From an optimization exercise on the open Yosys and OpenROAD flow, aimed at small area, a short achievable clock period and few clock cycles per item; shortcuts taken in it are not production practice.
Only simulation tests tie the RTL to the original design; equivalence was not proved.
Not every run is shown, and edits may drop behaviour that the tests do not exercise.

==> run_1/met1.png <==
Drawn at 2 px/um. Supply wires on this layer in gray.
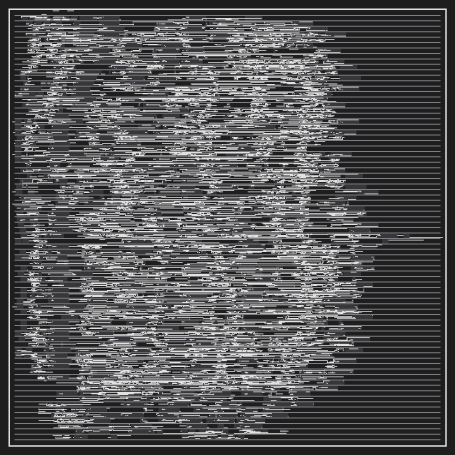
==> run_1/final_congestion.png <==
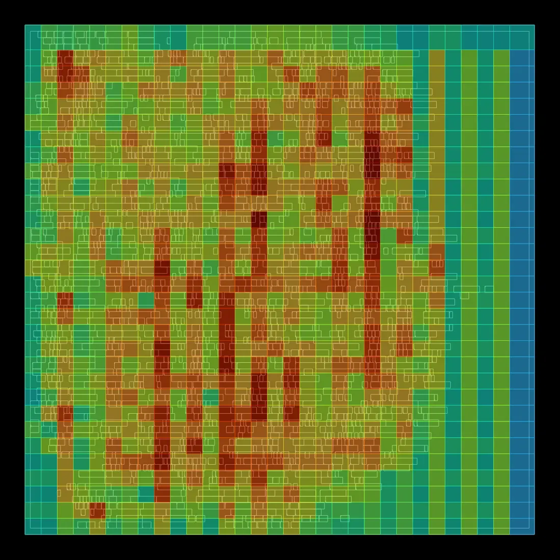
==> run_1/layout.png <==
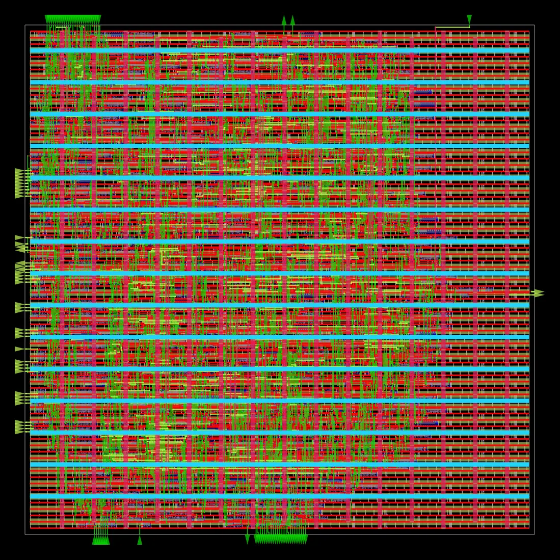
--- design.v ---
module DIVIDER (
    input logic [31:0] nume, den, 
    input en, clk, clr,
    output logic [31:0] quotient, remainder,
    output reg done, busy
);
logic [63:0] DEN, NEXT_DEN, NEXT_NUME, NUME;  
logic [31:0] NEXT_q, current_q ; 
logic [5:0]  NEXT_counter, counter; 
logic NEXT_done, current_done, check, running; 
assign busy = ~current_done; 
assign done = current_done; 
assign quotient = current_q; 
assign remainder = NUME[31:0]; 
always_ff @(posedge clk)begin 
    if(clr)begin 
        counter <= 0; 
        current_done <= 1; 
    end 
    else if(en && current_done)begin 
        current_done <= 0; 
        counter <= 0;  
        current_q <= NEXT_q; 
        NUME <= {32'b0, nume}; 
        DEN <= {den, 32'b0}; 
    end 
    else if(~current_done)begin 
        DEN <= NEXT_DEN; 
        NUME <= NEXT_NUME; 
        current_done <= NEXT_done; 
        current_q <= NEXT_q; 
        counter <= NEXT_counter; 
    end 
end 
always_comb begin 
    NEXT_done = 1; 
    NEXT_counter = 0; 
    NEXT_NUME = 0;  
    NEXT_DEN = 0; 
    NEXT_q = 0; 
    if(~current_done)begin 
        if(counter == 0)begin 
            case (den)
                0: begin 
                    NEXT_DEN = {32'b0,32'hffffffff};
                    NEXT_NUME ={32'b0, nume};
                    NEXT_q = 32'hffffffff;
                    NEXT_done = 1; 
                end
                1: begin 
                    NEXT_NUME =  64'b0;
                    NEXT_q = nume;
                    NEXT_done = 1;
                end
                2: begin 
                    NEXT_NUME = {63'b0,nume[0]};
                    NEXT_q = nume >> 1;
                    NEXT_done = 1;
                end
                4: begin 
                    NEXT_NUME = {62'b0,nume[1:0]};
                    NEXT_q = nume >> 2;
                    NEXT_done = 1;
                end
                8: begin 
                    NEXT_NUME = {61'b0,nume[2:0]};
                    NEXT_q = nume >> 3;
                    NEXT_done = 1;
                end
                default: begin 
                    NEXT_DEN = DEN >> 1;
                    NEXT_q = current_q << 1; 
                    if(NUME >= DEN)begin 
                        NEXT_NUME = NUME - DEN; 
                        NEXT_q[0] = 1; 
                    end 
                    else begin 
                        NEXT_NUME = NUME; 
                    end 
                    NEXT_counter = counter +1; 
                    NEXT_done = 0; 
                end 
            endcase
        end
        else begin 
            NEXT_DEN = DEN >> 1;
            NEXT_q = current_q << 1; 
            if(NUME >= DEN)begin 
                NEXT_NUME = NUME - DEN; 
                NEXT_q[0] = 1; 
            end 
            else begin 
                NEXT_NUME = NUME; 
            end 
            NEXT_counter = counter +1; 
            if(counter != 32)begin 
                NEXT_done = 0; 
            end 
        end 
    end 
end 
endmodule
module DIVIDER_wrapper(
    input clk, go, clr,
    input [1:0] func3,  
    input [31:0] rs1, rs2, 
    output done, 
    output logic [31:0] rd); 
    logic error, en, r_done, busy; 
    wire w_done; 
    wire [31:0] quotient, remainder; 
    logic [31:0] nume, den;
    DIVIDER divider(.nume(nume), 
                    .den(den),  
                    .en(en), 
                    .clk(clk), 
                    .clr(clr), 
                    .quotient(quotient), 
                    .remainder(remainder), 
                    .done(w_done),
                    .busy(busy)); 
    assign done = r_done; 
    logic neg_q, neg_r, is_rem; 
    always_ff@(posedge clk) begin 
        if(clr)begin 
            en <= 0; 
            r_done <= 1; 
        end 
        else begin 
            en <= 0; 
            if(go && r_done)begin 
                if(~func3[0])begin 
                    nume <= rs1[31] ? ~rs1 + 1: rs1; 
                    den <= rs2[31] ? ~rs2 + 1: rs2; 
                end 
                else begin 
                    nume <= rs1; 
                    den <= rs2; 
                end 
                neg_q <= ~func3[0] && (rs1[31]^rs2[31]) && (rs2 != 0); 
                neg_r <= ~func3[0] && rs1[31]; 
                is_rem <= func3[1]; 
                en <= 1; 
                r_done <= 0; 
            end 
            else if(~r_done && ~en && w_done)begin 
                if(is_rem)begin   
                    rd <= neg_r ? ~remainder + 1 : remainder; 
                end 
                else begin 
                    rd <= neg_q ? ~quotient + 1 : quotient; 
                end 
                r_done <= 1; 
            end 
        end 
    end 
endmodule 
--- run.sh ---
#!/bin/bash
# synth_recipe.tcl (not shown) runs the flow's synth.tcl, then flattens the netlist and writes it again
# the make line also repeats each setting of config.mk as NAME=value (left out here)
make -C /OpenROAD-flow-scripts/flow DESIGN_CONFIG=/design/flow/config.mk WORK_HOME=/design/flow/orfs CLKGATE_MAP_FILE= SYNTH_SCRIPT=/design/flow/synth_recipe.tcl finish
--- config.mk ---
export PLATFORM = sky130hd
export DESIGN_NAME = DIVIDER_wrapper
export DESIGN_NICKNAME = DIVIDER_wrapper
export VERILOG_FILES = /design/flow/design.v
export SDC_FILE = /design/flow/constraint.sdc
export NUM_CORES = 4
export LEC_CHECK = 0
export CAP_MARGIN = 20
export CORE_MARGIN = 2
export CORE_UTILIZATION = 40
export SLEW_MARGIN = 20
--- constraint.sdc ---
create_clock -name core_clock -period 10.0 [get_ports {clk}]
set_input_delay 2.0000 -clock core_clock [delete_from_list [all_inputs] [get_ports {clk}]]
set_output_delay 2.0000 -clock core_clock [all_outputs]
set_load 0.01 [all_outputs]
==> results.sh, run 1 <==
export IMPL_core_region_area_um2=45200
export IMPL_place_worst_setup_slack_ns=4.90
export IMPL_clkTransAtPathRegs_ns=0.06
export IMPL_layout_common_cells="edfxtp_1 (259), nand2_1 (203), a21oi_1 (165), nor2_1 (126), o21ai_0 (116)"
export IMPL_clockBufferDepth=3
export IMPL_io_buffers=101
export IMPL_post_cts_setup_buffer_count=0
export IMPL_antenna_found_initial=0
export IMPL_gp_congestion=0.926
export IMPL_ant_nets=0
export IMPL_cap_violations=0
export IMPL_slowest_stage="or2_2"
export IMPL_synth_fa_ha_area_share_pct=4.91
export IMPL_cp_slowest_stage_delay_ns=0.76
export IMPL_setup_tns_ns=0
export IMPL_final_setup_skew_ns=0.0133
export IMPL_synth_mux_area_share_pct=1.92
export IMPL_syn_num_nets=2075
export IMPL_yosysUniqueCellTypes=88
export IMPL_dp_cells=2544
export IMPL_synthCells=1935
export IMPL_yosysSeqAreaShare_pct=43.6
export IMPL_yosysWarnings=4
export IMPL_yosys_top_cells_area="edfxtp_1 (43%), ha_1 (4.8%), a21oi_1 (4.6%), nand2_1 (4.2%), xor2_1 (4.1%)"
export IMPL_root_buffer="clkbuf_16"
export IMPL_finalSetupViolations=0
export IMPL_met1_length_um=24500
export IMPL_layout_nets=2116
export IMPL_synth_edf_count=259
export IMPL_max_slew_margin_rel_pct=27.3
export IMPL_path_cells="inv_1 > ha_1 > fa_1 > and2b_1 > o2111ai_2 > and4b_1 > o31ai_4 > a211oi_4 > a31oi_4 > or2_2 > buf_4 > mux2i_1 > o21ai_1"
export IMPL_top_layer_used="met4"
export IMPL_end_kind="flop"
export IMPL_setup_ws_ns=5.26
export IMPL_fp_dieArea_um2=47300
export IMPL_synth_common_cells="edfxtp_1 (259), nand2_1 (204), a21oi_1 (166)"
export IMPL_synth_simple_area_share_pct=15.1
export IMPL_synth_top_cell_by_area="edfxtp_1"
export IMPL_ctsHoldBuffers=0
export IMPL_vias_per_cell=5.91
export IMPL_fmax_mhz=211
export IMPL_holdWs_ns=0.506
export IMPL_critical_path_class="flop to flop"
export IMPL_dr_wl_met3_um=3740
export IMPL_synth_compound_area_share_pct=21.4
export IMPL_areaGrowthSynthToFinish_pct=14.5
export IMPL_tritoncts="built"
export IMPL_final_cells=2600
export IMPL_rows=78
export IMPL_yosysMostFrequentCell="edfxtp_1"
export IMPL_synth_top_area_share_pct=42.6
export IMPL_start_util_pct=40.4
export IMPL_rsz0062_at_grt="no"
export IMPL_cp_data_required_time_ns=10.29
export IMPL_synth_top_family_by_area="compound AO/OA/AOI/OAI gates"
export IMPL_post_cts_resized=0
export IMPL_layout_commonest_cell="edfxtp_1"
export IMPL_tightest_slew_ns=1.09
export IMPL_ys_flop_type="edfxtp_1"
export IMPL_htree_levels=1
export IMPL_drv_slew=0
export IMPL_final_area_um2=20900
export IMPL_status="no timing/DRC/antenna violations"
export IMPL_period_needed_ns=4.74
export IMPL_numCtsBuffers=30
export IMPL_cts_sink_count=268
export IMPL_path_delay_family="simple AND/OR/NAND/NOR gates"
export IMPL_grt_pass1_wl_um=80200
export IMPL_grt_max_degree=88
export IMPL_cp_arrival_ns=5.03
export IMPL_die_w_um=218
export IMPL_cp_start_kind="flop"
export IMPL_insertion_delay_ns=0.58
export IMPL_fillCellCount=4255
Testbench counts for the RTL of run 1, summed over its fixed seeds: cycles 105,984, items 3,200.
-- met1.png (at the start) --
longest straight run: 74.1 um
share of all routed wire: 48%
wire length on this layer: 24.5 mm
nets with wire on the layer: 2,020

-- final_congestion.png (at the start) --
WL per Instance: 19.6 um
total track usage: 21.2%

-- layout.png (at the start) --
Core Util, Final: 46.2%
final wirelength: 51,000 um
die outline height: 218 um

## run 1: state kept, by name, indices dropped and copies added, names as in the netlist
register	count
den	32
divider.DEN	64
divider.NUME	64
divider.counter	6
divider.current_done	1
divider.current_q	32
en	1
is_rem	1
neg_q	1
neg_r	1
nume	32
r_done	1
rd	32
## run 1: worst paths after layout
check	from	to	slack, ns	cells past startpoint
setup / recovery	divider.NUME[0]	divider.NUME[18]	5.26	13
hold / removal	r_done	r_done	0.51	2
setup reg to reg	divider.NUME[0]	divider.NUME[18]	5.26	13
hold reg to reg	r_done	r_done	0.51	2
## run 1: per-layer routing
metal  GRT usage, %  vias up
li1               -     7307
met3           2.79       86
met1           32.6     7325
met5              0        -
met2           30.4      637
met4           7.05        0
## run 1: area by class of cell
cell class                      instances  area (um2)  area share (%)
Multi-Input combinational cell       1446        9460            45.3
Sequential cell                       268        7960            38.1
Timing Repair Buffer                  119        1150            5.49
Clock buffer                           33         783            3.75
Tap cell                              600         751            3.59
Inverter                              111         417            1.99
Clock inverter                         23         368            1.76
## run 1: worst min-delay path, delay by kind of cell, from the launching register on
family | cells | cell delay, ns
AOI/OAI and AO/OA | 1 | 0.06
buffers and inverters | 1 | 0.06
DFF | 1 | 0.34
## Run 2: what changed since run 1
==> design.v (replaced) <==
module DIVIDER (
    input  logic        clk, clr, go,
    input  logic [1:0]  func3,
    input  logic [31:0] rs1, rs2,
    output logic        done,
    output logic [31:0] rd
);
localparam logic [1:0] S_PREP = 2'd0, S_ITER = 2'd1, S_FIN = 2'd2;
logic [1:0]  state;
logic        done_r;
logic [31:0] R, B, Q;
logic [4:0]  cnt;
logic        neg_q, neg_r, is_rem;
assign done = done_r;
assign rd   = is_rem ? R : Q;
function automatic [5:0] clz32(input [31:0] x);
    integer i;
    clz32 = 6'd32;
    for (i = 0; i < 32; i = i + 1)
        if (x[i]) clz32 = 6'd31 - i[5:0];
endfunction
logic        sgn;
logic [31:0] abs_a, abs_b;
assign sgn   = ~func3[0];
assign abs_a = (sgn & rs1[31]) ? -rs1 : rs1;
assign abs_b = (sgn & rs2[31]) ? -rs2 : rs2;
logic [5:0]  za, zb;
logic [5:0]  dd;
logic        b_zero, short_op;
assign za      = clz32(R);
assign zb      = clz32(B);
assign dd      = zb - za;
assign b_zero  = zb[5];
assign short_op = b_zero | (zb < za);
logic [32:0] diff;
logic        qbit;
assign diff = {1'b0, R} - {1'b0, B};
assign qbit = ~diff[32];
logic [31:0] negx;
assign negx = -(is_rem ? R : Q);
logic need_neg;
assign need_neg = is_rem ? neg_r : neg_q;
always_ff @(posedge clk) begin
    if (clr) begin
        done_r <= 1'b1;
        state  <= S_PREP;
    end else if (done_r) begin
        if (go) begin
            R      <= abs_a;
            B      <= abs_b;
            is_rem <= func3[1];
            neg_r  <= sgn & rs1[31];
            neg_q  <= sgn & (rs1[31] ^ rs2[31]) & (rs2 != 32'b0);
            state  <= S_PREP;
            done_r <= 1'b0;
        end
    end else begin
        case (state)
        S_PREP: begin
            if (short_op) begin
                Q <= {32{b_zero}};
                if (is_rem & neg_r) state <= S_FIN;
                else done_r <= 1'b1;
            end else begin
                B     <= B << dd[4:0];
                cnt   <= dd[4:0];
                Q     <= 32'b0;
                state <= S_ITER;
            end
        end
        S_ITER: begin
            if (qbit) R <= diff[31:0];
            Q   <= {Q[30:0], qbit};
            B   <= B >> 1;
            cnt <= cnt - 5'd1;
            if (cnt == 5'd0) begin
                if (need_neg) state <= S_FIN;
                else done_r <= 1'b1;
            end
        end
        default: begin
            if (is_rem) R <= negx;
            else        Q <= negx;
            done_r <= 1'b1;
        end
        endcase
    end
end
endmodule
module DIVIDER_wrapper(
    input clk, go, clr,
    input [1:0] func3,
    input [31:0] rs1, rs2,
    output done,
    output logic [31:0] rd);
    DIVIDER divider(.clk(clk), .clr(clr), .go(go), .func3(func3),
                    .rs1(rs1), .rs2(rs2), .done(done), .rd(rd));
endmodule
--- a/config.mk
+++ b/config.mk
@@ -6,6 +6,8 @@
 export NUM_CORES = 4
 export LEC_CHECK = 0
+export ABC_CLOCK_PERIOD_IN_PS = 3000
 export CAP_MARGIN = 20
 export CORE_MARGIN = 2
 export CORE_UTILIZATION = 40
+export SETUP_SLACK_MARGIN = 5
 export SLEW_MARGIN = 20
==> results.sh, run 2 <==
export IMPL_status="no timing/DRC/antenna violations"
export IMPL_die_w_um=174
export IMPL_clockBufferDepth=2
export IMPL_use_met1_pct=32.1
export IMPL_insertion_delay_ns=0.37
export IMPL_drv_slew=0
export IMPL_io_buffers=101
export IMPL_antenna_found_initial=0
export IMPL_post_cts_setup_buffer_count=0
export IMPL_setup_tns_ns=0
export IMPL_setup_ws_ns=5.23
export IMPL_rr_worst_depth=15
export IMPL_ant_nets=0
export IMPL_yosysUniqueCellTypes=82
export IMPL_post_cts_resized=2
export IMPL_largestRegisters="divider.B: 32 flops, divider.Q: 32 flops, divider.R: 32 flops"
export IMPL_place_worst_setup_slack_ns=4.70
export IMPL_final_area_um2=13300
export IMPL_yosysMostFrequentCell="a21oi_1"
export IMPL_synth_top_cell_by_area="edfxtp_1"
export IMPL_cp_data_required_time_ns=10.13
export IMPL_worst_path_stages=9
export IMPL_numCtsBuffers=9
export IMPL_path_cells="clkdlybuf4s50_1 > nor4_1 > or4b_2 > nor3_1 > nand2_1 > nor2_1 > a21oi_1 > xor2_1 > mux2_2"
export IMPL_met1_length_um=15800
export IMPL_cp_start_kind="primary input"
export IMPL_cp_arrival_ns=4.90
export IMPL_ctsHoldBuffers=0
export IMPL_met3_usage_pct=3.36
export IMPL_yosysSeqAreaShare_pct=27.7
export IMPL_final_cells=1812
export IMPL_htree_levels=3
export IMPL_ys_flop_type="edfxtp_1"
export IMPL_tightest_slew_ns=0.960
export IMPL_synth_simple_area_share_pct=17.4
export IMPL_dr_wl_met3_um=2210
export IMPL_layout_commonest_cell="a21oi_1"
export IMPL_rsz0062_at_grt="no"
export IMPL_grt_max_degree=65
export IMPL_tritoncts="built"
export IMPL_die_height_um=174
export IMPL_fmax_mhz=210
export IMPL_path_delay_family="simple AND/OR/NAND/NOR gates"
export IMPL_start_util_pct=40.3
export IMPL_areaGrowthSynthToFinish_pct=15.7
export IMPL_syn_num_nets=1477
Testbench counts for the RTL of run 2, summed over its fixed seeds: cycles 36,209, items 3,200.
[run 2: cell count changes after synthesis, sizes merged, moves of 24 or more]
cell    delta
mux4      +24
mux2      +30
a222oi    -27
nand2     -86
clkbuf    -30
inv       -40
xnor2     -34
o21ai     -67
ha        -27
nand3     -26
edfxtp   -155
o31ai     -37
[run 2: layout make-up]
| class | count | area (um2) |
|---|---|---|
| multi-input cells | 1108 | 7840 |
| inverters | 71 | 267 |
| well taps | 384 | 480 |
| clock inverters | 7 | 70.1 |
| repair buffers | 126 | 1240 |
| fillers | 2865 | 15200 |
| clock buffers | 9 | 225 |
| flip-flops and latches | 107 | 3190 |
[run 2: cells by family (layout without fill, tap and decap cells)]
family          after synthesis  after routing
compound gates              424            424
simple gates                413            413
xor+xnor                    116            116
buf+inv                     148            213
flops                       107            107
fa+ha+maj                    45             45
mux                         110            110
[run 2: path summary, 6_finish.rpt]
path                                       start        endpoint
worst min-delay path            divider.state[1]  divider.done_r
worst max-delay path                      rs2[8]   divider.B[30]
worst max register to register      divider.B[3]   divider.B[27]
worst min register to register  divider.state[1]  divider.done_r
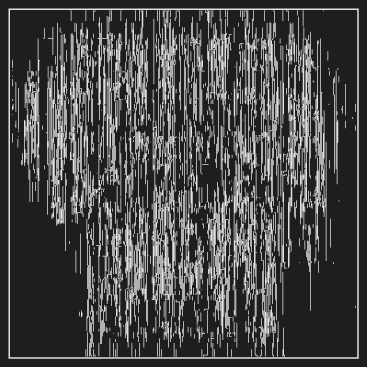
(run_2/met2.png)
Drawn at 2 px/um.
longest straight run: 62.9 um
main direction: vertical

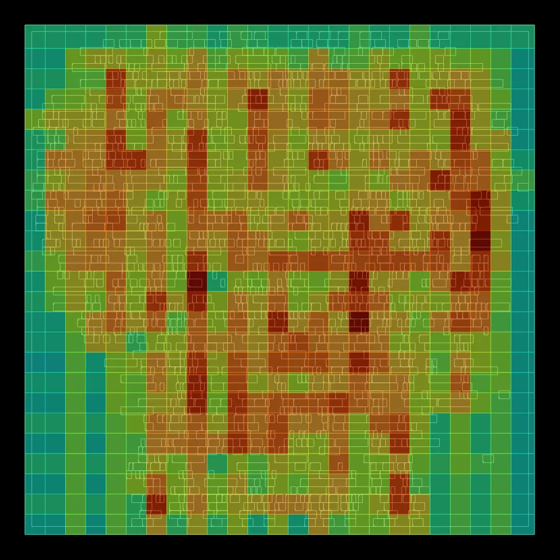
(run_2/final_congestion.png)
busiest grt layer: met2
WL per Instance: 20.4 um
Core Util, Final: 46.6%
total track usage: 24.2%

## Run 3: what changed since run 2
--- a/config.mk
+++ b/config.mk
@@ -6,8 +6,6 @@
 export NUM_CORES = 4
 export LEC_CHECK = 0
-export ABC_CLOCK_PERIOD_IN_PS = 3000
 export CAP_MARGIN = 20
 export CORE_MARGIN = 2
 export CORE_UTILIZATION = 40
-export SETUP_SLACK_MARGIN = 5
 export SLEW_MARGIN = 20
==> results.sh, run 3 <==
export IMPL_drive_gt1_share_pct=8.32
export IMPL_gp_congestion=0.917
export IMPL_numCtsBuffers=9
export IMPL_largestRegisters="divider.B: 32 flops, divider.Q: 32 flops, divider.R: 32 flops"
export IMPL_layout_commonest_cell="a21oi_1"
export IMPL_ant_nets=0
export IMPL_grt_usage_pct=24.1
export IMPL_layout_nets=1528
export IMPL_hold_viol=0
export IMPL_post_cts_resized=0
export IMPL_fmax_mhz=190
export IMPL_fillCellCount=2838
export IMPL_antenna_found_initial=0
export IMPL_ys_flop_type="edfxtp_1"
export IMPL_cap_violations=0
export IMPL_core_region_area_um2=28500
export IMPL_io_buffers=101
export IMPL_ctsHoldBuffers=0
export IMPL_gr_usage_met2_pct=41.5
export IMPL_rr_startpoint="divider.B[1]"
export IMPL_cp_slowest_stage_delay_ns=0.72
export IMPL_hold_start="divider.state[1]"
export IMPL_synth_fa_ha_area_share_pct=5.03
export IMPL_synth_mux_area_share_pct=12.5
export IMPL_tritoncts="built"
export IMPL_rsz0062_at_grt="no"
export IMPL_whs_endpoint="divider.state[1]"
export IMPL_yosys_top_cells_area="edfxtp_1 (27%), a21oi_1 (6.3%), xor2_1 (4.9%), mux2i_1 (4.9%), mux4_2 (4.7%)"
export IMPL_slowest_stage="nor2_1"
export IMPL_cp_start_kind="flop"
export IMPL_insertion_delay_ns=0.37
export IMPL_use_met1_pct=31.9
export IMPL_clockBufferDepth=2
export IMPL_syn_num_nets=1477
export IMPL_wl_um=36900
export IMPL_die_w_um=174
export IMPL_synth_compound_area_share_pct=23.2
export IMPL_drv_slew=0
export IMPL_htree_levels=3
export IMPL_top_usage_layer="met2"
export IMPL_path_delay_family="compound AO/OA/AOI/OAI gates"
export IMPL_min_path_cells=2
export IMPL_end_kind="flop"
export IMPL_top_layer_used="met4"
export IMPL_period_needed_ns=5.25
export IMPL_vias_per_cell=6.01
export IMPL_grt_max_degree=67
export IMPL_areaGrowthSynthToFinish_pct=14.5
export IMPL_layout_common_cells="a21oi_1 (144), nor2_1 (127), nand2_1 (117), edfxtp_1 (104), clkdlybuf4s50_1 (101)"
export IMPL_synth_edf_count=104
export IMPL_met1_length_um=16200
export IMPL_start_util_pct=40.3
export IMPL_avgRoutedWirePerCell_um=20.5
export IMPL_setup_tns_ns=0
export IMPL_synth_top_family_by_area="compound AO/OA/AOI/OAI gates"
export IMPL_die_height_um=174
export IMPL_rows=62
export IMPL_cts_sink_count=107
export IMPL_synth_top_cell_by_area="edfxtp_1"
export IMPL_r2r_end="divider.B[31]"
export IMPL_yosysUniqueCellTypes=82
export IMPL_status="no timing/DRC/antenna violations"
export IMPL_dr_wl_met3_um=1990
export IMPL_avgSynthCellArea_um2=8.44
export IMPL_final_setup_skew_ns=0.0150
export IMPL_finalSetupViolations=0
export IMPL_critical_path_class="flop to flop"
export IMPL_synth_top_area_share_pct=27.1
export IMPL_rr_worst_depth=17
export IMPL_synth_simple_area_share_pct=17.4
export IMPL_cp_arrival_ns=5.37
export IMPL_root_buffer="clkbuf_16"
export IMPL_path_cells="nor2_1 > o311ai_0 > a311oi_1 > o31ai_1 > a211oi_1 > o311ai_0 > a311o_1 > a21oi_1 > fa_1 > nor2b_1 > o21ai_0 > nand3_1 > nor2b_1 > buf_4 > nor2_1 > nand2_1 > o21a_1"
export IMPL_yosysMostFrequentCell="a21oi_1"
export IMPL_diodes=0
export IMPL_tightest_slew_ns=1.12
export IMPL_clkTransAtPathRegs_ns=0.08
export IMPL_max_slew_margin_rel_pct=25.4
export IMPL_dp_cells=1787
export IMPL_synth_common_cells="a21oi_1 (145), nor2_1 (128), nand2_1 (117)"
export IMPL_yosysSeqAreaShare_pct=27.7
## run 3: cell counts after synthesis
Identical to the previous run, type by type.
## run 3: cell type report
type / count / area [um2] / area share, %
multi-input cells: 1108 / 7780 / 59.0
flip-flops and latches: 107 / 3190 / 24.2
repair buffers: 117 / 1130 / 8.58
well taps: 384 / 480 / 3.65
inverters: 71 / 267 / 2.02
clock buffers: 9 / 225 / 1.71
clock inverters: 7 / 106 / 0.807
## run 3: worst max path at each step
stage / from / depth (start not counted) / end
floorplan: divider.B[1] / 17 / divider.B[30]
global placement: rs1[4] / 9 / divider.R[30]
global route: divider.B[1] / 17 / divider.B[1]
detailed placement: rs1[2] / 9 / divider.R[30]
CTS: divider.B[1] / 17 / divider.B[31]
finish: divider.B[1] / 17 / divider.B[31]
## run 3: metrics by stage
| stage | area (um2) | hold WS (ns) | worst slack (ns) |
|---|---|---|---|
| floorplan | 11500 | 0.578 | 4.79 |
| global placement | 12800 | 0.582 | 4.84 |
| detailed placement | 12800 | 0.585 | 4.76 |
| CTS | 13200 | 0.597 | 4.94 |
| global route | 13200 | 0.649 | 4.35 |
| finish | 13200 | 0.599 | 4.75 |
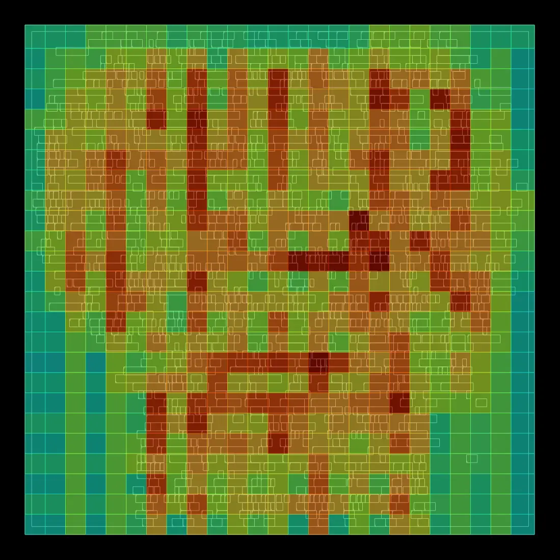
(run_3/final_congestion.png)
Core Util, Final: 46.2%
GRT met3 Usage: 3.44%

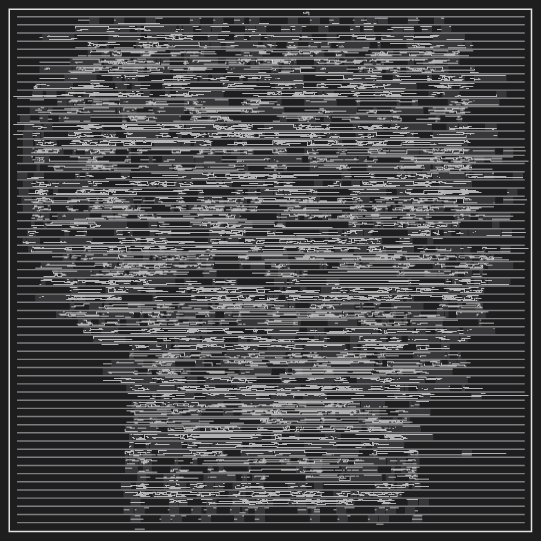
(run_3/met1.png)
Drawn at 3 px/um. Supply wires on this layer in gray.
main direction: horizontal
nets with wire on the layer: 1,438
longest straight run: 69.0 um

## Run 4: what changed since run 3
--- a/design.v
+++ b/design.v
@@ -10,14 +10,8 @@
 logic        done_r;
 logic [31:0] R, B, Q;
-logic [4:0]  cnt;
+logic [3:0]  cnt;
 logic        neg_q, neg_r, is_rem;
 assign done = done_r;
 assign rd   = is_rem ? R : Q;
-function automatic [5:0] clz32(input [31:0] x);
-    integer i;
-    clz32 = 6'd32;
-    for (i = 0; i < 32; i = i + 1)
-        if (x[i]) clz32 = 6'd31 - i[5:0];
-endfunction
 logic        sgn;
 logic [31:0] abs_a, abs_b;
@@ -26,15 +20,35 @@
 assign abs_b = (sgn & rs2[31]) ? -rs2 : rs2;
 logic [5:0]  za, zb;
-logic [5:0]  dd;
+logic [6:0]  dd;
 logic        b_zero, short_op;
-assign za      = clz32(R);
-assign zb      = clz32(B);
-assign dd      = zb - za;
-assign b_zero  = zb[5];
-assign short_op = b_zero | (zb < za);
-logic [32:0] diff;
-logic        qbit;
-assign diff = {1'b0, R} - {1'b0, B};
-assign qbit = ~diff[32];
+lzc32 lz_a (.x(R), .n(za));
+lzc32 lz_b (.x(B), .n(zb));
+assign dd       = {1'b0, zb} - {1'b0, za};
+assign b_zero   = zb[5];
+assign short_op = b_zero | dd[6];
+logic [32:0] d1;
+logic [33:0] d2;
+logic [34:0] d3, csa_s, csa_c, x3, y3, z3;
+logic        ge1, ge2, ge3;
+assign d1 = {1'b0, R} - {1'b0, B};
+assign d2 = {2'b0, R} - {1'b0, B, 1'b0};
+assign x3 = {3'b0, R};
+assign y3 = {3'b0, B};
+assign z3 = ~{1'b0, B, 2'b0};
+assign csa_s = x3 ^ y3 ^ z3;
+assign csa_c = (x3 & y3) | (x3 & z3) | (y3 & z3);
+assign d3 = csa_s + {csa_c[33:0], 1'b1};
+assign ge1 = ~d1[32];
+assign ge2 = ~d2[33];
+assign ge3 = ~d3[34];
+logic [31:0] r_next;
+logic [1:0]  qd;
+always_comb begin
+    if (ge3)      r_next = d3[31:0];
+    else if (ge2) r_next = d2[31:0];
+    else if (ge1) r_next = d1[31:0];
+    else          r_next = R;
+end
+assign qd = {ge2, ge3 | (ge1 & ~ge2)};
 logic [31:0] negx;
 assign negx = -(is_rem ? R : Q);
@@ -63,6 +77,6 @@
                 else done_r <= 1'b1;
             end else begin
-                B     <= B << dd[4:0];
-                cnt   <= dd[4:0];
+                B     <= B << {dd[4:1], 1'b0};
+                cnt   <= dd[4:1];
                 Q     <= 32'b0;
                 state <= S_ITER;
@@ -70,9 +84,9 @@
         end
         S_ITER: begin
-            if (qbit) R <= diff[31:0];
-            Q   <= {Q[30:0], qbit};
-            B   <= B >> 1;
-            cnt <= cnt - 5'd1;
-            if (cnt == 5'd0) begin
+            R   <= r_next;
+            Q   <= {Q[29:0], qd};
+            B   <= {2'b0, B[31:2]};
+            cnt <= cnt - 4'd1;
+            if (cnt == 4'd0) begin
                 if (need_neg) state <= S_FIN;
                 else done_r <= 1'b1;
@@ -88,4 +102,34 @@
 end
 endmodule
+module lzc32 (
+    input  logic [31:0] x,
+    output logic [5:0]  n
+);
+    logic [15:0] z1; logic [15:0] c1;
+    logic [7:0]  z2; logic [1:0] c2 [8];
+    logic [3:0]  z3; logic [2:0] c3 [4];
+    logic [1:0]  z4; logic [3:0] c4 [2];
+    logic [4:0]  c5;
+    always_comb begin
+        for (int i = 0; i < 16; i++) begin
+            z1[i] = ~(x[2*i+1] | x[2*i]);
+            c1[i] = ~x[2*i+1];
+        end
+        for (int i = 0; i < 8; i++) begin
+            z2[i] = z1[2*i+1] & z1[2*i];
+            c2[i] = z1[2*i+1] ? {1'b1, c1[2*i]} : {1'b0, c1[2*i+1]};
+        end
+        for (int i = 0; i < 4; i++) begin
+            z3[i] = z2[2*i+1] & z2[2*i];
+            c3[i] = z2[2*i+1] ? {1'b1, c2[2*i]} : {1'b0, c2[2*i+1]};
+        end
+        for (int i = 0; i < 2; i++) begin
+            z4[i] = z3[2*i+1] & z3[2*i];
+            c4[i] = z3[2*i+1] ? {1'b1, c3[2*i]} : {1'b0, c3[2*i+1]};
+        end
+        c5 = z4[1] ? {1'b1, c4[0]} : {1'b0, c4[1]};
+        n  = (z4[1] & z4[0]) ? 6'd32 : {1'b0, c5};
+    end
+endmodule
 module DIVIDER_wrapper(
     input clk, go, clr,
--- a/config.mk
+++ b/config.mk
@@ -6,6 +6,8 @@
 export NUM_CORES = 4
 export LEC_CHECK = 0
+export ABC_CLOCK_PERIOD_IN_PS = 3000
 export CAP_MARGIN = 20
 export CORE_MARGIN = 2
 export CORE_UTILIZATION = 40
+export SETUP_SLACK_MARGIN = 5
 export SLEW_MARGIN = 20
==> results.sh, run 4 <==
export IMPL_final_setup_skew_ns=0.0113
export IMPL_yosysUniqueCellTypes=87
export IMPL_yosysMostFrequentCell="a21oi_1"
export IMPL_ctsHoldBuffers=0
export IMPL_multi_input_area_share_pct=65.3
export IMPL_grt_pass1_wl_um=88700
export IMPL_critical_path_class="primary input to flop"
export IMPL_utilization_pct=46.5
export IMPL_start_util_pct=40.7
export IMPL_min_path_cells=1
export IMPL_die_height_um=200
export IMPL_drive_gt1_share_pct=6.62
export IMPL_fillCellCount=3841
export IMPL_yosysWarnings=5
export IMPL_rr_startpoint="divider.R[27]"
export IMPL_buffer_area_share_pct=7.40
export IMPL_gp_congestion=0.973
export IMPL_clock_area_share_pct=1.69
export IMPL_largestRegisters="divider.B: 32 flops, divider.Q: 32 flops, divider.R: 32 flops"
export IMPL_layout_commonest_cell="a21oi_1"
export IMPL_critPathCapture="divider.B[27]"
export IMPL_multi_input_cells=1583
export IMPL_insertion_delay_ns=0.37
export IMPL_rr_worst_depth=12
export IMPL_multi_input_area_um2=11500
export IMPL_setup_tns_ns=0
export IMPL_path_cells="clkdlybuf4s50_1 > or4_4 > nor3_2 > nand2_1 > or4_1 > nor4_4 > a21oi_1 > xnor2_1 > o22ai_1 > a211o_1"
export IMPL_end_kind="flop"
export IMPL_cp_arrival_ns=5.03
export IMPL_cts_sink_count=106
export IMPL_placed_cell_area_um2=16900
export IMPL_die_w_um=200
export IMPL_yosysSeqAreaShare_pct=20.6
export IMPL_numCtsBuffers=9
export IMPL_grt_max_degree=73
export IMPL_synth_top_cell_by_area="edfxtp_1"
export IMPL_layout_nets=2228
export IMPL_synth_edf_count=103
export IMPL_cp_data_required_time_ns=10.12
export IMPL_cap_violations=0
export IMPL_avgRoutedWirePerCell_um=23.1
export IMPL_synth_simple_area_share_pct=16.7
export IMPL_max_slew_margin_rel_pct=25.1
export IMPL_synth_common_cells="a21oi_1 (199), inv_1 (179), nand2_1 (158)"
export IMPL_holdWs_ns=0.627
export IMPL_setup_ws_ns=5.09
export IMPL_ys_flop_type="edfxtp_1"
export IMPL_hold_start="divider.cnt[0]"
export IMPL_sh_seq_area_pct=18.0
export IMPL_tap_cells=511
export IMPL_diodes=0
export IMPL_grt_usage_pct=29.3
export IMPL_syn_num_nets=2155
export IMPL_min_period_over_period_pct=49.1
export IMPL_status="no timing/DRC/antenna violations"
export IMPL_synthCells=1946
export IMPL_core_region_area_um2=37700
export IMPL_avgSynthCellArea_um2=7.87
export IMPL_r2r_end="divider.B[27]"
export IMPL_rows=71
export IMPL_cp_start_kind="primary input"
export IMPL_largest_class="multi-input combinational cells"
export IMPL_final_cells=2535
export IMPL_finalSetupViolations=0
export IMPL_io_buffers=101
export IMPL_seq_cells=106
export IMPL_antenna_found_initial=0
export IMPL_period_needed_ns=4.91
export IMPL_dp_cells=2502
export IMPL_seqCellArea_um2=3160
export IMPL_tightest_slew_ns=1.12
export IMPL_yosys_top_cells_area="edfxtp_1 (20%), ha_1 (8.7%), a21oi_1 (6.5%), xnor2_1 (5.5%), fa_1 (4.4%)"
export IMPL_synth_top_area_share_pct=20.2
export IMPL_fmax_mhz=204
export IMPL_root_buffer="clkbuf_16"
export IMPL_nNonClkBuffers=138
export IMPL_ant_nets=0
export IMPL_synth_mux_area_share_pct=5.02
export IMPL_synth_top_family_by_area="compound AO/OA/AOI/OAI gates"
export IMPL_cp_slowest_stage_delay_ns=0.56
export IMPL_slowest_stage="or4_4"
export IMPL_fp_dieArea_um2=39900
export IMPL_first_iter_violations=1602
export IMPL_layout_common_cells="a21oi_1 (199), inv_1 (178), nand2_1 (156), o21ai_0 (134), nor2_1 (130)"
export IMPL_crit_start="rs2[8]"
export IMPL_vias_per_cell=6.22
export IMPL_clkTransAtPathRegs_ns=0.07
Testbench counts for the RTL of run 4, summed over its fixed seeds: cycles 22,314, items 3,200.
[run 4: cell types whose count changed after synthesis, moves of 17 or more]
| cell | change |
|---|---|
| a21o_1 | +39 |
| a21oi_1 | +54 |
| a22oi_1 | +27 |
| fa_1 | +32 |
| ha_1 | +63 |
| inv_1 | +108 |
| mux4_2 | -23 |
| nand2_1 | +41 |
| nand2b_1 | +19 |
| nand3_1 | +17 |
| o211ai_1 | +22 |
| o21ai_0 | +38 |
| xnor2_1 | +47 |
[run 4: per-layer routing]
layer  wire [um]  track usage [%]  up-vias
li1            -                -     7301
met1       25700             40.5     7545
met2       25300             44.9      757
met3        4850             4.83      155
met4        2670             12.6        0
met5           0                0        -
[run 4: critical path: cells and delay by family]
kind | cells | cell delay (ns)
compound gates | 3 | 0.58
xor+xnor | 1 | 0.25
buf+inv | 1 | 0.47
simple gates | 5 | 1.73
[run 4: timing repair]
action	in CTS	in global routing
hold endpoints to repair	0	0
gates resized for setup	16	25
gates cloned	1	1
pin swaps	4	7
setup buffers	6	9
setup endpoints to repair	89	86
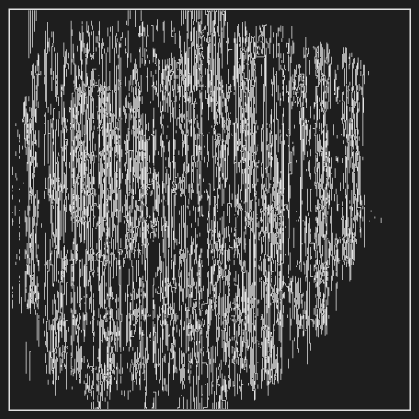
(run_4/met2.png)
Drawn at 2 px/um.
met2 Usage GRT: 44.9%
final wirelength: 58,600 um
via count: 15,800

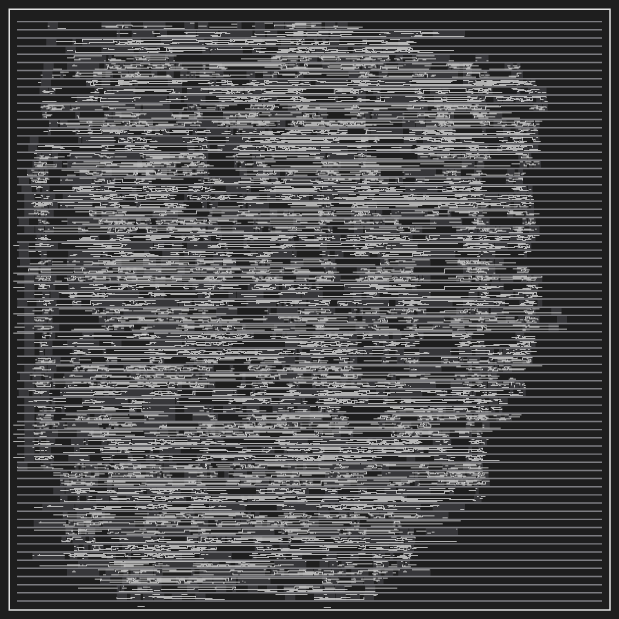
(run_4/met1.png)
Drawn at 3 px/um. Supply wires on this layer in gray.
share of all routed wire: 44%
main direction: horizontal
nets with wire on the layer: 2,126
wire length on this layer: 25.7 mm

## Run 5: what changed since run 4
--- a/config.mk
+++ b/config.mk
@@ -6,8 +6,7 @@
 export NUM_CORES = 4
 export LEC_CHECK = 0
-export ABC_CLOCK_PERIOD_IN_PS = 3000
+export ABC_AREA = 1
 export CAP_MARGIN = 20
 export CORE_MARGIN = 2
 export CORE_UTILIZATION = 40
-export SETUP_SLACK_MARGIN = 5
 export SLEW_MARGIN = 20
==> results.sh, run 5 <==
export IMPL_critical_path_buf_inv_count=3
export IMPL_grt_pass1_wl_um=120000
export IMPL_fmax_mhz=184
export IMPL_largestRegisters="divider.B: 32 flops, divider.Q: 32 flops, divider.R: 32 flops"
export IMPL_end_kind="flop"
export IMPL_grt_max_degree=58
export IMPL_vias_per_cell=5.87
export IMPL_syn_num_nets=2974
export IMPL_min_period_over_period_pct=54.2
export IMPL_final_setup_skew_ns=0.0222
export IMPL_seqCellArea_um2=3150
export IMPL_max_slew_margin_rel_pct=26.6
export IMPL_met2_length_um=35600
export IMPL_met1_length_um=34400
export IMPL_clock_area_share_pct=1.64
export IMPL_cp_arrival_ns=5.52
export IMPL_multi_input_area_um2=11900
export IMPL_multi_input_area_share_pct=63.4
export IMPL_ctsHoldBuffers=0
export IMPL_drv_slew=0
export IMPL_post_cts_setup_buffer_count=0
export IMPL_place_worst_setup_slack_ns=4.60
export IMPL_synthCells=2765
export IMPL_path_delay_family="simple AND/OR/NAND/NOR gates"
export IMPL_critical_path_class="flop to flop"
export IMPL_synth_common_cells="nand2_1 (677), inv_1 (408), nor2_1 (267)"
export IMPL_gr_usage_met2_pct=58.6
export IMPL_tap_cells=539
export IMPL_tritoncts="built"
export IMPL_start_util_pct=40.5
export IMPL_top_usage_layer="met2"
export IMPL_dp_cells=3357
export IMPL_io_buffers=101
export IMPL_finalSetupViolations=0
export IMPL_yosys_top_cells_area="edfxtp_1 (18%), nand2_1 (15%), inv_1 (9.0%), ha_1 (7.8%), a21oi_1 (7.1%)"
export IMPL_slowest_stage="or2_2"
export IMPL_gp_congestion=1.06
export IMPL_setup_ws_ns=4.58
export IMPL_areaGrowthSynthToFinish_pct=10.8
export IMPL_die_w_um=210
export IMPL_core_region_area_um2=41900
export IMPL_clkTransAtPathRegs_ns=0.10
export IMPL_cp_data_required_time_ns=10.10
export IMPL_yosysSeqAreaShare_pct=18.6
export IMPL_final_area_um2=18800
export IMPL_ant_nets=0
export IMPL_setup_tns_ns=0
export IMPL_via_count=19800
export IMPL_cap_violations=0
export IMPL_antenna_found_initial=2
export IMPL_rows=75
export IMPL_layout_nets=3038
export IMPL_n_all_inverters=417
export IMPL_sh_seq_area_pct=16.8
export IMPL_seq_cells=106
export IMPL_ys_flop_type="edfxtp_1"
export IMPL_cp_slowest_stage_delay_ns=0.80
export IMPL_drive_gt1_share_pct=3.60
export IMPL_first_iter_violations=2401
export IMPL_multi_input_cells=2172
export IMPL_hold_viol=0
export IMPL_status="no timing/DRC/antenna violations"
export IMPL_nClkBuffers=9
export IMPL_period_needed_ns=5.42
export IMPL_yosysUniqueCellTypes=59
export IMPL_cts_sink_count=106
export IMPL_die_height_um=210
export IMPL_grt_usage_pct=36.7
export IMPL_yosysWarnings=5
export IMPL_synth_top_cell_by_area="edfxtp_1"
export IMPL_met3_usage_pct=7.70
export IMPL_largest_class="multi-input combinational cells"
export IMPL_clockBufferDepth=2
export IMPL_fp_dieArea_um2=44100
export IMPL_top_layer_used="met5"
export IMPL_holdWs_ns=0.515
export IMPL_dr_wl_met3_um=8090
export IMPL_htree_levels=3
export IMPL_utilization_pct=44.9
export IMPL_synth_edf_count=103
export IMPL_yosysMostFrequentCell="nand2_1"
export IMPL_nNonClkBuffers=123
export IMPL_fillCellCount=4591
export IMPL_tightest_slew_ns=1.09
export IMPL_buffer_area_share_pct=6.25
export IMPL_numCtsBuffers=9
export IMPL_layout_common_cells="nand2_1 (677), inv_1 (408), nor2_1 (264), a21oi_1 (240), nand3_1 (230)"
export IMPL_placed_cell_area_um2=18500
-- run 5: cell types whose count changed in the layout (fill, tap and decap cells not counted), sizes merged, moves of 49 or more --
cell | before | now
nand2 | 158 | 685
xnor2 | 97 | 18
o21ai | 149 | 260
nor2 | 136 | 278
inv | 178 | 418
nand3 | 30 | 235
mux2i | 51 | 2
-- run 5: worst paths after layout --
kind | from | endpoint | slack (ns) | cells past startpoint
max | divider.B[25] | divider.B[29] | 4.58 | 19
min reg2reg | divider.state[0] | divider.state[0] | 0.52 | 2
max reg2reg | divider.B[25] | divider.B[29] | 4.58 | 19
min | divider.state[0] | divider.state[0] | 0.52 | 2
-- run 5: cell families after synthesis --
kind of cell,synth area share [%]
xor+xnor,4.27
buf+inv,11.2
flops,18.6
compound gates,21.0
simple gates,33.0
fa+ha+maj,11.8
mux,0.118
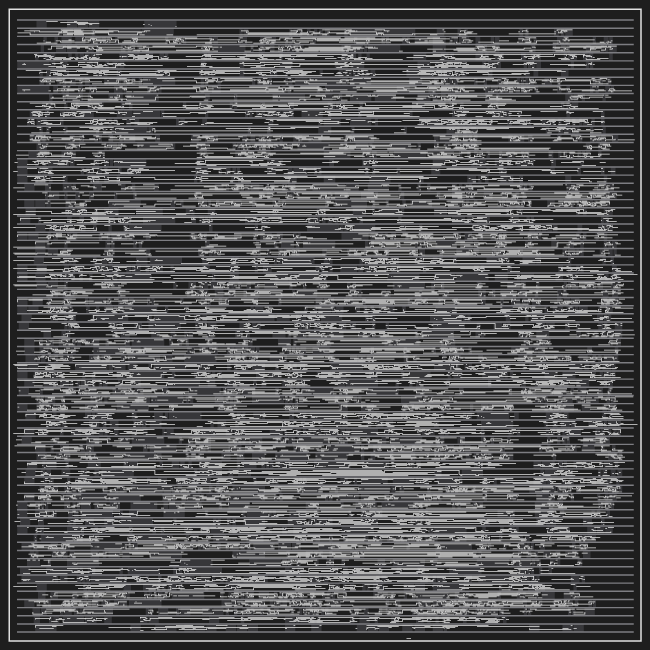
(run_5/met1.png)
Drawn at 3 px/um. Supply wires on this layer in gray.
share of all routed wire: 42%
nets with wire on the layer: 2,912
longest straight run: 69.9 um
wire length on this layer: 34.4 mm
main direction: horizontal

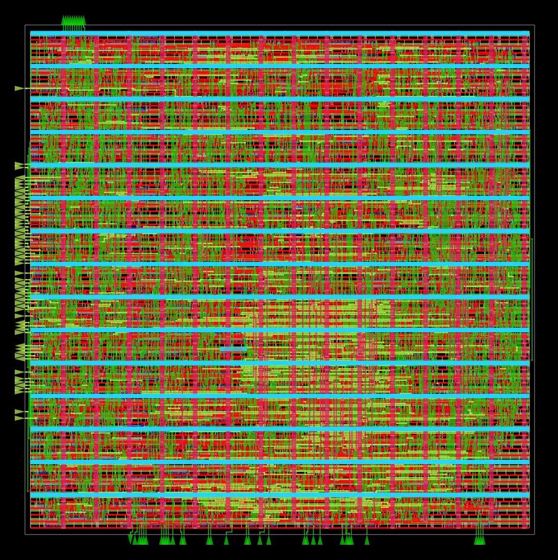
(run_5/layout.png)
final wirelength: 81,200 um
Layout Cells excl Fill: 3,373

## Run 6: what changed since run 5
==> flow/run.sh (new file) <==
#!/bin/bash
# Standard ORFS layout, with repair_timing aiming for extra setup slack.
set -euo pipefail
bash standard.sh SETUP_SLACK_MARGIN=6.6 finish > standard_flow.log 2>&1
==> standard.sh (new file) <==
#!/bin/bash
# synth_recipe.tcl (not shown) runs the flow's synth.tcl, then flattens the netlist and writes it again
# the make line also repeats each setting of config.mk as NAME=value (left out here)
make -C /OpenROAD-flow-scripts/flow DESIGN_CONFIG=/design/flow/config.mk WORK_HOME=/design/flow/orfs CLKGATE_MAP_FILE= SYNTH_SCRIPT=/design/flow/synth_recipe.tcl "${@:-finish}"
--- a/config.mk
+++ b/config.mk
@@ -6,7 +6,8 @@
 export NUM_CORES = 4
 export LEC_CHECK = 0
-export ABC_AREA = 1
+export ABC_CLOCK_PERIOD_IN_PS = 3000
 export CAP_MARGIN = 20
 export CORE_MARGIN = 2
 export CORE_UTILIZATION = 40
+export SETUP_SLACK_MARGIN = 5
 export SLEW_MARGIN = 20
removed: run.sh
==> results.sh, run 6 <==
export IMPL_insertion_delay_ns=0.39
export IMPL_fmax_mhz=226
export IMPL_synthCells=1946
export IMPL_tritoncts="built"
export IMPL_finalSetupViolations=0
export IMPL_post_cts_setup_buffer_count=214
export IMPL_synth_xor_xnor_area_share_pct=9.66
export IMPL_yosysSeqAreaShare_pct=20.6
export IMPL_end_kind="flop"
export IMPL_post_cts_resized=597
export IMPL_crit_start="rs1[5]"
export IMPL_yosysUniqueCellTypes=87
export IMPL_ys_flop_type="edfxtp_1"
export IMPL_die_w_um=200
export IMPL_utilization_pct=61.7
export IMPL_status="no timing/DRC/antenna violations"
export IMPL_grt_pass1_wl_um=108000
export IMPL_gp_congestion=0.969
export IMPL_cp_arrival_ns=4.55
export IMPL_root_buffer="clkbuf_16"
export IMPL_critPathCapture="divider.R[30]"
export IMPL_grt_usage_pct=36.3
export IMPL_avgRoutedWirePerCell_um=27.1
export IMPL_numCtsBuffers=9
export IMPL_synth_mux_area_share_pct=5.02
export IMPL_clkTransAtPathRegs_ns=0.08
export IMPL_top_usage_layer="met2"
export IMPL_multi_input_area_um2=13700
export IMPL_vias_per_cell=6.51
export IMPL_yosysMostFrequentCell="a21oi_1"
export IMPL_hold_viol=0
export IMPL_seqCellArea_um2=3160
export IMPL_layout_common_cells="buf_4 (248), a21oi_1 (156), inv_1 (146), nand2_1 (140), nor2_1 (112)"
export IMPL_rr_startpoint="divider.B[15]"
export IMPL_path_delay_family="simple AND/OR/NAND/NOR gates"
export IMPL_first_iter_violations=2700
export IMPL_met1_length_um=30500
export IMPL_synth_top_cell_by_area="edfxtp_1"
export IMPL_dp_cells=2504
export IMPL_drv_slew=0
export IMPL_synth_top_family_by_area="compound AO/OA/AOI/OAI gates"
export IMPL_whs_endpoint="divider.cnt[0]"
run 6: changes by cell type after synthesis, sizes merged, moves of 30 or more:
cell	delta
nand3	-205
nand2b	+30
a21o	+31
o21ai	-111
nor2	-142
inv	-234
xnor2	+79
mux2i	+49
nand2	-527
a21oi	-41
run 6: area by class of cell:
cell class / instances / area share, %
clock inverters: 6 / 0.307
clock buffers: 10 / 0.986
multi-input cells: 1587 / 58.8
well taps: 511 / 2.75
inverters: 180 / 3.12
repair inverters: 2 / 0.0646
flip-flops and latches: 106 / 13.6
repair buffers: 475 / 20.4
run 6: worst register-to-register path, stage by stage (launching register included):
cell      delay [ns]
edfxtp_1        0.55
buf_6           0.20
buf_6           0.11
buf_6           0.11
nor4_4          0.26
nand2_2         0.17
a21oi_4         0.16
a211oi_4        0.09
or3b_4          0.42
nor2_4          0.12
fa_2            0.25
buf_6           0.13
nor2b_4         0.04
o21ai_1         0.12
nand2b_1        0.11
a21o_1          0.21
a21oi_4         0.22
nor2_2          0.08
nor2_2          0.13
nor4_4          0.04
buf_4           0.18
or2_4           0.29
o21a_4          0.16
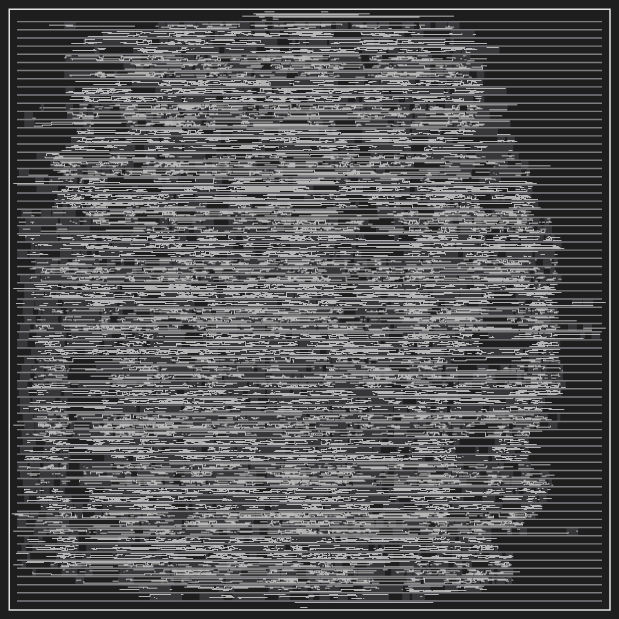
(run_6/met1.png)
Drawn at 3 px/um. Supply wires on this layer in gray.
wire length on this layer: 30.5 mm
longest straight run: 84.6 um
share of all routed wire: 39%
main direction: horizontal
nets with wire on the layer: 2,450
final wirelength: 78,000 um
via count: 18,700
met1 Usage GRT: 49.6%

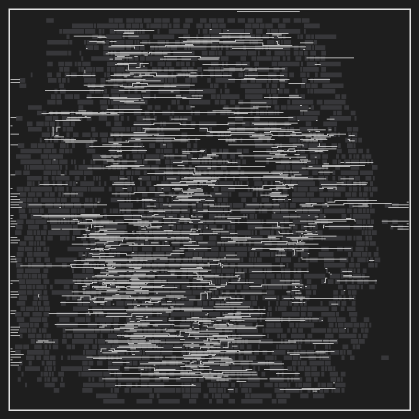
(run_6/met3.png)
Drawn at 2 px/um.
share of all routed wire: 12%
wire length on this layer: 9,230 um
main direction: horizontal

## Run 7: what changed since run 6
--- a/design.v
+++ b/design.v
@@ -72,12 +72,11 @@
         case (state)
         S_PREP: begin
+            B   <= B << {dd[4:1], 1'b0};
+            cnt <= dd[4:1];
+            Q   <= {32{b_zero}};
             if (short_op) begin
-                Q <= {32{b_zero}};
                 if (is_rem & neg_r) state <= S_FIN;
                 else done_r <= 1'b1;
             end else begin
-                B     <= B << {dd[4:1], 1'b0};
-                cnt   <= dd[4:1];
-                Q     <= 32'b0;
                 state <= S_ITER;
             end
==> run.sh (new file) <==
#!/bin/bash
# synth_recipe.tcl (not shown) runs the flow's synth.tcl, then flattens the netlist and writes it again
# the make line also repeats each setting of config.mk as NAME=value (left out here)
make -C /OpenROAD-flow-scripts/flow DESIGN_CONFIG=/design/flow/config.mk WORK_HOME=/design/flow/orfs CLKGATE_MAP_FILE= SYNTH_SCRIPT=/design/flow/synth_recipe.tcl finish
removed: flow/run.sh
removed: standard.sh
==> results.sh, run 7 <==
export IMPL_status="no timing/DRC/antenna violations"
export IMPL_yosys_top_cells_area="edfxtp_1 (20%), ha_1 (8.5%), a21oi_1 (6.4%), xnor2_1 (5.5%), inv_1 (4.5%)"
export IMPL_cp_start_kind="flop"
export IMPL_vias_per_cell=6.32
export IMPL_final_cells=2594
export IMPL_root_buffer="clkbuf_16"
export IMPL_clkTransAtPathRegs_ns=0.09
export IMPL_cp_arrival_ns=5.10
export IMPL_nNonClkBuffers=140
export IMPL_yosysMostFrequentCell="a21oi_1"
export IMPL_dp_cells=2562
export IMPL_place_worst_setup_slack_ns=4.54
export IMPL_gr_usage_met2_pct=48.7
export IMPL_slowest_stage="fa_4"
export IMPL_rr_startpoint="divider.R[30]"
export IMPL_seqCellArea_um2=3160
export IMPL_drv_slew=0
export IMPL_holdWs_ns=0.649
export IMPL_diodes=2
export IMPL_r2r_end="divider.B[30]"
export IMPL_yosysUniqueCellTypes=87
export IMPL_tritoncts="built"
export IMPL_final_area_um2=17900
export IMPL_core_region_area_um2=38600
export IMPL_cp_slowest_stage_delay_ns=1.13
export IMPL_hold_viol=0
export IMPL_yosysSeqAreaShare_pct=20.1
export IMPL_period_needed_ns=4.86
export IMPL_layout_common_cells="a21oi_1 (198), inv_1 (190), nand2_1 (143), nor2_1 (125), o21ai_0 (121)"
export IMPL_final_setup_skew_ns=0.0137
export IMPL_cp_data_required_time_ns=10.23
export IMPL_cap_violations=0
export IMPL_fmax_mhz=206
export IMPL_critPathCapture="divider.B[30]"
export IMPL_path_cells="nor4_4 > and2_1 > o2111ai_2 > a2111oi_2 > o211a_2 > clkinv_2 > fa_4 > mux2i_1 > nand3_1 > nor4_1 > a21oi_1 > o211ai_1"
export IMPL_drive_gt1_share_pct=6.36
export IMPL_ant_nets=0
export IMPL_numCtsBuffers=9
export IMPL_worst_path_stages=12
export IMPL_multi_input_area_share_pct=65.5
export IMPL_path_delay_family="compound AO/OA/AOI/OAI gates"
export IMPL_antenna_found_initial=0
export IMPL_rr_worst_depth=12
export IMPL_tightest_slew_ns=0.914
export IMPL_grt_pass1_wl_um=93700
export IMPL_syn_num_nets=2215
export IMPL_buffer_area_share_pct=7.48
export IMPL_synth_top_area_share_pct=19.7
export IMPL_critical_path_buf_inv_count=1
export IMPL_synth_common_cells="a21oi_1 (200), inv_1 (190), nand2_1 (144)"
export IMPL_fp_dieArea_um2=40800
export IMPL_first_iter_violations=1798
export IMPL_setup_ws_ns=5.14
export IMPL_critical_path_class="flop to flop"
export IMPL_cts_sink_count=106
export IMPL_min_period_over_period_pct=48.6
export IMPL_max_slew_margin_rel_pct=38.4
export IMPL_htree_levels=3
export IMPL_ys_flop_type="edfxtp_1"
export IMPL_setup_tns_ns=0
export IMPL_seq_cells=106
export IMPL_layout_nets=2278
export IMPL_largest_class="multi-input combinational cells"
export IMPL_grt_usage_pct=29.8
export IMPL_largestRegisters="divider.B: 32 flops, divider.Q: 32 flops, divider.R: 32 flops"
export IMPL_clockBufferDepth=2
export IMPL_layout_commonest_cell="a21oi_1"
export IMPL_start_util_pct=40.6
export IMPL_multi_input_cells=1621
export IMPL_multi_input_area_um2=11700
export IMPL_synthCells=2006
export IMPL_rsz0062_at_grt="yes"
export IMPL_areaGrowthSynthToFinish_pct=14.0
export IMPL_crit_start="divider.R[30]"
export IMPL_n_all_inverters=191
export IMPL_clock_area_share_pct=1.71
export IMPL_synth_edf_count=103
export IMPL_yosysWarnings=5
export IMPL_r2r_setup_slack_ns=5.14
export IMPL_io_buffers=101
export IMPL_met3_usage_pct=3.64
Testbench counts for the RTL of run 7, summed over its fixed seeds: cycles 22,314, items 3,200.
run 7: cells by family (layout without fill, tap and decap cells):
logic type	count (synthesis)	count (layout)	synth area share (%)
AO/OA/AOI/OAI	700	700	29.2
XOR/XNOR	153	153	8.55
adder cells (fa/ha/maj)	140	140	12.8
buffers and inverters	279	347	6.82
flip-flops	106	106	20.1
multiplexers	69	69	4.53
other	0	2	0
AND/OR/NAND/NOR	559	559	18.0
run 7: worst min path at each step:
stage	startpoint	to	slack [ns]	cells past startpoint
2_1_floorplan	divider.cnt[0]	divider.cnt[0]	0.59	1
3_3_place_gp	divider.cnt[0]	divider.cnt[0]	0.62	1
6_report	divider.Q[17]	divider.Q[19]	0.65	2
4_1_cts	divider.Q[17]	divider.Q[19]	0.65	2
5_1_grt	divider.cnt[0]	divider.cnt[0]	0.69	1
3_5_place_dp	divider.Q[17]	divider.Q[19]	0.64	2
run 7: repair_timing:
item	4_1_cts	5_1_grt
pin swaps	0	3
buffers inserted	0	14
resized for setup	10	28
hold buffers	0	0
endpoints found under the setup margin	40	87
run 7: routing by layer:
metal | wire length, um | vias to the layer above
li1 | - | 7588
met1 | 26500 | 7990
met2 | 28800 | 716
met3 | 4200 | 108
met4 | 2490 | 0
met5 | 0 | -
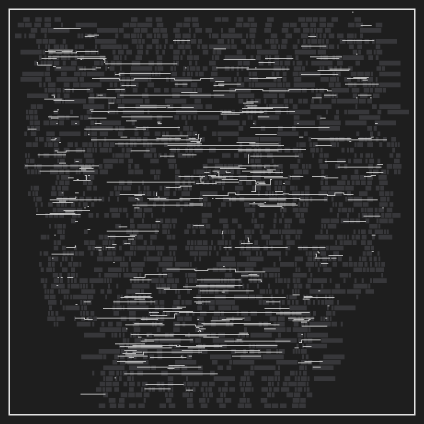
(run_7/met3.png)
Drawn at 2 px/um.
wire length on this layer: 4,200 um
nets with wire on the layer: 240
final wirelength: 62,000 um
via count: 16,400

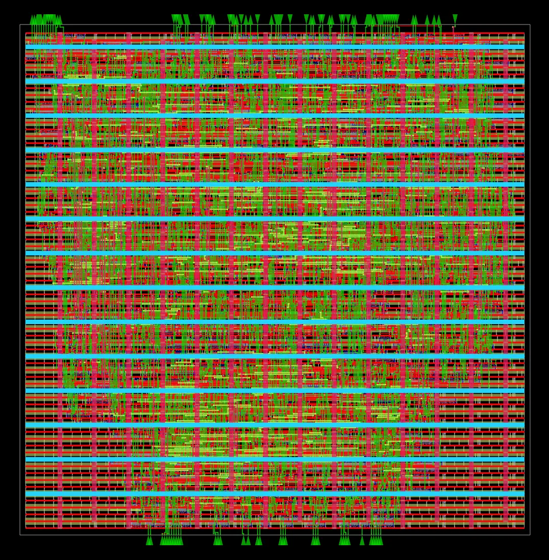
(run_7/layout.png)
row count: 72
Core Util, Final: 46.2%
die outline height: 202 um
chip width: 202 um

## Run 8: what changed since run 7
--- a/design.v
+++ b/design.v
@@ -13,5 +13,5 @@
 logic        neg_q, neg_r, is_rem;
 assign done = done_r;
-assign rd   = is_rem ? R : Q;
+assign rd   = R;     
 logic        sgn;
 logic [31:0] abs_a, abs_b;
@@ -52,5 +52,5 @@
 assign qd = {ge2, ge3 | (ge1 & ~ge2)};
 logic [31:0] negx;
-assign negx = -(is_rem ? R : Q);
+assign negx = -R;
 logic need_neg;
 assign need_neg = is_rem ? neg_r : neg_q;
@@ -74,5 +74,6 @@
             B   <= B << {dd[4:1], 1'b0};
             cnt <= dd[4:1];
-            Q   <= {32{b_zero}};
+            Q   <= 32'b0;
+            if (short_op & ~is_rem) R <= {32{b_zero}};
             if (short_op) begin
                 if (is_rem & neg_r) state <= S_FIN;
@@ -83,5 +84,6 @@
         end
         S_ITER: begin
-            R   <= r_next;
+            if ((cnt == 4'd0) & ~is_rem) R <= {Q[29:0], qd};
+            else                         R <= r_next;
             Q   <= {Q[29:0], qd};
             B   <= {2'b0, B[31:2]};
@@ -93,6 +95,5 @@
         end
         default: begin
-            if (is_rem) R <= negx;
-            else        Q <= negx;
+            R <= negx;
             done_r <= 1'b1;
         end
==> results.sh, run 8 <==
export IMPL_grt_usage_pct=29.2
export IMPL_numCtsBuffers=9
export IMPL_status="no timing/DRC/antenna violations"
export IMPL_gp_congestion=0.991
export IMPL_critical_path_class="flop to flop"
export IMPL_worst_path_stages=14
export IMPL_end_kind="flop"
export IMPL_io_buffers=101
export IMPL_layout_common_cells="a21oi_1 (175), nor2_1 (166), inv_1 (161), o21ai_0 (141), nand2_1 (132)"
export IMPL_rr_worst_depth=14
export IMPL_fp_dieArea_um2=39200
export IMPL_tightest_slew_ns=0.917
export IMPL_rsz0062_at_grt="no"
export IMPL_final_setup_skew_ns=0.00871
export IMPL_path_delay_family="compound AO/OA/AOI/OAI gates"
export IMPL_avgRoutedWirePerCell_um=23.2
export IMPL_critical_path_buf_inv_count=4
export IMPL_cp_slowest_stage_delay_ns=0.54
export IMPL_fillCellCount=3732
export IMPL_final_cells=2469
export IMPL_synth_simple_area_share_pct=18.4
export IMPL_yosysWarnings=5
export IMPL_areaGrowthSynthToFinish_pct=13.4
export IMPL_path_cells="inv_1 > fa_1 > inv_1 > ha_1 > o211ai_1 > a21oi_1 > o211ai_1 > a31oi_1 > a31oi_2 > a21o_1 > buf_4 > nand2_1 > o311a_1 > buf_8"
export IMPL_setup_tns_ns=0
export IMPL_ys_flop_type="edfxtp_1"
export IMPL_post_cts_resized=10
export IMPL_dp_cells=2440
export IMPL_first_iter_violations=1405
export IMPL_synth_common_cells="a21oi_1 (178), nor2_1 (168), inv_1 (161)"
export IMPL_drv_slew=0
export IMPL_largestRegisters="divider.B: 32 flops, divider.R: 32 flops, divider.Q: 30 flops"
export IMPL_layout_nets=2199
export IMPL_max_slew_margin_rel_pct=38.3
export IMPL_synth_xor_xnor_area_share_pct=9.25
export IMPL_synth_mux_area_share_pct=3.49
export IMPL_final_area_um2=17100
export IMPL_yosysMostFrequentCell="a21oi_1"
export IMPL_hold_viol=0
export IMPL_yosys_top_cells_area="edfxtp_1 (20%), ha_1 (8.8%), a21oi_1 (5.9%), xnor2_1 (5.6%), o21ai_0 (4.8%)"
export IMPL_synth_compound_area_share_pct=28.8
export IMPL_syn_num_nets=2131
export IMPL_min_period_over_period_pct=48.6
export IMPL_tritoncts="built"
export IMPL_die_height_um=198
export IMPL_cp_start_kind="flop"
export IMPL_post_cts_setup_buffer_count=1
export IMPL_fmax_mhz=206
export IMPL_synthCells=1922
export IMPL_finalSetupViolations=0
export IMPL_synth_top_cell_by_area="edfxtp_1"
export IMPL_place_worst_setup_slack_ns=4.57
export IMPL_cap_violations=0
export IMPL_clkTransAtPathRegs_ns=0.08
export IMPL_synth_edf_count=101
export IMPL_yosysSeqAreaShare_pct=20.6
export IMPL_antenna_found_initial=0
export IMPL_root_buffer="clkbuf_16"
export IMPL_slowest_stage="fa_1"
export IMPL_min_path_cells=1
export IMPL_start_util_pct=40.3
export IMPL_holdWs_ns=0.555
export IMPL_synth_top_family_by_area="compound AO/OA/AOI/OAI gates"
export IMPL_yosysUniqueCellTypes=77
export IMPL_grt_max_degree=58
Testbench counts for the RTL of run 8, summed over its fixed seeds: cycles 22,314, items 3,200.
## run 8: area by class of cell
class,instances,area (um2),share of cell area [%]
multi-input cells,1576,11200,65.4
flip-flops and latches,104,3100,18.1
repair buffers,138,1310,7.68
inverters,161,604,3.54
well taps,474,593,3.48
clock buffers,10,229,1.34
clock inverters,6,77.6,0.455
## run 8: final timing paths
check               startpoint       endpoint  slack (ns)
setup / recovery  divider.B[3]   divider.R[5]        5.14
hold / removal    divider.Q[8]  divider.Q[10]        0.55
setup reg to reg  divider.B[3]   divider.R[5]        5.14
hold reg to reg   divider.Q[8]  divider.Q[10]        0.55
## run 8: per-layer routing
| metal | GRT usage [%] | wire length [um] |
|---|---|---|
| met1 | 39.3 | 24900 |
| met2 | 47.0 | 26300 |
| met3 | 2.83 | 3450 |
| met4 | 13.8 | 2640 |
| met5 | 0 | 0 |
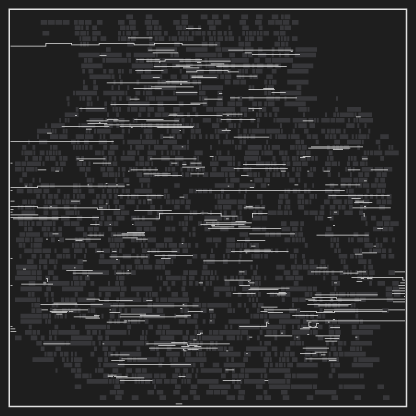
(run_8/met3.png)
Drawn at 2 px/um.
via count: 15,200
final wirelength: 57,300 um
GRT met3 Usage: 2.83%

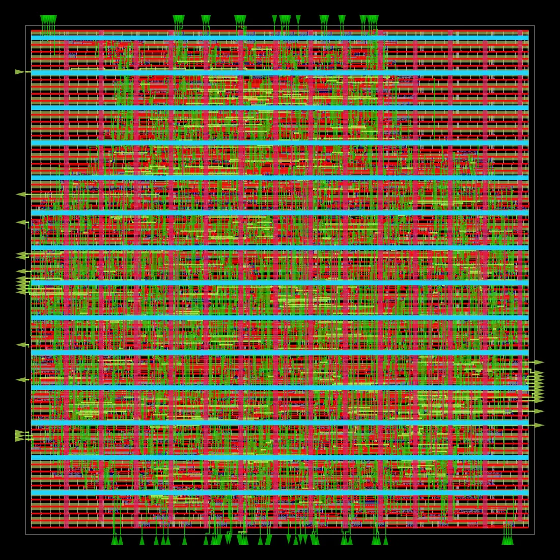
(run_8/layout.png)
Core Util, Final: 45.7%
# IOs: 102

## Run 9: what changed since run 8
--- a/config.mk
+++ b/config.mk
@@ -9,5 +9,6 @@
 export CAP_MARGIN = 20
 export CORE_MARGIN = 2
-export CORE_UTILIZATION = 40
+export CORE_UTILIZATION = 65
+export PLACE_DENSITY = 0.75
 export SETUP_SLACK_MARGIN = 5
 export SLEW_MARGIN = 20
==> results.sh, run 9 <==
export IMPL_status="no timing/DRC/antenna violations"
export IMPL_seq_cells=104
export IMPL_gp_congestion=1.00
export IMPL_die_height_um=156
export IMPL_final_cells=2282
export IMPL_vias_per_cell=7.10
export IMPL_clkTransAtPathRegs_ns=0.09
export IMPL_utilization_pct=74.5
export IMPL_synth_xor_xnor_area_share_pct=9.25
export IMPL_largest_class="multi-input combinational cells"
export IMPL_min_period_over_period_pct=50.0
export IMPL_r2r_setup_slack_ns=5.12
export IMPL_layout_nets=2201
export IMPL_drive_gt1_share_pct=5.61
export IMPL_rr_startpoint="divider.B[3]"
export IMPL_yosys_top_cells_area="edfxtp_1 (20%), ha_1 (8.8%), a21oi_1 (5.9%), xnor2_1 (5.6%), o21ai_0 (4.8%)"
export IMPL_multi_input_area_um2=11200
export IMPL_yosysMostFrequentCell="a21oi_1"
export IMPL_insertion_delay_ns=0.37
export IMPL_synth_edf_count=101
export IMPL_ctsHoldBuffers=0
export IMPL_holdWs_ns=0.551
export IMPL_whs_endpoint="divider.Q[17]"
export IMPL_synthCells=1922
export IMPL_synth_top_cell_by_area="edfxtp_1"
export IMPL_grt_usage_pct=45.2
export IMPL_start_util_pct=66.2
export IMPL_tightest_slew_ns=0.976
export IMPL_path_cells="clkdlybuf4s50_1 > or3_1 > or3b_2 > nor3_1 > nand3_1 > o21ai_0 > xnor2_1 > a22oi_1 > o31a_1 > o211ai_1"
export IMPL_fillCellCount=1733
export IMPL_hold_viol=0
export IMPL_post_cts_resized=10
export IMPL_placed_cell_area_um2=16300
export IMPL_cp_arrival_ns=5.11
export IMPL_htree_levels=3
export IMPL_layout_commonest_cell="a21oi_1"
export IMPL_via_count=16200
export IMPL_synth_simple_area_share_pct=18.4
export IMPL_period_needed_ns=5.00
export IMPL_synth_fa_ha_area_share_pct=13.3
export IMPL_post_cts_setup_buffer_count=3
export IMPL_clock_area_share_pct=1.72
export IMPL_setup_tns_ns=0
export IMPL_final_setup_skew_ns=0.0120
export IMPL_sh_seq_area_pct=18.3
export IMPL_diodes=0
export IMPL_tritoncts="built"
export IMPL_clockBufferDepth=2
export IMPL_path_delay_family="simple AND/OR/NAND/NOR gates"
export IMPL_slowest_stage="or3b_2"
export IMPL_yosysSeqAreaShare_pct=20.6
export IMPL_syn_num_nets=2131
export IMPL_synth_mux_area_share_pct=3.49
export IMPL_max_slew_margin_rel_pct=34.3
export IMPL_numCtsBuffers=9
export IMPL_place_worst_setup_slack_ns=4.53
export IMPL_cp_start_kind="primary input"
export IMPL_ant_nets=0
export IMPL_synth_common_cells="a21oi_1 (178), nor2_1 (168), inv_1 (161)"
export IMPL_first_iter_violations=2301
export IMPL_cp_data_required_time_ns=10.11
export IMPL_finalSetupViolations=0
[run 9: cell counts after synthesis]
No cell type changed its count.
[run 9: kinds of logic (layout without fill, tap and decap cells)]
kind of cell	Yosys count	count (layout)
buffers and inverters	242	317
multiplexers	52	52
XOR/XNOR	158	158
AO/OA/AOI/OAI	672	672
adder cells (fa/ha/maj)	140	140
AND/OR/NAND/NOR	554	554
flip-flops	104	104
[run 9: worst max path at each step]
stage / end / slack, ns / cells past startpoint
floorplan: divider.R[10] / 5.45 / 14
global placement: divider.B[30] / 4.72 / 15
detailed placement: divider.B[29] / 4.53 / 10
CTS: divider.B[29] / 5.00 / 15
global route: divider.R[29] / 5.01 / 11
finish: divider.B[28] / 5.00 / 10
[run 9: per-layer routing]
metal  up-vias  global-route usage (%)  share of wire (%)
met5         -                       0                  0
met4         0                    31.8                8.7
met3       290                    10.1                 11
met2      1176                    69.6                 43
met1      7485                    56.3                 37
li1       7255                       -                  -
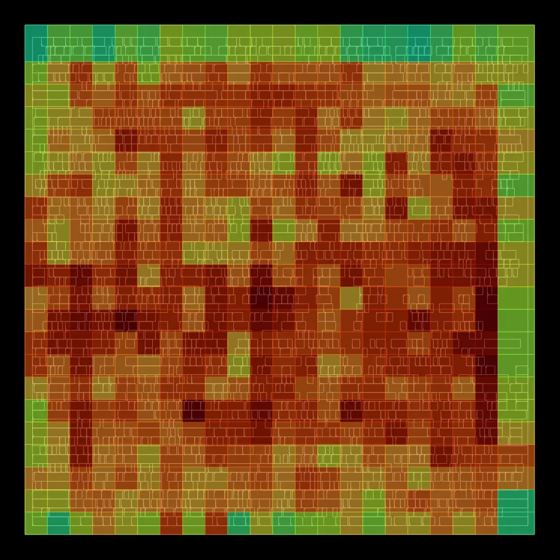
(run_9/final_congestion.png)
WL per Instance: 24.6 um
met1 Usage GRT: 56.3%
met2 Usage GRT: 69.6%
GRT met3 Usage: 10.1%

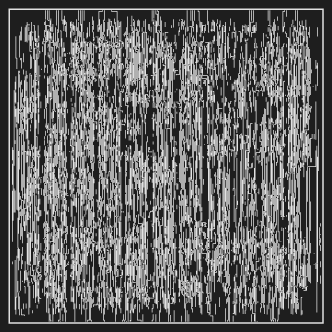
(run_9/met2.png)
Drawn at 2 px/um.
share of all routed wire: 43%
longest straight run: 70.4 um

## Run 10: what changed since run 9
--- a/design.v
+++ b/design.v
@@ -56,4 +56,23 @@
 assign need_neg = is_rem ? neg_r : neg_q;
 always_ff @(posedge clk) begin
+    if (done_r) begin
+        B      <= abs_b;
+        is_rem <= func3[1];
+        neg_r  <= sgn & rs1[31];
+        neg_q  <= sgn & (rs1[31] ^ rs2[31]) & (rs2 != 32'b0);
+    end else if (state == S_PREP) begin
+        B      <= B << {dd[4:1], 1'b0};
+    end else begin
+        B      <= {2'b0, B[31:2]};
+    end
+    if (state == S_PREP) begin
+        Q   <= 32'b0;
+        cnt <= dd[4:1];
+    end else begin
+        Q   <= {Q[29:0], qd};
+        cnt <= cnt - 4'd1;
+    end
+end
+always_ff @(posedge clk) begin
     if (clr) begin
         done_r <= 1'b1;
@@ -62,8 +81,4 @@
         if (go) begin
             R      <= abs_a;
-            B      <= abs_b;
-            is_rem <= func3[1];
-            neg_r  <= sgn & rs1[31];
-            neg_q  <= sgn & (rs1[31] ^ rs2[31]) & (rs2 != 32'b0);
             state  <= S_PREP;
             done_r <= 1'b0;
@@ -72,7 +87,4 @@
         case (state)
         S_PREP: begin
-            B   <= B << {dd[4:1], 1'b0};
-            cnt <= dd[4:1];
-            Q   <= 32'b0;
             if (short_op & ~is_rem) R <= {32{b_zero}};
             if (short_op) begin
@@ -86,7 +98,4 @@
             if ((cnt == 4'd0) & ~is_rem) R <= {Q[29:0], qd};
             else                         R <= r_next;
-            Q   <= {Q[29:0], qd};
-            B   <= {2'b0, B[31:2]};
-            cnt <= cnt - 4'd1;
             if (cnt == 4'd0) begin
                 if (need_neg) state <= S_FIN;
--- a/config.mk
+++ b/config.mk
@@ -9,6 +9,5 @@
 export CAP_MARGIN = 20
 export CORE_MARGIN = 2
-export CORE_UTILIZATION = 65
-export PLACE_DENSITY = 0.75
+export CORE_UTILIZATION = 40
 export SETUP_SLACK_MARGIN = 5
 export SLEW_MARGIN = 20
==> results.sh, run 10 <==
export IMPL_grt_pass1_wl_um=83600
export IMPL_layout_commonest_cell="a21oi_1"
export IMPL_layout_nets=2146
export IMPL_multi_input_area_um2=10900
export IMPL_via_count=14900
export IMPL_synth_compound_area_share_pct=29.2
export IMPL_avgRoutedWirePerCell_um=23.4
export IMPL_synth_fa_ha_area_share_pct=14.1
export IMPL_insertion_delay_ns=0.37
export IMPL_synth_top_family_by_area="compound AO/OA/AOI/OAI gates"
export IMPL_ant_nets=0
export IMPL_seq_cells=104
export IMPL_tritoncts="built"
export IMPL_first_iter_violations=1373
export IMPL_fp_dieArea_um2=37100
export IMPL_whs_endpoint="divider.Q[11]"
export IMPL_multi_input_cells=1521
export IMPL_clock_area_share_pct=1.68
export IMPL_rows=69
export IMPL_clockBufferDepth=2
export IMPL_ctsHoldBuffers=0
export IMPL_min_path_cells=1
export IMPL_fmax_mhz=205
export IMPL_final_area_um2=16200
export IMPL_utilization_pct=46.0
export IMPL_cp_arrival_ns=4.99
export IMPL_yosys_top_cells_area="ha_1 (9.3%), dfxtp_1 (9.1%), edfxtp_1 (8.2%), a21oi_1 (7.1%), xnor2_1 (6.7%)"
export IMPL_hold_start="divider.Q[9]"
export IMPL_multi_input_area_share_pct=67.3
export IMPL_r2r_end="divider.B[29]"
export IMPL_nClkBuffers=10
export IMPL_ys_flop_type="dfxtp_1"
export IMPL_tap_cells=461
export IMPL_place_worst_setup_slack_ns=4.41
export IMPL_syn_num_nets=2083
export IMPL_end_kind="flop"
export IMPL_path_cells="clkdlybuf4s50_1 > or4_1 > nor4_1 > nor3b_1 > a21oi_1 > xnor2_1 > nand2_1 > a22oi_1 > o41ai_1 > a41oi_1 > o21ai_1"
export IMPL_synth_top_area_share_pct=9.32
export IMPL_yosysWarnings=5
export IMPL_vias_per_cell=6.21
export IMPL_antenna_found_initial=0
export IMPL_yosysSeqAreaShare_pct=17.4
export IMPL_clkTransAtPathRegs_ns=0.08
export IMPL_synthCells=1874
export IMPL_diodes=0
export IMPL_numCtsBuffers=9
export IMPL_rr_startpoint="divider.R[1]"
export IMPL_status="no timing/DRC/antenna violations"
export IMPL_setup_ws_ns=5.12
export IMPL_gp_congestion=0.992
export IMPL_cp_start_kind="primary input"
export IMPL_yosysUniqueCellTypes=85
export IMPL_areaGrowthSynthToFinish_pct=14.1
export IMPL_tightest_slew_ns=0.857
export IMPL_hold_viol=0
export IMPL_avgSynthCellArea_um2=7.59
export IMPL_htree_levels=3
export IMPL_rr_worst_depth=16
export IMPL_r2r_setup_slack_ns=5.13
export IMPL_sh_seq_area_pct=15.3
export IMPL_drive_gt1_share_pct=5.92
export IMPL_drv_slew=0
export IMPL_max_slew_margin_rel_pct=41.4
export IMPL_seqCellArea_um2=2480
export IMPL_synth_common_cells="a21oi_1 (203), inv_1 (164), nor2_1 (149)"
export IMPL_setup_tns_ns=0
export IMPL_holdWs_ns=0.458
export IMPL_nNonClkBuffers=136
export IMPL_dp_cells=2373
export IMPL_cp_data_required_time_ns=10.11
export IMPL_n_all_inverters=165
export IMPL_cts_sink_count=104
Testbench counts for the RTL of run 10, summed over its fixed seeds: cycles 22,314, items 3,200.
==> run 10: cell count changes after synthesis, sizes merged, moves of 21 or more <==
cell and change:
a22oi -21, o211ai -25, o21ai -39, dfxtp +62, a21oi +26, a221oi +30, edfxtp -62
==> run 10: repair_timing <==
action	CTS	global route
cloned	0	2
setup buffers	2	10
resized for setup	9	23
pin swaps	0	5
endpoints found under the setup margin	63	79
==> run 10: layer usage <==
metal / track usage (%) / vias up / wire length, um
met4: 10.3 / 0 / 1830
li1: - / 6983 / -
met2: 48.0 / 691 / 25200
met1: 41.5 / 7164 / 24700
met5: 0 / - / 0
met3: 3.51 / 83 / 4380
==> run 10: worst max-delay path by stage <==
stage / from / endpoint / slack [ns] / cells after the start
after floorplan: divider.R[1] / divider.R[10] / 5.04 / 19
after global placement: rs1[2] / divider.R[28] / 4.46 / 11
after detailed placement: rs1[2] / divider.R[28] / 4.41 / 11
after CTS: divider.R[1] / divider.B[28] / 5.01 / 15
after global routing: divider.R[3] / divider.R[10] / 4.86 / 22
final: rs1[22] / divider.R[29] / 5.12 / 11
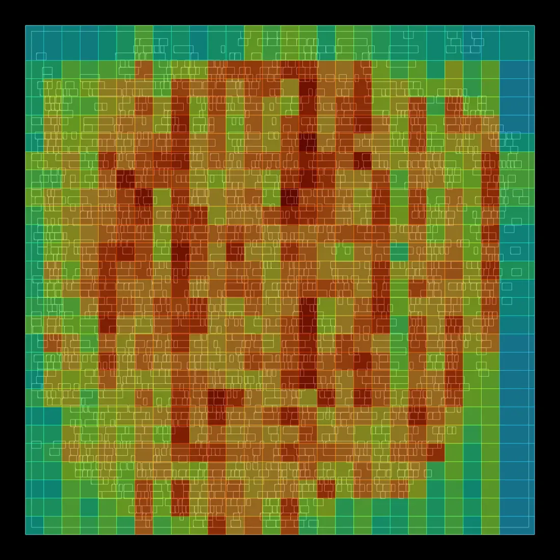
(run_10/final_congestion.png)
GRT met3 Usage: 3.51%
total track usage: 30.0%
met1 Usage GRT: 41.5%

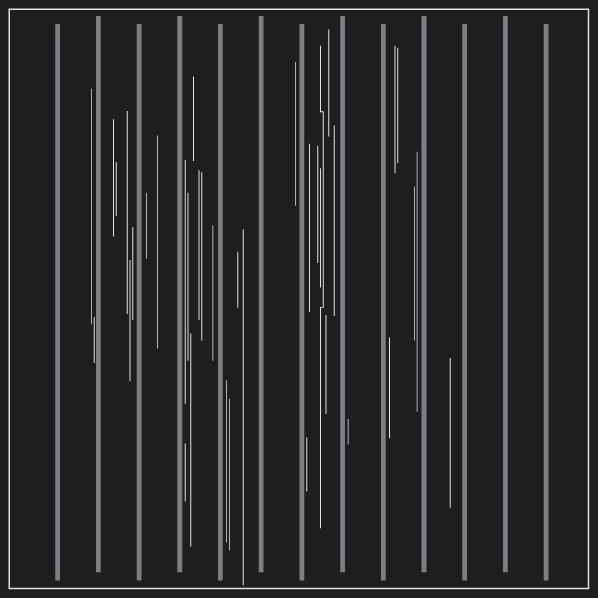
(run_10/met4.png)
Drawn at 3 px/um. Supply wires on this layer in gray.
share of all routed wire: 3.3%
longest straight run: 118 um
wire length on this layer: 1,830 um

## Run 11: what changed since run 10
--- a/design.v
+++ b/design.v
@@ -19,9 +19,11 @@
 assign abs_a = (sgn & rs1[31]) ? -rs1 : rs1;
 assign abs_b = (sgn & rs2[31]) ? -rs2 : rs2;
-logic [5:0]  za, zb;
+logic        sa;
+logic [5:0]  la, lb, za, zb;
 logic [6:0]  dd;
 logic        b_zero, short_op;
-lzc32 lz_a (.x(R), .n(za));
-lzc32 lz_b (.x(B), .n(zb));
+assign sa = sgn & rs1[31];
+lzc32 lz_a (.x(rs1 ^ {32{sa}}), .n(la));
+lzc32 lz_b (.x(abs_b), .n(lb));
 assign dd       = {1'b0, zb} - {1'b0, za};
 assign b_zero   = zb[5];
@@ -58,4 +60,6 @@
     if (done_r) begin
         B      <= abs_b;
+        za     <= la - {5'b0, sa};
+        zb     <= lb;
         is_rem <= func3[1];
         neg_r  <= sgn & rs1[31];
==> results.sh, run 11 <==
export IMPL_status="no timing/DRC/antenna violations"
export IMPL_top_usage_layer="met2"
export IMPL_hold_start="divider.Q[14]"
export IMPL_synth_top_family_by_area="compound AO/OA/AOI/OAI gates"
export IMPL_met3_usage_pct=5.89
export IMPL_end_kind="flop"
export IMPL_synth_edf_count=51
export IMPL_avgRoutedWirePerCell_um=22.8
export IMPL_diodes=0
export IMPL_fmax_mhz=196
export IMPL_dr_wl_met3_um=5510
export IMPL_cts_sink_count=116
export IMPL_layout_commonest_cell="nor2_1"
export IMPL_synth_compound_area_share_pct=28.7
export IMPL_ant_nets=0
export IMPL_ctsHoldBuffers=0
export IMPL_htree_levels=4
export IMPL_ys_flop_type="dfxtp_1"
export IMPL_min_period_over_period_pct=51.1
export IMPL_fillCellCount=4056
export IMPL_rr_startpoint="divider.R[24]"
export IMPL_finalSetupViolations=0
export IMPL_min_path_cells=1
export IMPL_crit_start="rs2[10]"
export IMPL_tap_cells=525
export IMPL_grt_max_degree=62
export IMPL_synth_xor_xnor_area_share_pct=8.81
export IMPL_yosysSeqAreaShare_pct=17.5
export IMPL_period_needed_ns=5.11
export IMPL_start_util_pct=40.7
export IMPL_tritoncts="built"
export IMPL_io_pin_count=102
export IMPL_clockBufferDepth=2
export IMPL_cp_arrival_ns=5.29
export IMPL_yosys_top_cells_area="edfxtp_1 (9.5%), ha_1 (8.3%), dfxtp_1 (8.0%), xnor2_1 (5.9%), a21oi_1 (5.9%)"
export IMPL_areaGrowthSynthToFinish_pct=15.2
export IMPL_multi_input_area_um2=12500
export IMPL_core_region_area_um2=39800
export IMPL_rsz0062_at_grt="yes"
export IMPL_top_layer_used="met4"
export IMPL_buffer_area_share_pct=7.57
export IMPL_r2r_setup_slack_ns=5.22
export IMPL_setup_tns_ns=0
export IMPL_synth_common_cells="nor2_1 (197), a21oi_1 (190), inv_1 (184)"
export IMPL_clock_area_share_pct=3.02
export IMPL_rr_worst_depth=14
export IMPL_critPathCapture="divider.zb[0]"
export IMPL_drv_slew=0
export IMPL_synth_top_cell_by_area="edfxtp_1"
export IMPL_root_buffer="clkbuf_16"
export IMPL_antenna_found_initial=0
export IMPL_final_setup_skew_ns=0.0106
export IMPL_sh_seq_area_pct=15.2
export IMPL_largest_class="multi-input combinational cells"
export IMPL_tightest_slew_ns=1.14
export IMPL_numCtsBuffers=17
export IMPL_layout_nets=2453
export IMPL_gp_congestion=0.962
export IMPL_grt_pass1_wl_um=95000
export IMPL_clkTransAtPathRegs_ns=0.06
export IMPL_multi_input_area_share_pct=67.0
export IMPL_io_buffers=101
export IMPL_grt_usage_pct=29.5
export IMPL_whs_endpoint="divider.Q[16]"
export IMPL_holdWs_ns=0.455
export IMPL_met1_length_um=27600
export IMPL_synth_fa_ha_area_share_pct=12.5
export IMPL_multi_input_cells=1772
export IMPL_vias_per_cell=6.21
export IMPL_avgSynthCellArea_um2=7.40
export IMPL_nNonClkBuffers=151
export IMPL_yosysUniqueCellTypes=84
export IMPL_met2_length_um=28100
export IMPL_yosysWarnings=5
export IMPL_die_w_um=205
export IMPL_n_all_inverters=184
export IMPL_use_met1_pct=40.3
export IMPL_seq_cells=116
export IMPL_synth_simple_area_share_pct=21.9
export IMPL_r2r_end="divider.R[0]"
export IMPL_first_iter_violations=1560
export IMPL_dp_hpwl_um=49100
export IMPL_fp_dieArea_um2=42100
export IMPL_layout_common_cells="nor2_1 (193), a21oi_1 (189), inv_1 (184), nand2_1 (150), o21ai_0 (132)"
export IMPL_cap_violations=0
export IMPL_seqCellArea_um2=2840
export IMPL_synth_mux_area_share_pct=3.50
export IMPL_synthCells=2188
export IMPL_insertion_delay_ns=0.44
export IMPL_synth_top_area_share_pct=9.46
export IMPL_syn_num_nets=2399
export IMPL_largestRegisters="divider.B: 32 flops, divider.R: 32 flops, divider.Q: 30 flops"
export IMPL_cp_max_fo=7
export IMPL_nClkBuffers=22
export IMPL_drive_gt1_share_pct=7.23
export IMPL_yosysMostFrequentCell="nor2_1"
export IMPL_hold_viol=0
export IMPL_max_slew_margin_rel_pct=23.7
export IMPL_critical_path_class="primary input to flop"
export IMPL_cp_start_kind="primary input"
export IMPL_cp_data_required_time_ns=10.18
export IMPL_rows=73
Testbench counts for the RTL of run 11, summed over its fixed seeds: cycles 22,653, items 3,200.
-- run 11: timing repair --
item                                    in CTS  in global routing
buffers inserted                             5                 18
gates cloned                                 0                  2
resized for setup                           24                 38
pin swaps                                    3                 16
endpoints found under the setup margin      47                 52
-- run 11: critical path, stage by stage --
cell,delay (ns)
dlygate4sd2_1,0.32
or4_4,0.59
or3_4,0.47
nor4_4,0.27
a21oi_1,0.11
o32a_1,0.41
nor4b_2,0.32
or3b_4,0.44
a41o_1,0.21
nor3b_1,0.14
-- run 11: stage by stage --
step,util (%),worst slack [ns],instances,area (um2)
finish,46.8,4.89,2780,18700
global route,46.8,4.75,2780,18700
CTS,46.1,4.88,2760,18300
detailed placement,44.4,3.93,2723,17700
global placement,44.4,4.03,2723,17700
floorplan,-,5.13,2188,16200
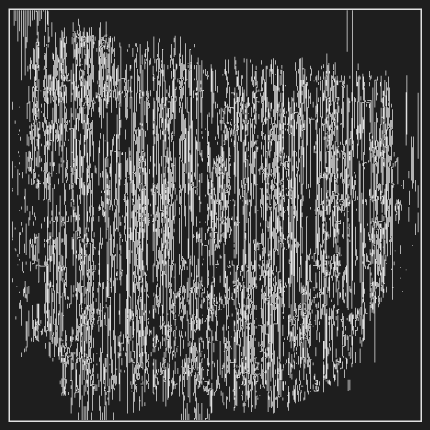
(run_11/met2.png)
Drawn at 2 px/um.
main direction: vertical
nets with wire on the layer: 2,018
wire length on this layer: 28.1 mm
longest straight run: 112 um
final wirelength: 63,300 um
via count: 17,300
met2 Usage GRT: 46.2%

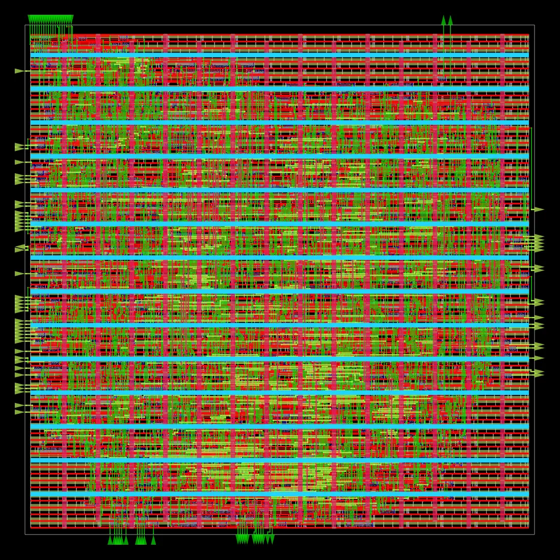
(run_11/layout.png)
Layout Cells excl Fill: 2,780
die outline height: 205 um
final instance area: 18,700 um2

## Run 12: what changed since run 11
--- a/design.v
+++ b/design.v
@@ -6,5 +6,5 @@
     output logic [31:0] rd
 );
-localparam logic [1:0] S_PREP = 2'd0, S_ITER = 2'd1, S_FIN = 2'd2;
+localparam logic [1:0] S_PREP = 2'd0, S_ITER = 2'd1, S_FIN = 2'd2, S_FIN0 = 2'd3;
 logic [1:0]  state;
 logic        done_r;
@@ -19,11 +19,9 @@
 assign abs_a = (sgn & rs1[31]) ? -rs1 : rs1;
 assign abs_b = (sgn & rs2[31]) ? -rs2 : rs2;
-logic        sa;
-logic [5:0]  la, lb, za, zb;
+logic [5:0]  za, zb;
 logic [6:0]  dd;
 logic        b_zero, short_op;
-assign sa = sgn & rs1[31];
-lzc32 lz_a (.x(rs1 ^ {32{sa}}), .n(la));
-lzc32 lz_b (.x(abs_b), .n(lb));
+lzc32 lz_a (.x(R), .n(za));
+lzc32 lz_b (.x(B), .n(zb));
 assign dd       = {1'b0, zb} - {1'b0, za};
 assign b_zero   = zb[5];
@@ -54,5 +52,5 @@
 assign qd = {ge2, ge3 | (ge1 & ~ge2)};
 logic [31:0] negx;
-assign negx = -R;
+assign negx = ~d1[31:0];     
 logic need_neg;
 assign need_neg = is_rem ? neg_r : neg_q;
@@ -60,6 +58,4 @@
     if (done_r) begin
         B      <= abs_b;
-        za     <= la - {5'b0, sa};
-        zb     <= lb;
         is_rem <= func3[1];
         neg_r  <= sgn & rs1[31];
@@ -67,4 +63,6 @@
     end else if (state == S_PREP) begin
         B      <= B << {dd[4:1], 1'b0};
+    end else if ((cnt == 4'd0) | (state == S_FIN0)) begin
+        B      <= 32'd1;
     end else begin
         B      <= {2'b0, B[31:2]};
@@ -93,5 +91,5 @@
             if (short_op & ~is_rem) R <= {32{b_zero}};
             if (short_op) begin
-                if (is_rem & neg_r) state <= S_FIN;
+                if (is_rem & neg_r) state <= S_FIN0;
                 else done_r <= 1'b1;
             end else begin
@@ -106,4 +104,7 @@
                 else done_r <= 1'b1;
             end
+        end
+        S_FIN0: begin
+            state <= S_FIN;
         end
         default: begin
==> results.sh, run 12 <==
export IMPL_tap_cells=455
export IMPL_multi_input_area_share_pct=67.4
export IMPL_synth_top_cell_by_area="ha_1"
export IMPL_final_setup_skew_ns=0.0137
export IMPL_seq_cells=104
export IMPL_root_buffer="clkbuf_16"
export IMPL_grt_pass1_wl_um=85800
export IMPL_multi_input_cells=1520
export IMPL_ctsHoldBuffers=0
export IMPL_grt_max_degree=65
export IMPL_io_pin_count=102
export IMPL_period_needed_ns=4.93
export IMPL_first_iter_violations=1507
export IMPL_io_buffers=101
export IMPL_status="no timing/DRC/antenna violations"
export IMPL_synth_top_area_share_pct=9.30
export IMPL_cp_start_kind="flop"
export IMPL_end_kind="flop"
export IMPL_finalSetupViolations=0
export IMPL_sh_seq_area_pct=15.3
export IMPL_cp_max_fo=42
export IMPL_via_count=15000
export IMPL_tritoncts="built"
export IMPL_dp_cells=2370
export IMPL_final_cells=2399
export IMPL_clkTransAtPathRegs_ns=0.07
export IMPL_hold_viol=0
export IMPL_gp_congestion=0.964
export IMPL_dp_hpwl_um=44600
export IMPL_yosysUniqueCellTypes=84
export IMPL_holdWs_ns=0.467
export IMPL_synth_simple_area_share_pct=18.6
export IMPL_htree_levels=3
export IMPL_yosys_top_cells_area="ha_1 (9.3%), dfxtp_1 (9.2%), edfxtp_1 (8.3%), a21oi_1 (7.5%), xnor2_1 (5.1%)"
export IMPL_fp_dieArea_um2=36800
export IMPL_antenna_found_initial=1
export IMPL_synth_edf_count=39
export IMPL_synth_mux_area_share_pct=2.62
export IMPL_cp_slowest_stage_delay_ns=1.26
export IMPL_cts_sink_count=104
export IMPL_layout_commonest_cell="a21oi_1"
export IMPL_placed_cell_area_um2=15600
export IMPL_synth_xor_xnor_area_share_pct=8.68
export IMPL_critical_path_class="flop to flop"
export IMPL_largest_class="multi-input combinational cells"
export IMPL_path_cells="or4_1 > or2_4 > nor3b_4 > nor4b_1 > o2111ai_1 > o21ai_1 > fa_4 > nor2_1 > nand2_1 > a21oi_1 > o21ai_0 > a22oi_1"
export IMPL_post_cts_setup_buffer_count=5
export IMPL_start_util_pct=40.8
export IMPL_wl_um=57500
export IMPL_fmax_mhz=203
export IMPL_synth_fa_ha_area_share_pct=14.2
export IMPL_n_all_inverters=169
export IMPL_drv_slew=0
export IMPL_yosysMostFrequentCell="a21oi_1"
export IMPL_final_area_um2=16200
export IMPL_tightest_slew_ns=0.978
export IMPL_nClkBuffers=16
export IMPL_setup_tns_ns=0
export IMPL_slowest_stage="fa_4"
export IMPL_avgSynthCellArea_um2=7.52
export IMPL_path_delay_family="simple AND/OR/NAND/NOR gates"
export IMPL_max_slew_margin_rel_pct=34.0
export IMPL_nNonClkBuffers=135
export IMPL_cp_arrival_ns=5.15
export IMPL_vias_per_cell=6.27
export IMPL_cap_violations=0
export IMPL_diodes=0
export IMPL_synth_top_family_by_area="compound AO/OA/AOI/OAI gates"
export IMPL_clock_area_share_pct=2.03
export IMPL_multi_input_area_um2=10900
export IMPL_fillCellCount=3508
Testbench counts for the RTL of run 12, summed over its fixed seeds: cycles 22,443, items 3,200.
-- run 12: layer usage --
layer  up-vias  global-route usage (%)  routed length, um  part of all wire [%]
li1       7007                       -                  -                     -
met1      7252                    40.7              24400                    43
met2       661                    49.7              26100                    45
met3       125                    5.90               4600                   8.0
met4         0                    12.8               2300                   4.0
met5         -                       0                  0                     0
-- run 12: path summary, 6_finish.rpt --
check                   end      startpoint  slack (ns)  depth (start not counted)
max           divider.B[25]   divider.B[25]        5.07                         12
max reg2reg   divider.B[25]   divider.B[25]        5.07                         12
min reg2reg  divider.cnt[0]  divider.cnt[0]        0.47                          1
min          divider.cnt[0]  divider.cnt[0]        0.47                          1
-- run 12: cells by family after synthesis --
logic type,count (synthesis)
compound gates,677
fa+ha+maj,140
mux,35
buf+inv,255
flops,104
xor+xnor,140
simple gates,527
-- run 12: per-stage QoR --
step	setup slack, ns	util, %
global placement	4.57	45.1
detailed placement	4.42	45.1
finish	5.07	46.9
global route	5.00	46.9
CTS	5.00	46.3
floorplan	5.18	-
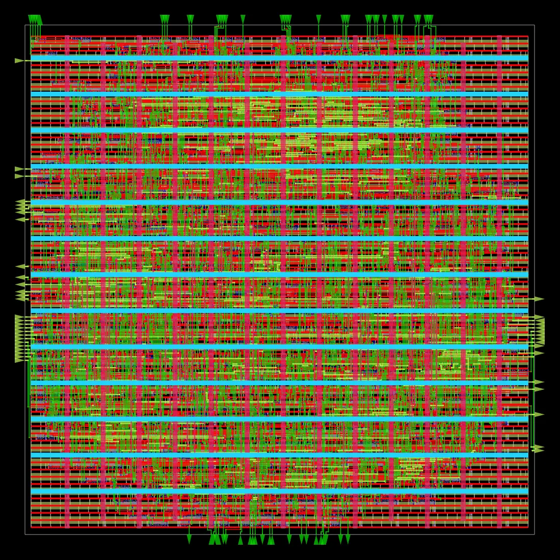
(run_12/layout.png)
die outline height: 192 um
row count: 68
Core Util, Final: 46.9%

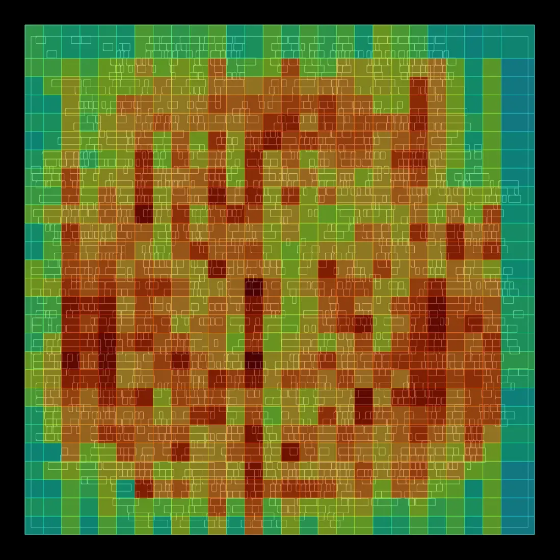
(run_12/final_congestion.png)
WL per Instance: 24.0 um
total track usage: 31.0%
met1 Usage GRT: 40.7%
GRT met3 Usage: 5.90%
met2 Usage GRT: 49.7%

## Run 13: what changed since run 12
--- a/design.v
+++ b/design.v
@@ -6,5 +6,5 @@
     output logic [31:0] rd
 );
-localparam logic [1:0] S_PREP = 2'd0, S_ITER = 2'd1, S_FIN = 2'd2, S_FIN0 = 2'd3;
+localparam logic [1:0] S_PREP = 2'd0, S_ITER = 2'd1, S_FIN = 2'd2;
 logic [1:0]  state;
 logic        done_r;
@@ -31,6 +31,6 @@
 logic [34:0] d3, csa_s, csa_c, x3, y3, z3;
 logic        ge1, ge2, ge3;
-assign d1 = {1'b0, R} - {1'b0, B};
-assign d2 = {2'b0, R} - {1'b0, B, 1'b0};
+addbk #(.W(33)) add1 (.a({1'b0, R}), .b(~{1'b0, B}), .cin(1'b1), .s(d1));
+addbk #(.W(34)) add2 (.a({2'b0, R}), .b(~{1'b0, B, 1'b0}), .cin(1'b1), .s(d2));
 assign x3 = {3'b0, R};
 assign y3 = {3'b0, B};
@@ -38,5 +38,5 @@
 assign csa_s = x3 ^ y3 ^ z3;
 assign csa_c = (x3 & y3) | (x3 & z3) | (y3 & z3);
-assign d3 = csa_s + {csa_c[33:0], 1'b1};
+addbk #(.W(35)) add3 (.a(csa_s), .b({csa_c[33:0], 1'b1}), .cin(1'b0), .s(d3));
 assign ge1 = ~d1[32];
 assign ge2 = ~d2[33];
@@ -52,5 +52,5 @@
 assign qd = {ge2, ge3 | (ge1 & ~ge2)};
 logic [31:0] negx;
-assign negx = ~d1[31:0];     
+assign negx = -R;
 logic need_neg;
 assign need_neg = is_rem ? neg_r : neg_q;
@@ -63,6 +63,4 @@
     end else if (state == S_PREP) begin
         B      <= B << {dd[4:1], 1'b0};
-    end else if ((cnt == 4'd0) | (state == S_FIN0)) begin
-        B      <= 32'd1;
     end else begin
         B      <= {2'b0, B[31:2]};
@@ -91,5 +89,5 @@
             if (short_op & ~is_rem) R <= {32{b_zero}};
             if (short_op) begin
-                if (is_rem & neg_r) state <= S_FIN0;
+                if (is_rem & neg_r) state <= S_FIN;
                 else done_r <= 1'b1;
             end else begin
@@ -105,7 +103,4 @@
             end
         end
-        S_FIN0: begin
-            state <= S_FIN;
-        end
         default: begin
             R <= negx;
@@ -115,4 +110,29 @@
     end
 end
+endmodule
+module addbk #(parameter int W = 32, parameter int LG = 6) (
+    input  logic [W-1:0] a, b,
+    input  logic         cin,
+    output logic [W-1:0] s
+);
+    logic [W-1:0] p, g, pp, gg;
+    always_comb begin
+        p  = a ^ b;
+        g  = a & b;
+        pp = p;
+        gg = g;
+        gg[0] = g[0] | (p[0] & cin);
+        for (int i = 1; i <= LG; i++)
+            for (int j = 2**i - 1; j < W; j = j + 2**i) begin
+                gg[j] = gg[j] | (pp[j] & gg[j - 2**(i-1)]);
+                pp[j] = pp[j] & pp[j - 2**(i-1)];
+            end
+        for (int i = LG; i > 0; i--)
+            for (int j = 2**i + 2**(i-1) - 1; j < W; j = j + 2**i) begin
+                gg[j] = gg[j] | (pp[j] & gg[j - 2**(i-1)]);
+                pp[j] = pp[j] & pp[j - 2**(i-1)];
+            end
+        s = p ^ {gg[W-2:0], cin};
+    end
 endmodule
 module lzc32 (
==> results.sh, run 13 <==
export IMPL_status="no timing/DRC/antenna violations"
export IMPL_cp_start_kind="flop"
export IMPL_rsz0062_at_grt="no"
export IMPL_end_kind="flop"
export IMPL_min_period_over_period_pct=48.2
export IMPL_fmax_mhz=208
export IMPL_ctsHoldBuffers=0
export IMPL_clockBufferDepth=2
export IMPL_yosysUniqueCellTypes=76
export IMPL_hold_start="divider.Q[11]"
export IMPL_synth_simple_area_share_pct=18.9
export IMPL_final_area_um2=16000
export IMPL_cap_violations=0
export IMPL_met1_length_um=22600
export IMPL_whs_endpoint="divider.Q[13]"
export IMPL_antenna_found_initial=0
export IMPL_synth_seq_cells=104
export IMPL_place_worst_setup_slack_ns=4.26
export IMPL_io_buffers=101
export IMPL_synth_top_family_by_area="compound AO/OA/AOI/OAI gates"
export IMPL_grt_max_degree=73
export IMPL_yosysMostFrequentCell="inv_1"
export IMPL_yosys_top_cells_area="fa_1 (11%), dfxtp_1 (9.4%), ha_1 (9.4%), edfxtp_1 (8.5%), a21oi_1 (5.5%)"
export IMPL_r2r_end="divider.R[2]"
export IMPL_vias_per_cell=6.13
export IMPL_layout_commonest_cell="inv_1"
export IMPL_synth_area_um2=13800
export IMPL_start_util_pct=40.3
export IMPL_first_iter_violations=1573
export IMPL_post_cts_setup_buffer_count=5
export IMPL_tritoncts="built"
export IMPL_layout_nets=2063
export IMPL_dp_hpwl_um=40000
export IMPL_cp_arrival_ns=4.88
export IMPL_grt_pass1_wl_um=79800
export IMPL_synth_xor_xnor_area_share_pct=8.25
export IMPL_final_cells=2272
export IMPL_synth_top_area_share_pct=11.3
export IMPL_core_region_area_um2=34300
export IMPL_rr_startpoint="divider.R[7]"
export IMPL_synth_top_cell_by_area="fa_1"
export IMPL_numCtsBuffers=9
export IMPL_cp_max_fo=22
export IMPL_gp_congestion=0.960
export IMPL_areaGrowthSynthToFinish_pct=16.3
export IMPL_synth_edf_count=39
export IMPL_htree_levels=3
export IMPL_avgRoutedWirePerCell_um=23.2
export IMPL_r2r_setup_slack_ns=5.18
export IMPL_synthCells=1724
export IMPL_die_w_um=190
export IMPL_gr_usage_met2_pct=45.5
export IMPL_layout_common_cells="inv_1 (165), a21oi_1 (150), nand2_1 (145), nor2_1 (125), ha_1 (103)"
export IMPL_syn_num_nets=1975
export IMPL_drive_gt1_share_pct=6.77
export IMPL_cp_data_required_time_ns=10.07
export IMPL_tightest_slew_ns=1.14
export IMPL_hold_viol=0
export IMPL_setup_tns_ns=0
export IMPL_clkTransAtPathRegs_ns=0.09
export IMPL_top_layer_used="met4"
export IMPL_ant_nets=0
export IMPL_top_usage_layer="met2"
export IMPL_diodes=0
export IMPL_met3_usage_pct=6.18
export IMPL_yosysWarnings=8
export IMPL_largestRegisters="divider.B: 32 flops, divider.R: 32 flops, divider.Q: 30 flops"
export IMPL_synth_fa_ha_area_share_pct=20.7
export IMPL_synth_common_cells="inv_1 (165), a21oi_1 (153), nand2_1 (145)"
export IMPL_die_height_um=190
export IMPL_utilization_pct=46.8
export IMPL_drv_slew=0
export IMPL_max_slew_margin_rel_pct=24.0
export IMPL_cts_sink_count=104
export IMPL_grt_usage_pct=28.9
export IMPL_root_buffer="clkbuf_16"
export IMPL_yosysSeqAreaShare_pct=17.9
export IMPL_rows=68
export IMPL_dp_cells=2225
export IMPL_io_pin_count=102
export IMPL_ys_flop_type="dfxtp_1"
export IMPL_rr_worst_depth=19
export IMPL_via_count=13900
export IMPL_finalSetupViolations=0
export IMPL_final_setup_skew_ns=0.0155
export IMPL_holdWs_ns=0.467
export IMPL_met2_length_um=23600
export IMPL_avgSynthCellArea_um2=8.01
export IMPL_placed_cell_area_um2=15300
export IMPL_synth_compound_area_share_pct=24.4
export IMPL_min_path_cells=1
export IMPL_setup_ws_ns=5.18
export IMPL_critical_path_class="flop to flop"
export IMPL_insertion_delay_ns=0.38
export IMPL_fp_dieArea_um2=36000
export IMPL_synth_mux_area_share_pct=3.15
export IMPL_period_needed_ns=4.82
export IMPL_dr_wl_met3_um=4720
Testbench counts for the RTL of run 13, summed over its fixed seeds: cycles 22,314, items 3,200.
-- run 13: critical path, stage by stage, from the launching register on --
cell and delay, ns:
edfxtp_1 0.50, inv_1 0.17, o311ai_2 0.13, a211oi_1 0.38, o311ai_1 0.20, a211oi_1 0.30
o31ai_1 0.11, a211oi_1 0.38, o311ai_2 0.14, inv_1 0.12, fa_4 0.40, nor2b_1 0.08
o21ai_0 0.21, a21boi_1 0.11, o21ai_0 0.21, a21oi_2 0.11, o21ai_0 0.18, nand2b_1 0.16
a221oi_4 0.30, buf_8 0.27
-- run 13: area by class of cell --
type                            instances  area [um2]
Clock buffer                            9         225
Tap cell                              455         569
Fill cell                            3407       18200
Multi-Input combinational cell       1383       10700
Inverter                              165         619
Clock inverter                          7        72.6
Sequential cell                       104        2480
Timing Repair Buffer                  149        1410
-- run 13: worst max-delay path by stage --
stage                     slack (ns)       endpoint          from
after floorplan                 5.06  divider.R[10]  divider.R[2]
after global placement          4.26  divider.B[30]  divider.R[2]
after detailed placement        4.26  divider.B[29]  divider.R[2]
after CTS                       5.01  divider.B[28]  divider.R[1]
after global routing            4.94  divider.R[11]  divider.R[7]
final                           5.18   divider.R[2]  divider.R[7]
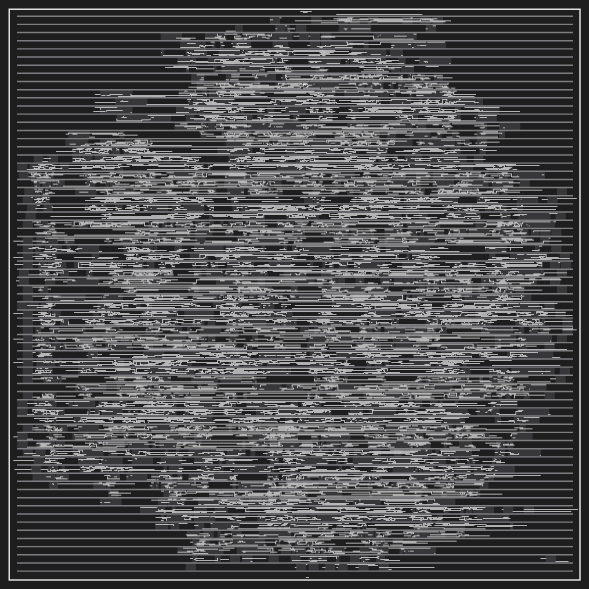
(run_13/met1.png)
Drawn at 3 px/um. Supply wires on this layer in gray.
nets with wire on the layer: 1,918
longest straight run: 74.1 um
share of all routed wire: 43%
wire length on this layer: 22.6 mm
final wirelength: 52,800 um
met1 Usage GRT: 39.1%

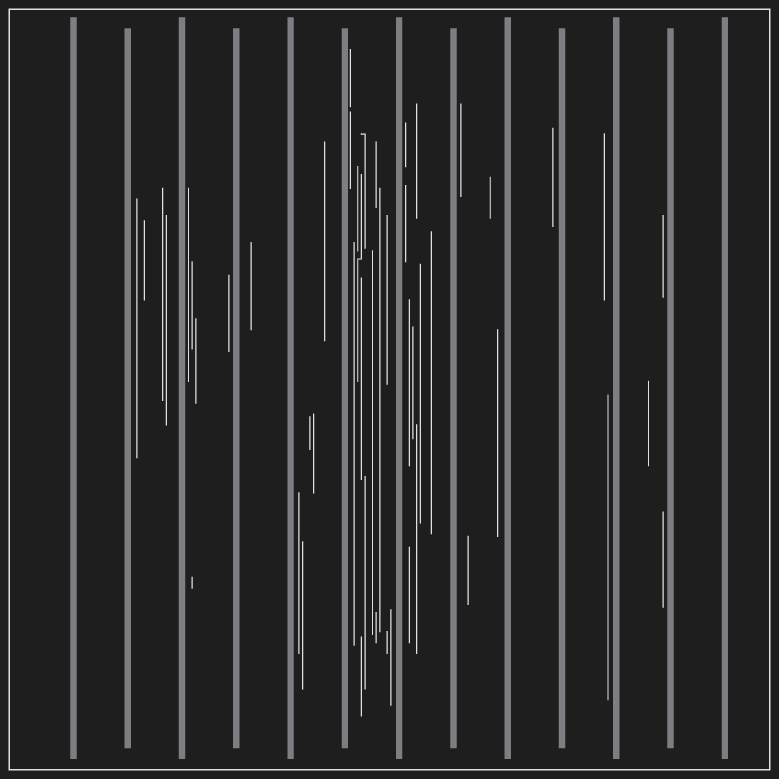
(run_13/met4.png)
Drawn at 4 px/um. Supply wires on this layer in gray.
main direction: vertical
nets with wire on the layer: 42
wire length on this layer: 1,800 um
share of all routed wire: 3.4%

## Run 14: what changed since run 13
==> flow/run.sh (new file) <==
#!/bin/bash
# Standard ORFS layout, with repair_timing aiming for extra setup slack.
set -euo pipefail
bash standard.sh SETUP_SLACK_MARGIN=5.6 finish > standard_flow.log 2>&1
==> standard.sh (new file) <==
#!/bin/bash
# synth_recipe.tcl (not shown) runs the flow's synth.tcl, then flattens the netlist and writes it again
# the make line also repeats each setting of config.mk as NAME=value (left out here)
make -C /OpenROAD-flow-scripts/flow DESIGN_CONFIG=/design/flow/config.mk WORK_HOME=/design/flow/orfs CLKGATE_MAP_FILE= SYNTH_SCRIPT=/design/flow/synth_recipe.tcl "${@:-finish}"
removed: run.sh
==> results.sh, run 14 <==
export IMPL_met2_length_um=24400
export IMPL_numCtsBuffers=9
export IMPL_yosysWarnings=8
export IMPL_synth_area_um2=13800
export IMPL_first_iter_violations=1317
export IMPL_layout_common_cells="inv_1 (162), nand2_1 (142), a21oi_1 (137), nor2_1 (115), buf_4 (111)"
export IMPL_placed_cell_area_um2=15300
export IMPL_path_cells="o311ai_2 > a211oi_2 > o311ai_2 > a211oi_2 > o31ai_1 > a211oi_2 > o311ai_2 > inv_1 > fa_4 > xor2_4 > buf_6 > buf_16 > a21oi_1 > mux2i_2 > and3_1 > o31ai_1 > a22oi_1"
export IMPL_place_worst_setup_slack_ns=4.57
export IMPL_fmax_mhz=224
export IMPL_synth_mux_area_share_pct=3.15
export IMPL_yosysUniqueCellTypes=76
export IMPL_top_layer_used="met4"
export IMPL_synth_common_cells="inv_1 (165), a21oi_1 (153), nand2_1 (145)"
export IMPL_cp_start_kind="flop"
export IMPL_final_cells=2356
export IMPL_rr_worst_depth=17
export IMPL_top_usage_layer="met2"
export IMPL_worst_path_stages=17
export IMPL_status="no timing/DRC/antenna violations"
export IMPL_tightest_slew_ns=1.15
export IMPL_dp_hpwl_um=40100
export IMPL_cp_max_fo=6
export IMPL_gp_congestion=0.932
export IMPL_hold_viol=0
export IMPL_r2r_setup_slack_ns=5.54
export IMPL_cts_sink_count=104
export IMPL_end_kind="flop"
export IMPL_synth_compound_area_share_pct=24.4
export IMPL_rsz0062_at_grt="yes"
export IMPL_met1_length_um=23700
export IMPL_final_setup_skew_ns=0.0156
export IMPL_utilization_pct=50.7
export IMPL_fillCellCount=3274
export IMPL_vias_per_cell=6.11
export IMPL_multi_input_area_um2=11100
export IMPL_layout_commonest_cell="inv_1"
export IMPL_ant_nets=0
export IMPL_synth_simple_area_share_pct=18.9
export IMPL_ys_flop_type="dfxtp_1"
export IMPL_grt_max_degree=55
export IMPL_antenna_found_initial=0
export IMPL_yosys_top_cells_area="fa_1 (11%), dfxtp_1 (9.4%), ha_1 (9.4%), edfxtp_1 (8.5%), a21oi_1 (5.5%)"
export IMPL_io_pin_count=102
export IMPL_final_area_um2=17400
export IMPL_core_region_area_um2=34300
export IMPL_htree_levels=3
export IMPL_areaGrowthSynthToFinish_pct=25.9
export IMPL_io_buffers=101
export IMPL_synth_top_family_by_area="compound AO/OA/AOI/OAI gates"
export IMPL_setup_tns_ns=0
export IMPL_cp_slowest_stage_delay_ns=0.51
export IMPL_seqCellArea_um2=2500
export IMPL_path_delay_family="compound AO/OA/AOI/OAI gates"
[run 14: timing repair]
item	4_1_cts	5_1_grt
endpoints found under the hold margin	0	0
pin swaps	29	34
cloned	3	4
buffers inserted	52	53
hold buffers	0	0
resized for setup	107	99
setup endpoints to repair	97	91
[run 14: layout make-up]
class                           instances  area share (%)
Tap cell                              455            3.28
Timing Repair inverter                  1          0.0432
Clock inverter                          7           0.540
Antenna cell                            1          0.0144
Multi-Input combinational cell       1380            63.7
Clock buffer                            9            1.30
Sequential cell                       104            14.4
Timing Repair Buffer                  234            13.1
Inverter                              165            3.59
[run 14: cell families (layout without fill, tap and decap cells)]
| group | Yosys count | after routing |
|---|---|---|
| AOI/OAI and AO/OA | 508 | 508 |
| xor gates and xnor gates | 130 | 130 |
| adders and majority gates | 182 | 182 |
| buffers and inverters | 240 | 416 |
| DFF | 104 | 104 |
| muxes | 43 | 43 |
| other | 0 | 1 |
| and+or+nand+nor | 517 | 517 |
[run 14: path summary, 6_finish.rpt]
check	from	endpoint
worst max-delay path	divider.R[5]	divider.B[27]
worst min-delay path	divider.Q[6]	divider.Q[8]
worst max register to register	divider.R[5]	divider.B[27]
worst min register to register	divider.Q[6]	divider.Q[8]
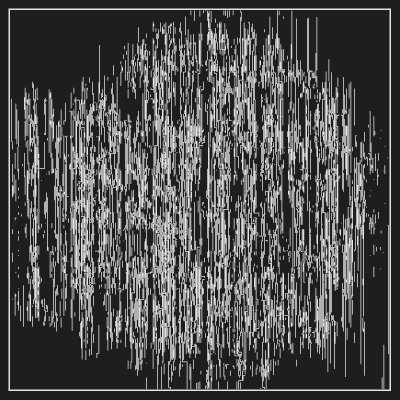
(run_14/met2.png)
Drawn at 2 px/um.
met2 Usage GRT: 46.9%
via count: 14,400
final wirelength: 55,000 um

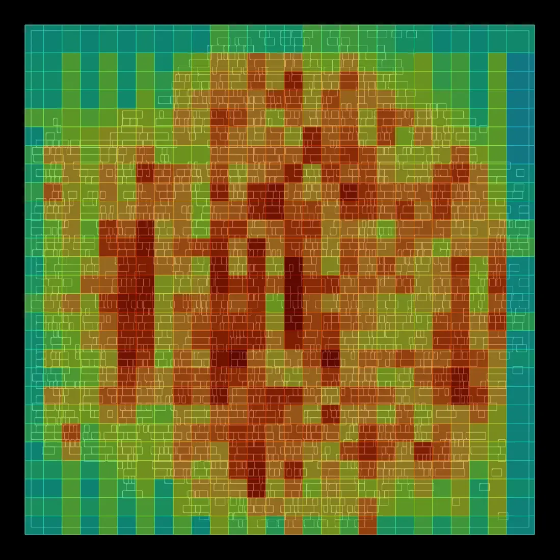
(run_14/final_congestion.png)
WL per Instance: 23.4 um
GRT met3 Usage: 4.26%


## Gallery

The metal 3 layer.
shot_01.png
Drawn at 2 px/um.
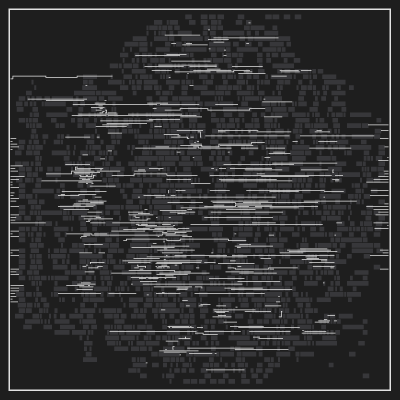
shot_02.png
Drawn at 3 px/um.
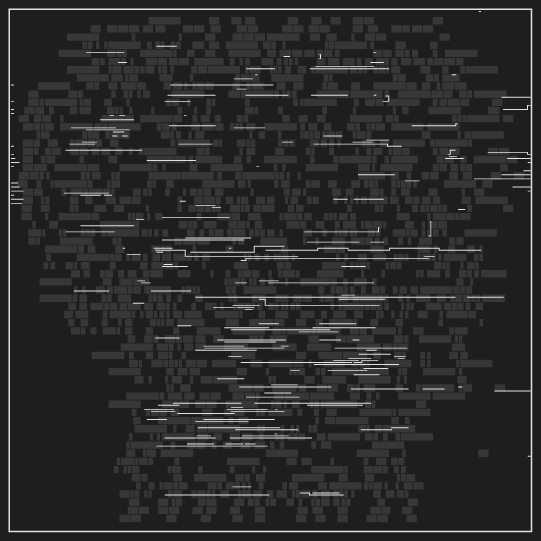
shot_03.png
Drawn at 2 px/um.
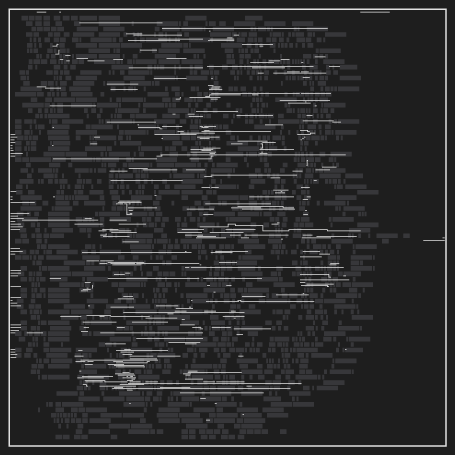
shot_04.png
Drawn at 2 px/um.
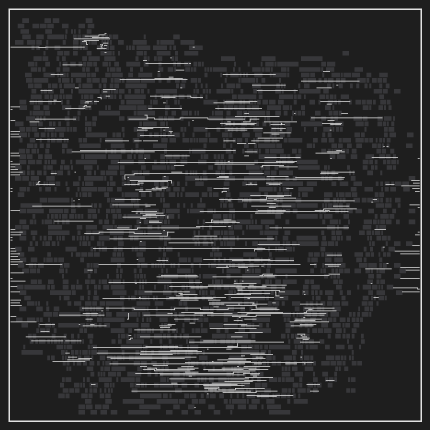
shot_05.png
Drawn at 2 px/um.
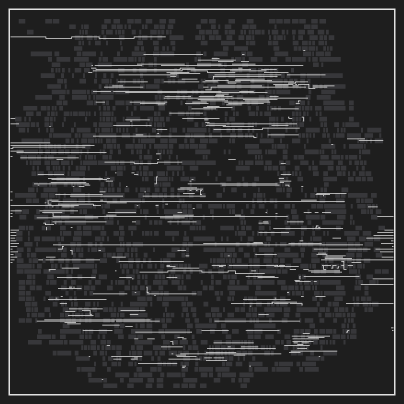
shot_06.png
Drawn at 3 px/um.
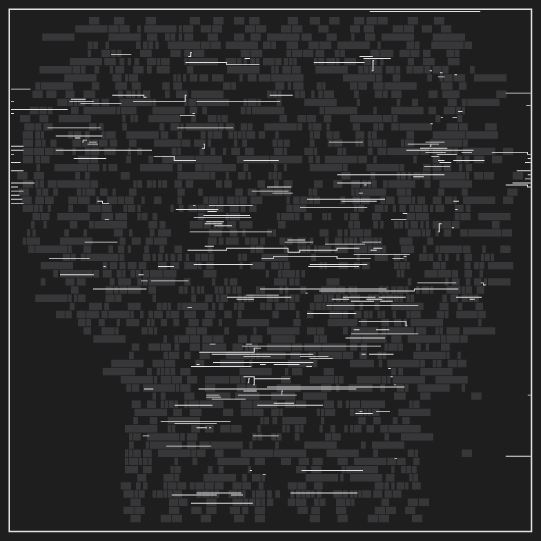
For run 1, see shot_03.png.
For run 14, see shot_01.png.
For run 2, see shot_02.png.
For run 11, see shot_04.png.
For run 12, see shot_05.png.
For run 3, see shot_06.png.


==> notes/layouts.md <==
Pictures saved along the way, in no particular order.

Metal 1.
(a)
Drawn at 3 px/um. Supply wires on this layer in gray.
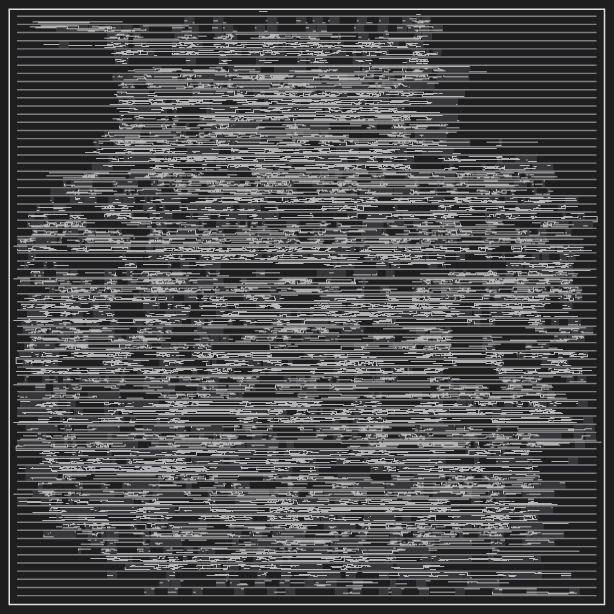
(b)
Drawn at 3 px/um. Supply wires on this layer in gray.
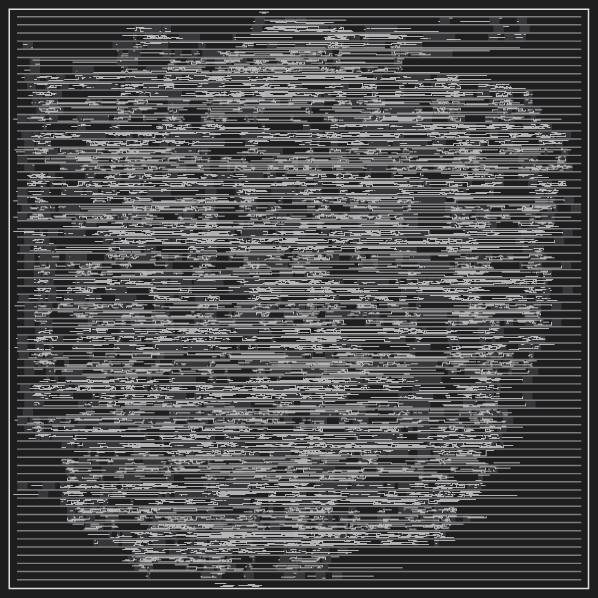
(c)
Drawn at 3 px/um. Supply wires on this layer in gray.
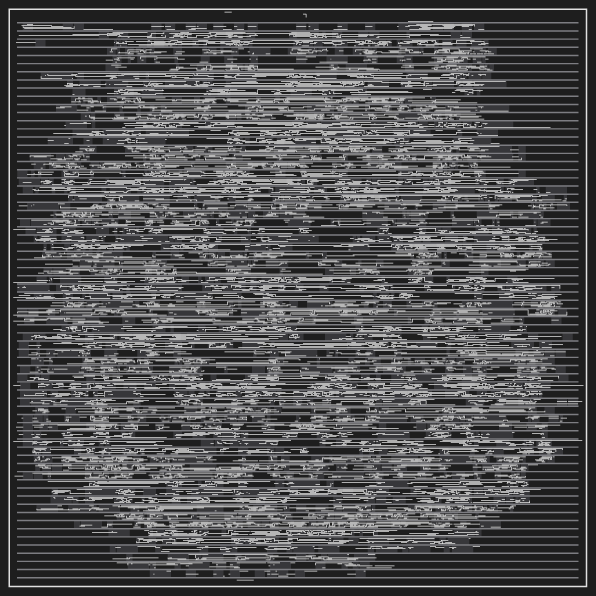
(d)
Drawn at 3 px/um. Supply wires on this layer in gray.
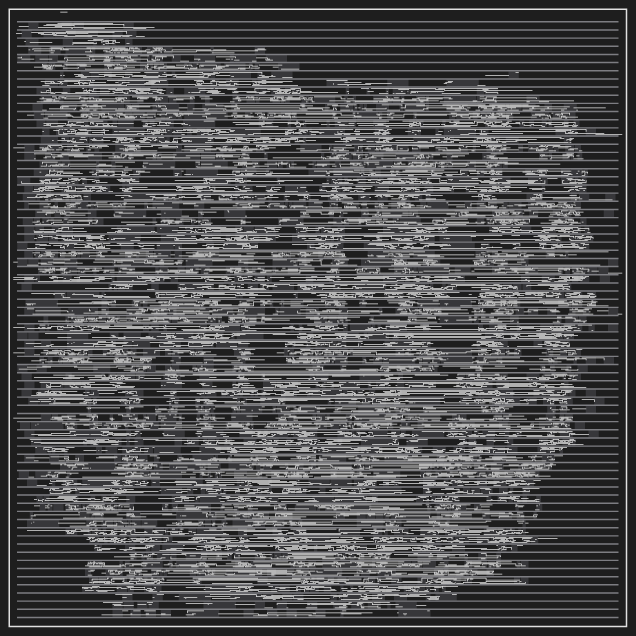
(e)
Drawn at 4 px/um. Supply wires on this layer in gray.
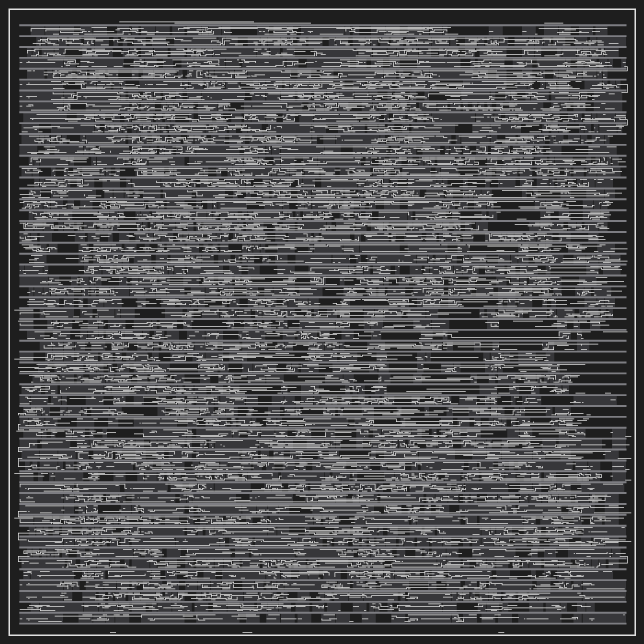
(f)
Drawn at 3 px/um. Supply wires on this layer in gray.
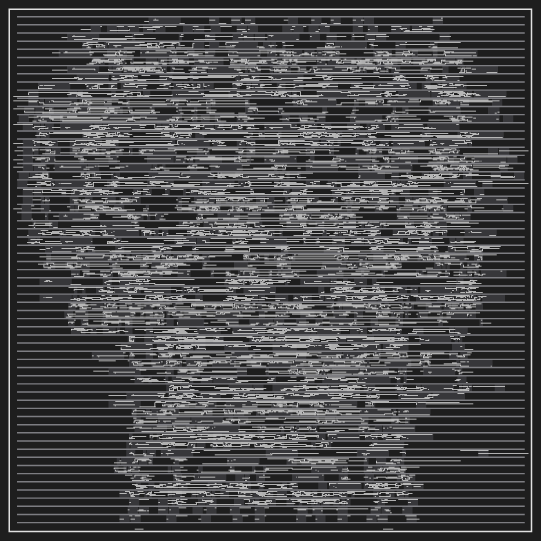
(a) -> run 8
(b) -> run 10
(f) -> run 2
(d) -> run 11
(c) -> run 12
(e) -> run 9

Key to (b):
main direction: horizontal
wire length on this layer: 24.7 mm

## port drivers added, routing unchanged
The flow's constraints put no driver on any port. The routed layouts listed below were extracted and timed again, unchanged, in two steps. Step 1, drivers: a clkbuf_16 drives clk and a buf_2 each remaining input, both assumed. Step 2 moves the port delays by t, midway between the first and last clock arrival at a register: inputs arrive t later, outputs are due t later. That takes back most of the time a late clock gives input paths. Slacks: no drivers / after step 1 / after step 2; pairs: no drivers / after step 1.
| run | shift t [ns] | slack for setup (ns) | hold slack, ns |
|---|---|---|---|
| run 1 | 0.628 | 5.263 / 5.263 / 4.874 | 0.506 / 0.506 / 0.506 |
| run 2 | 0.416 | 5.234 / 5.257 / 4.842 | 0.595 / 0.595 / 0.595 |
| run 3 | 0.412 | 4.750 / 4.750 / 4.676 | 0.599 / 0.599 / 0.599 |
| run 4 | 0.420 | 5.089 / 5.118 / 4.698 | 0.627 / 0.627 / 0.627 |
| run 5 | 0.441 | 4.577 / 4.577 / 4.490 | 0.515 / 0.515 / 0.515 |
| run 6 | 0.434 | 5.578 / 5.595 / 5.162 | 0.622 / 0.622 / 0.622 |
| run 7 | 0.438 | 5.137 / 5.137 / 4.787 | 0.649 / 0.649 / 0.649 |
| run 8 | 0.445 | 5.136 / 5.136 / 4.788 | 0.555 / 0.555 / 0.555 |
| run 9 | 0.417 | 4.998 / 5.018 / 4.601 | 0.551 / 0.551 / 0.551 |
| run 10 | 0.419 | 5.119 / 5.126 / 4.727 | 0.458 / 0.458 / 0.458 |
| run 11 | 0.491 | 4.893 / 4.931 / 4.439 | 0.455 / 0.455 / 0.455 |
| run 12 | 0.428 | 5.070 / 5.070 / 4.862 | 0.467 / 0.467 / 0.467 |
| run 13 | 0.422 | 5.185 / 5.185 / 4.837 | 0.467 / 0.467 / 0.467 |
| run 14 | 0.425 | 5.541 / 5.541 / 5.266 | 0.461 / 0.461 / 0.461 |
After both steps every run listed still meets setup and hold. The setup slack of run 11, which loses most, moves by +0.038 ns with the drivers and by -0.454 ns with both steps.
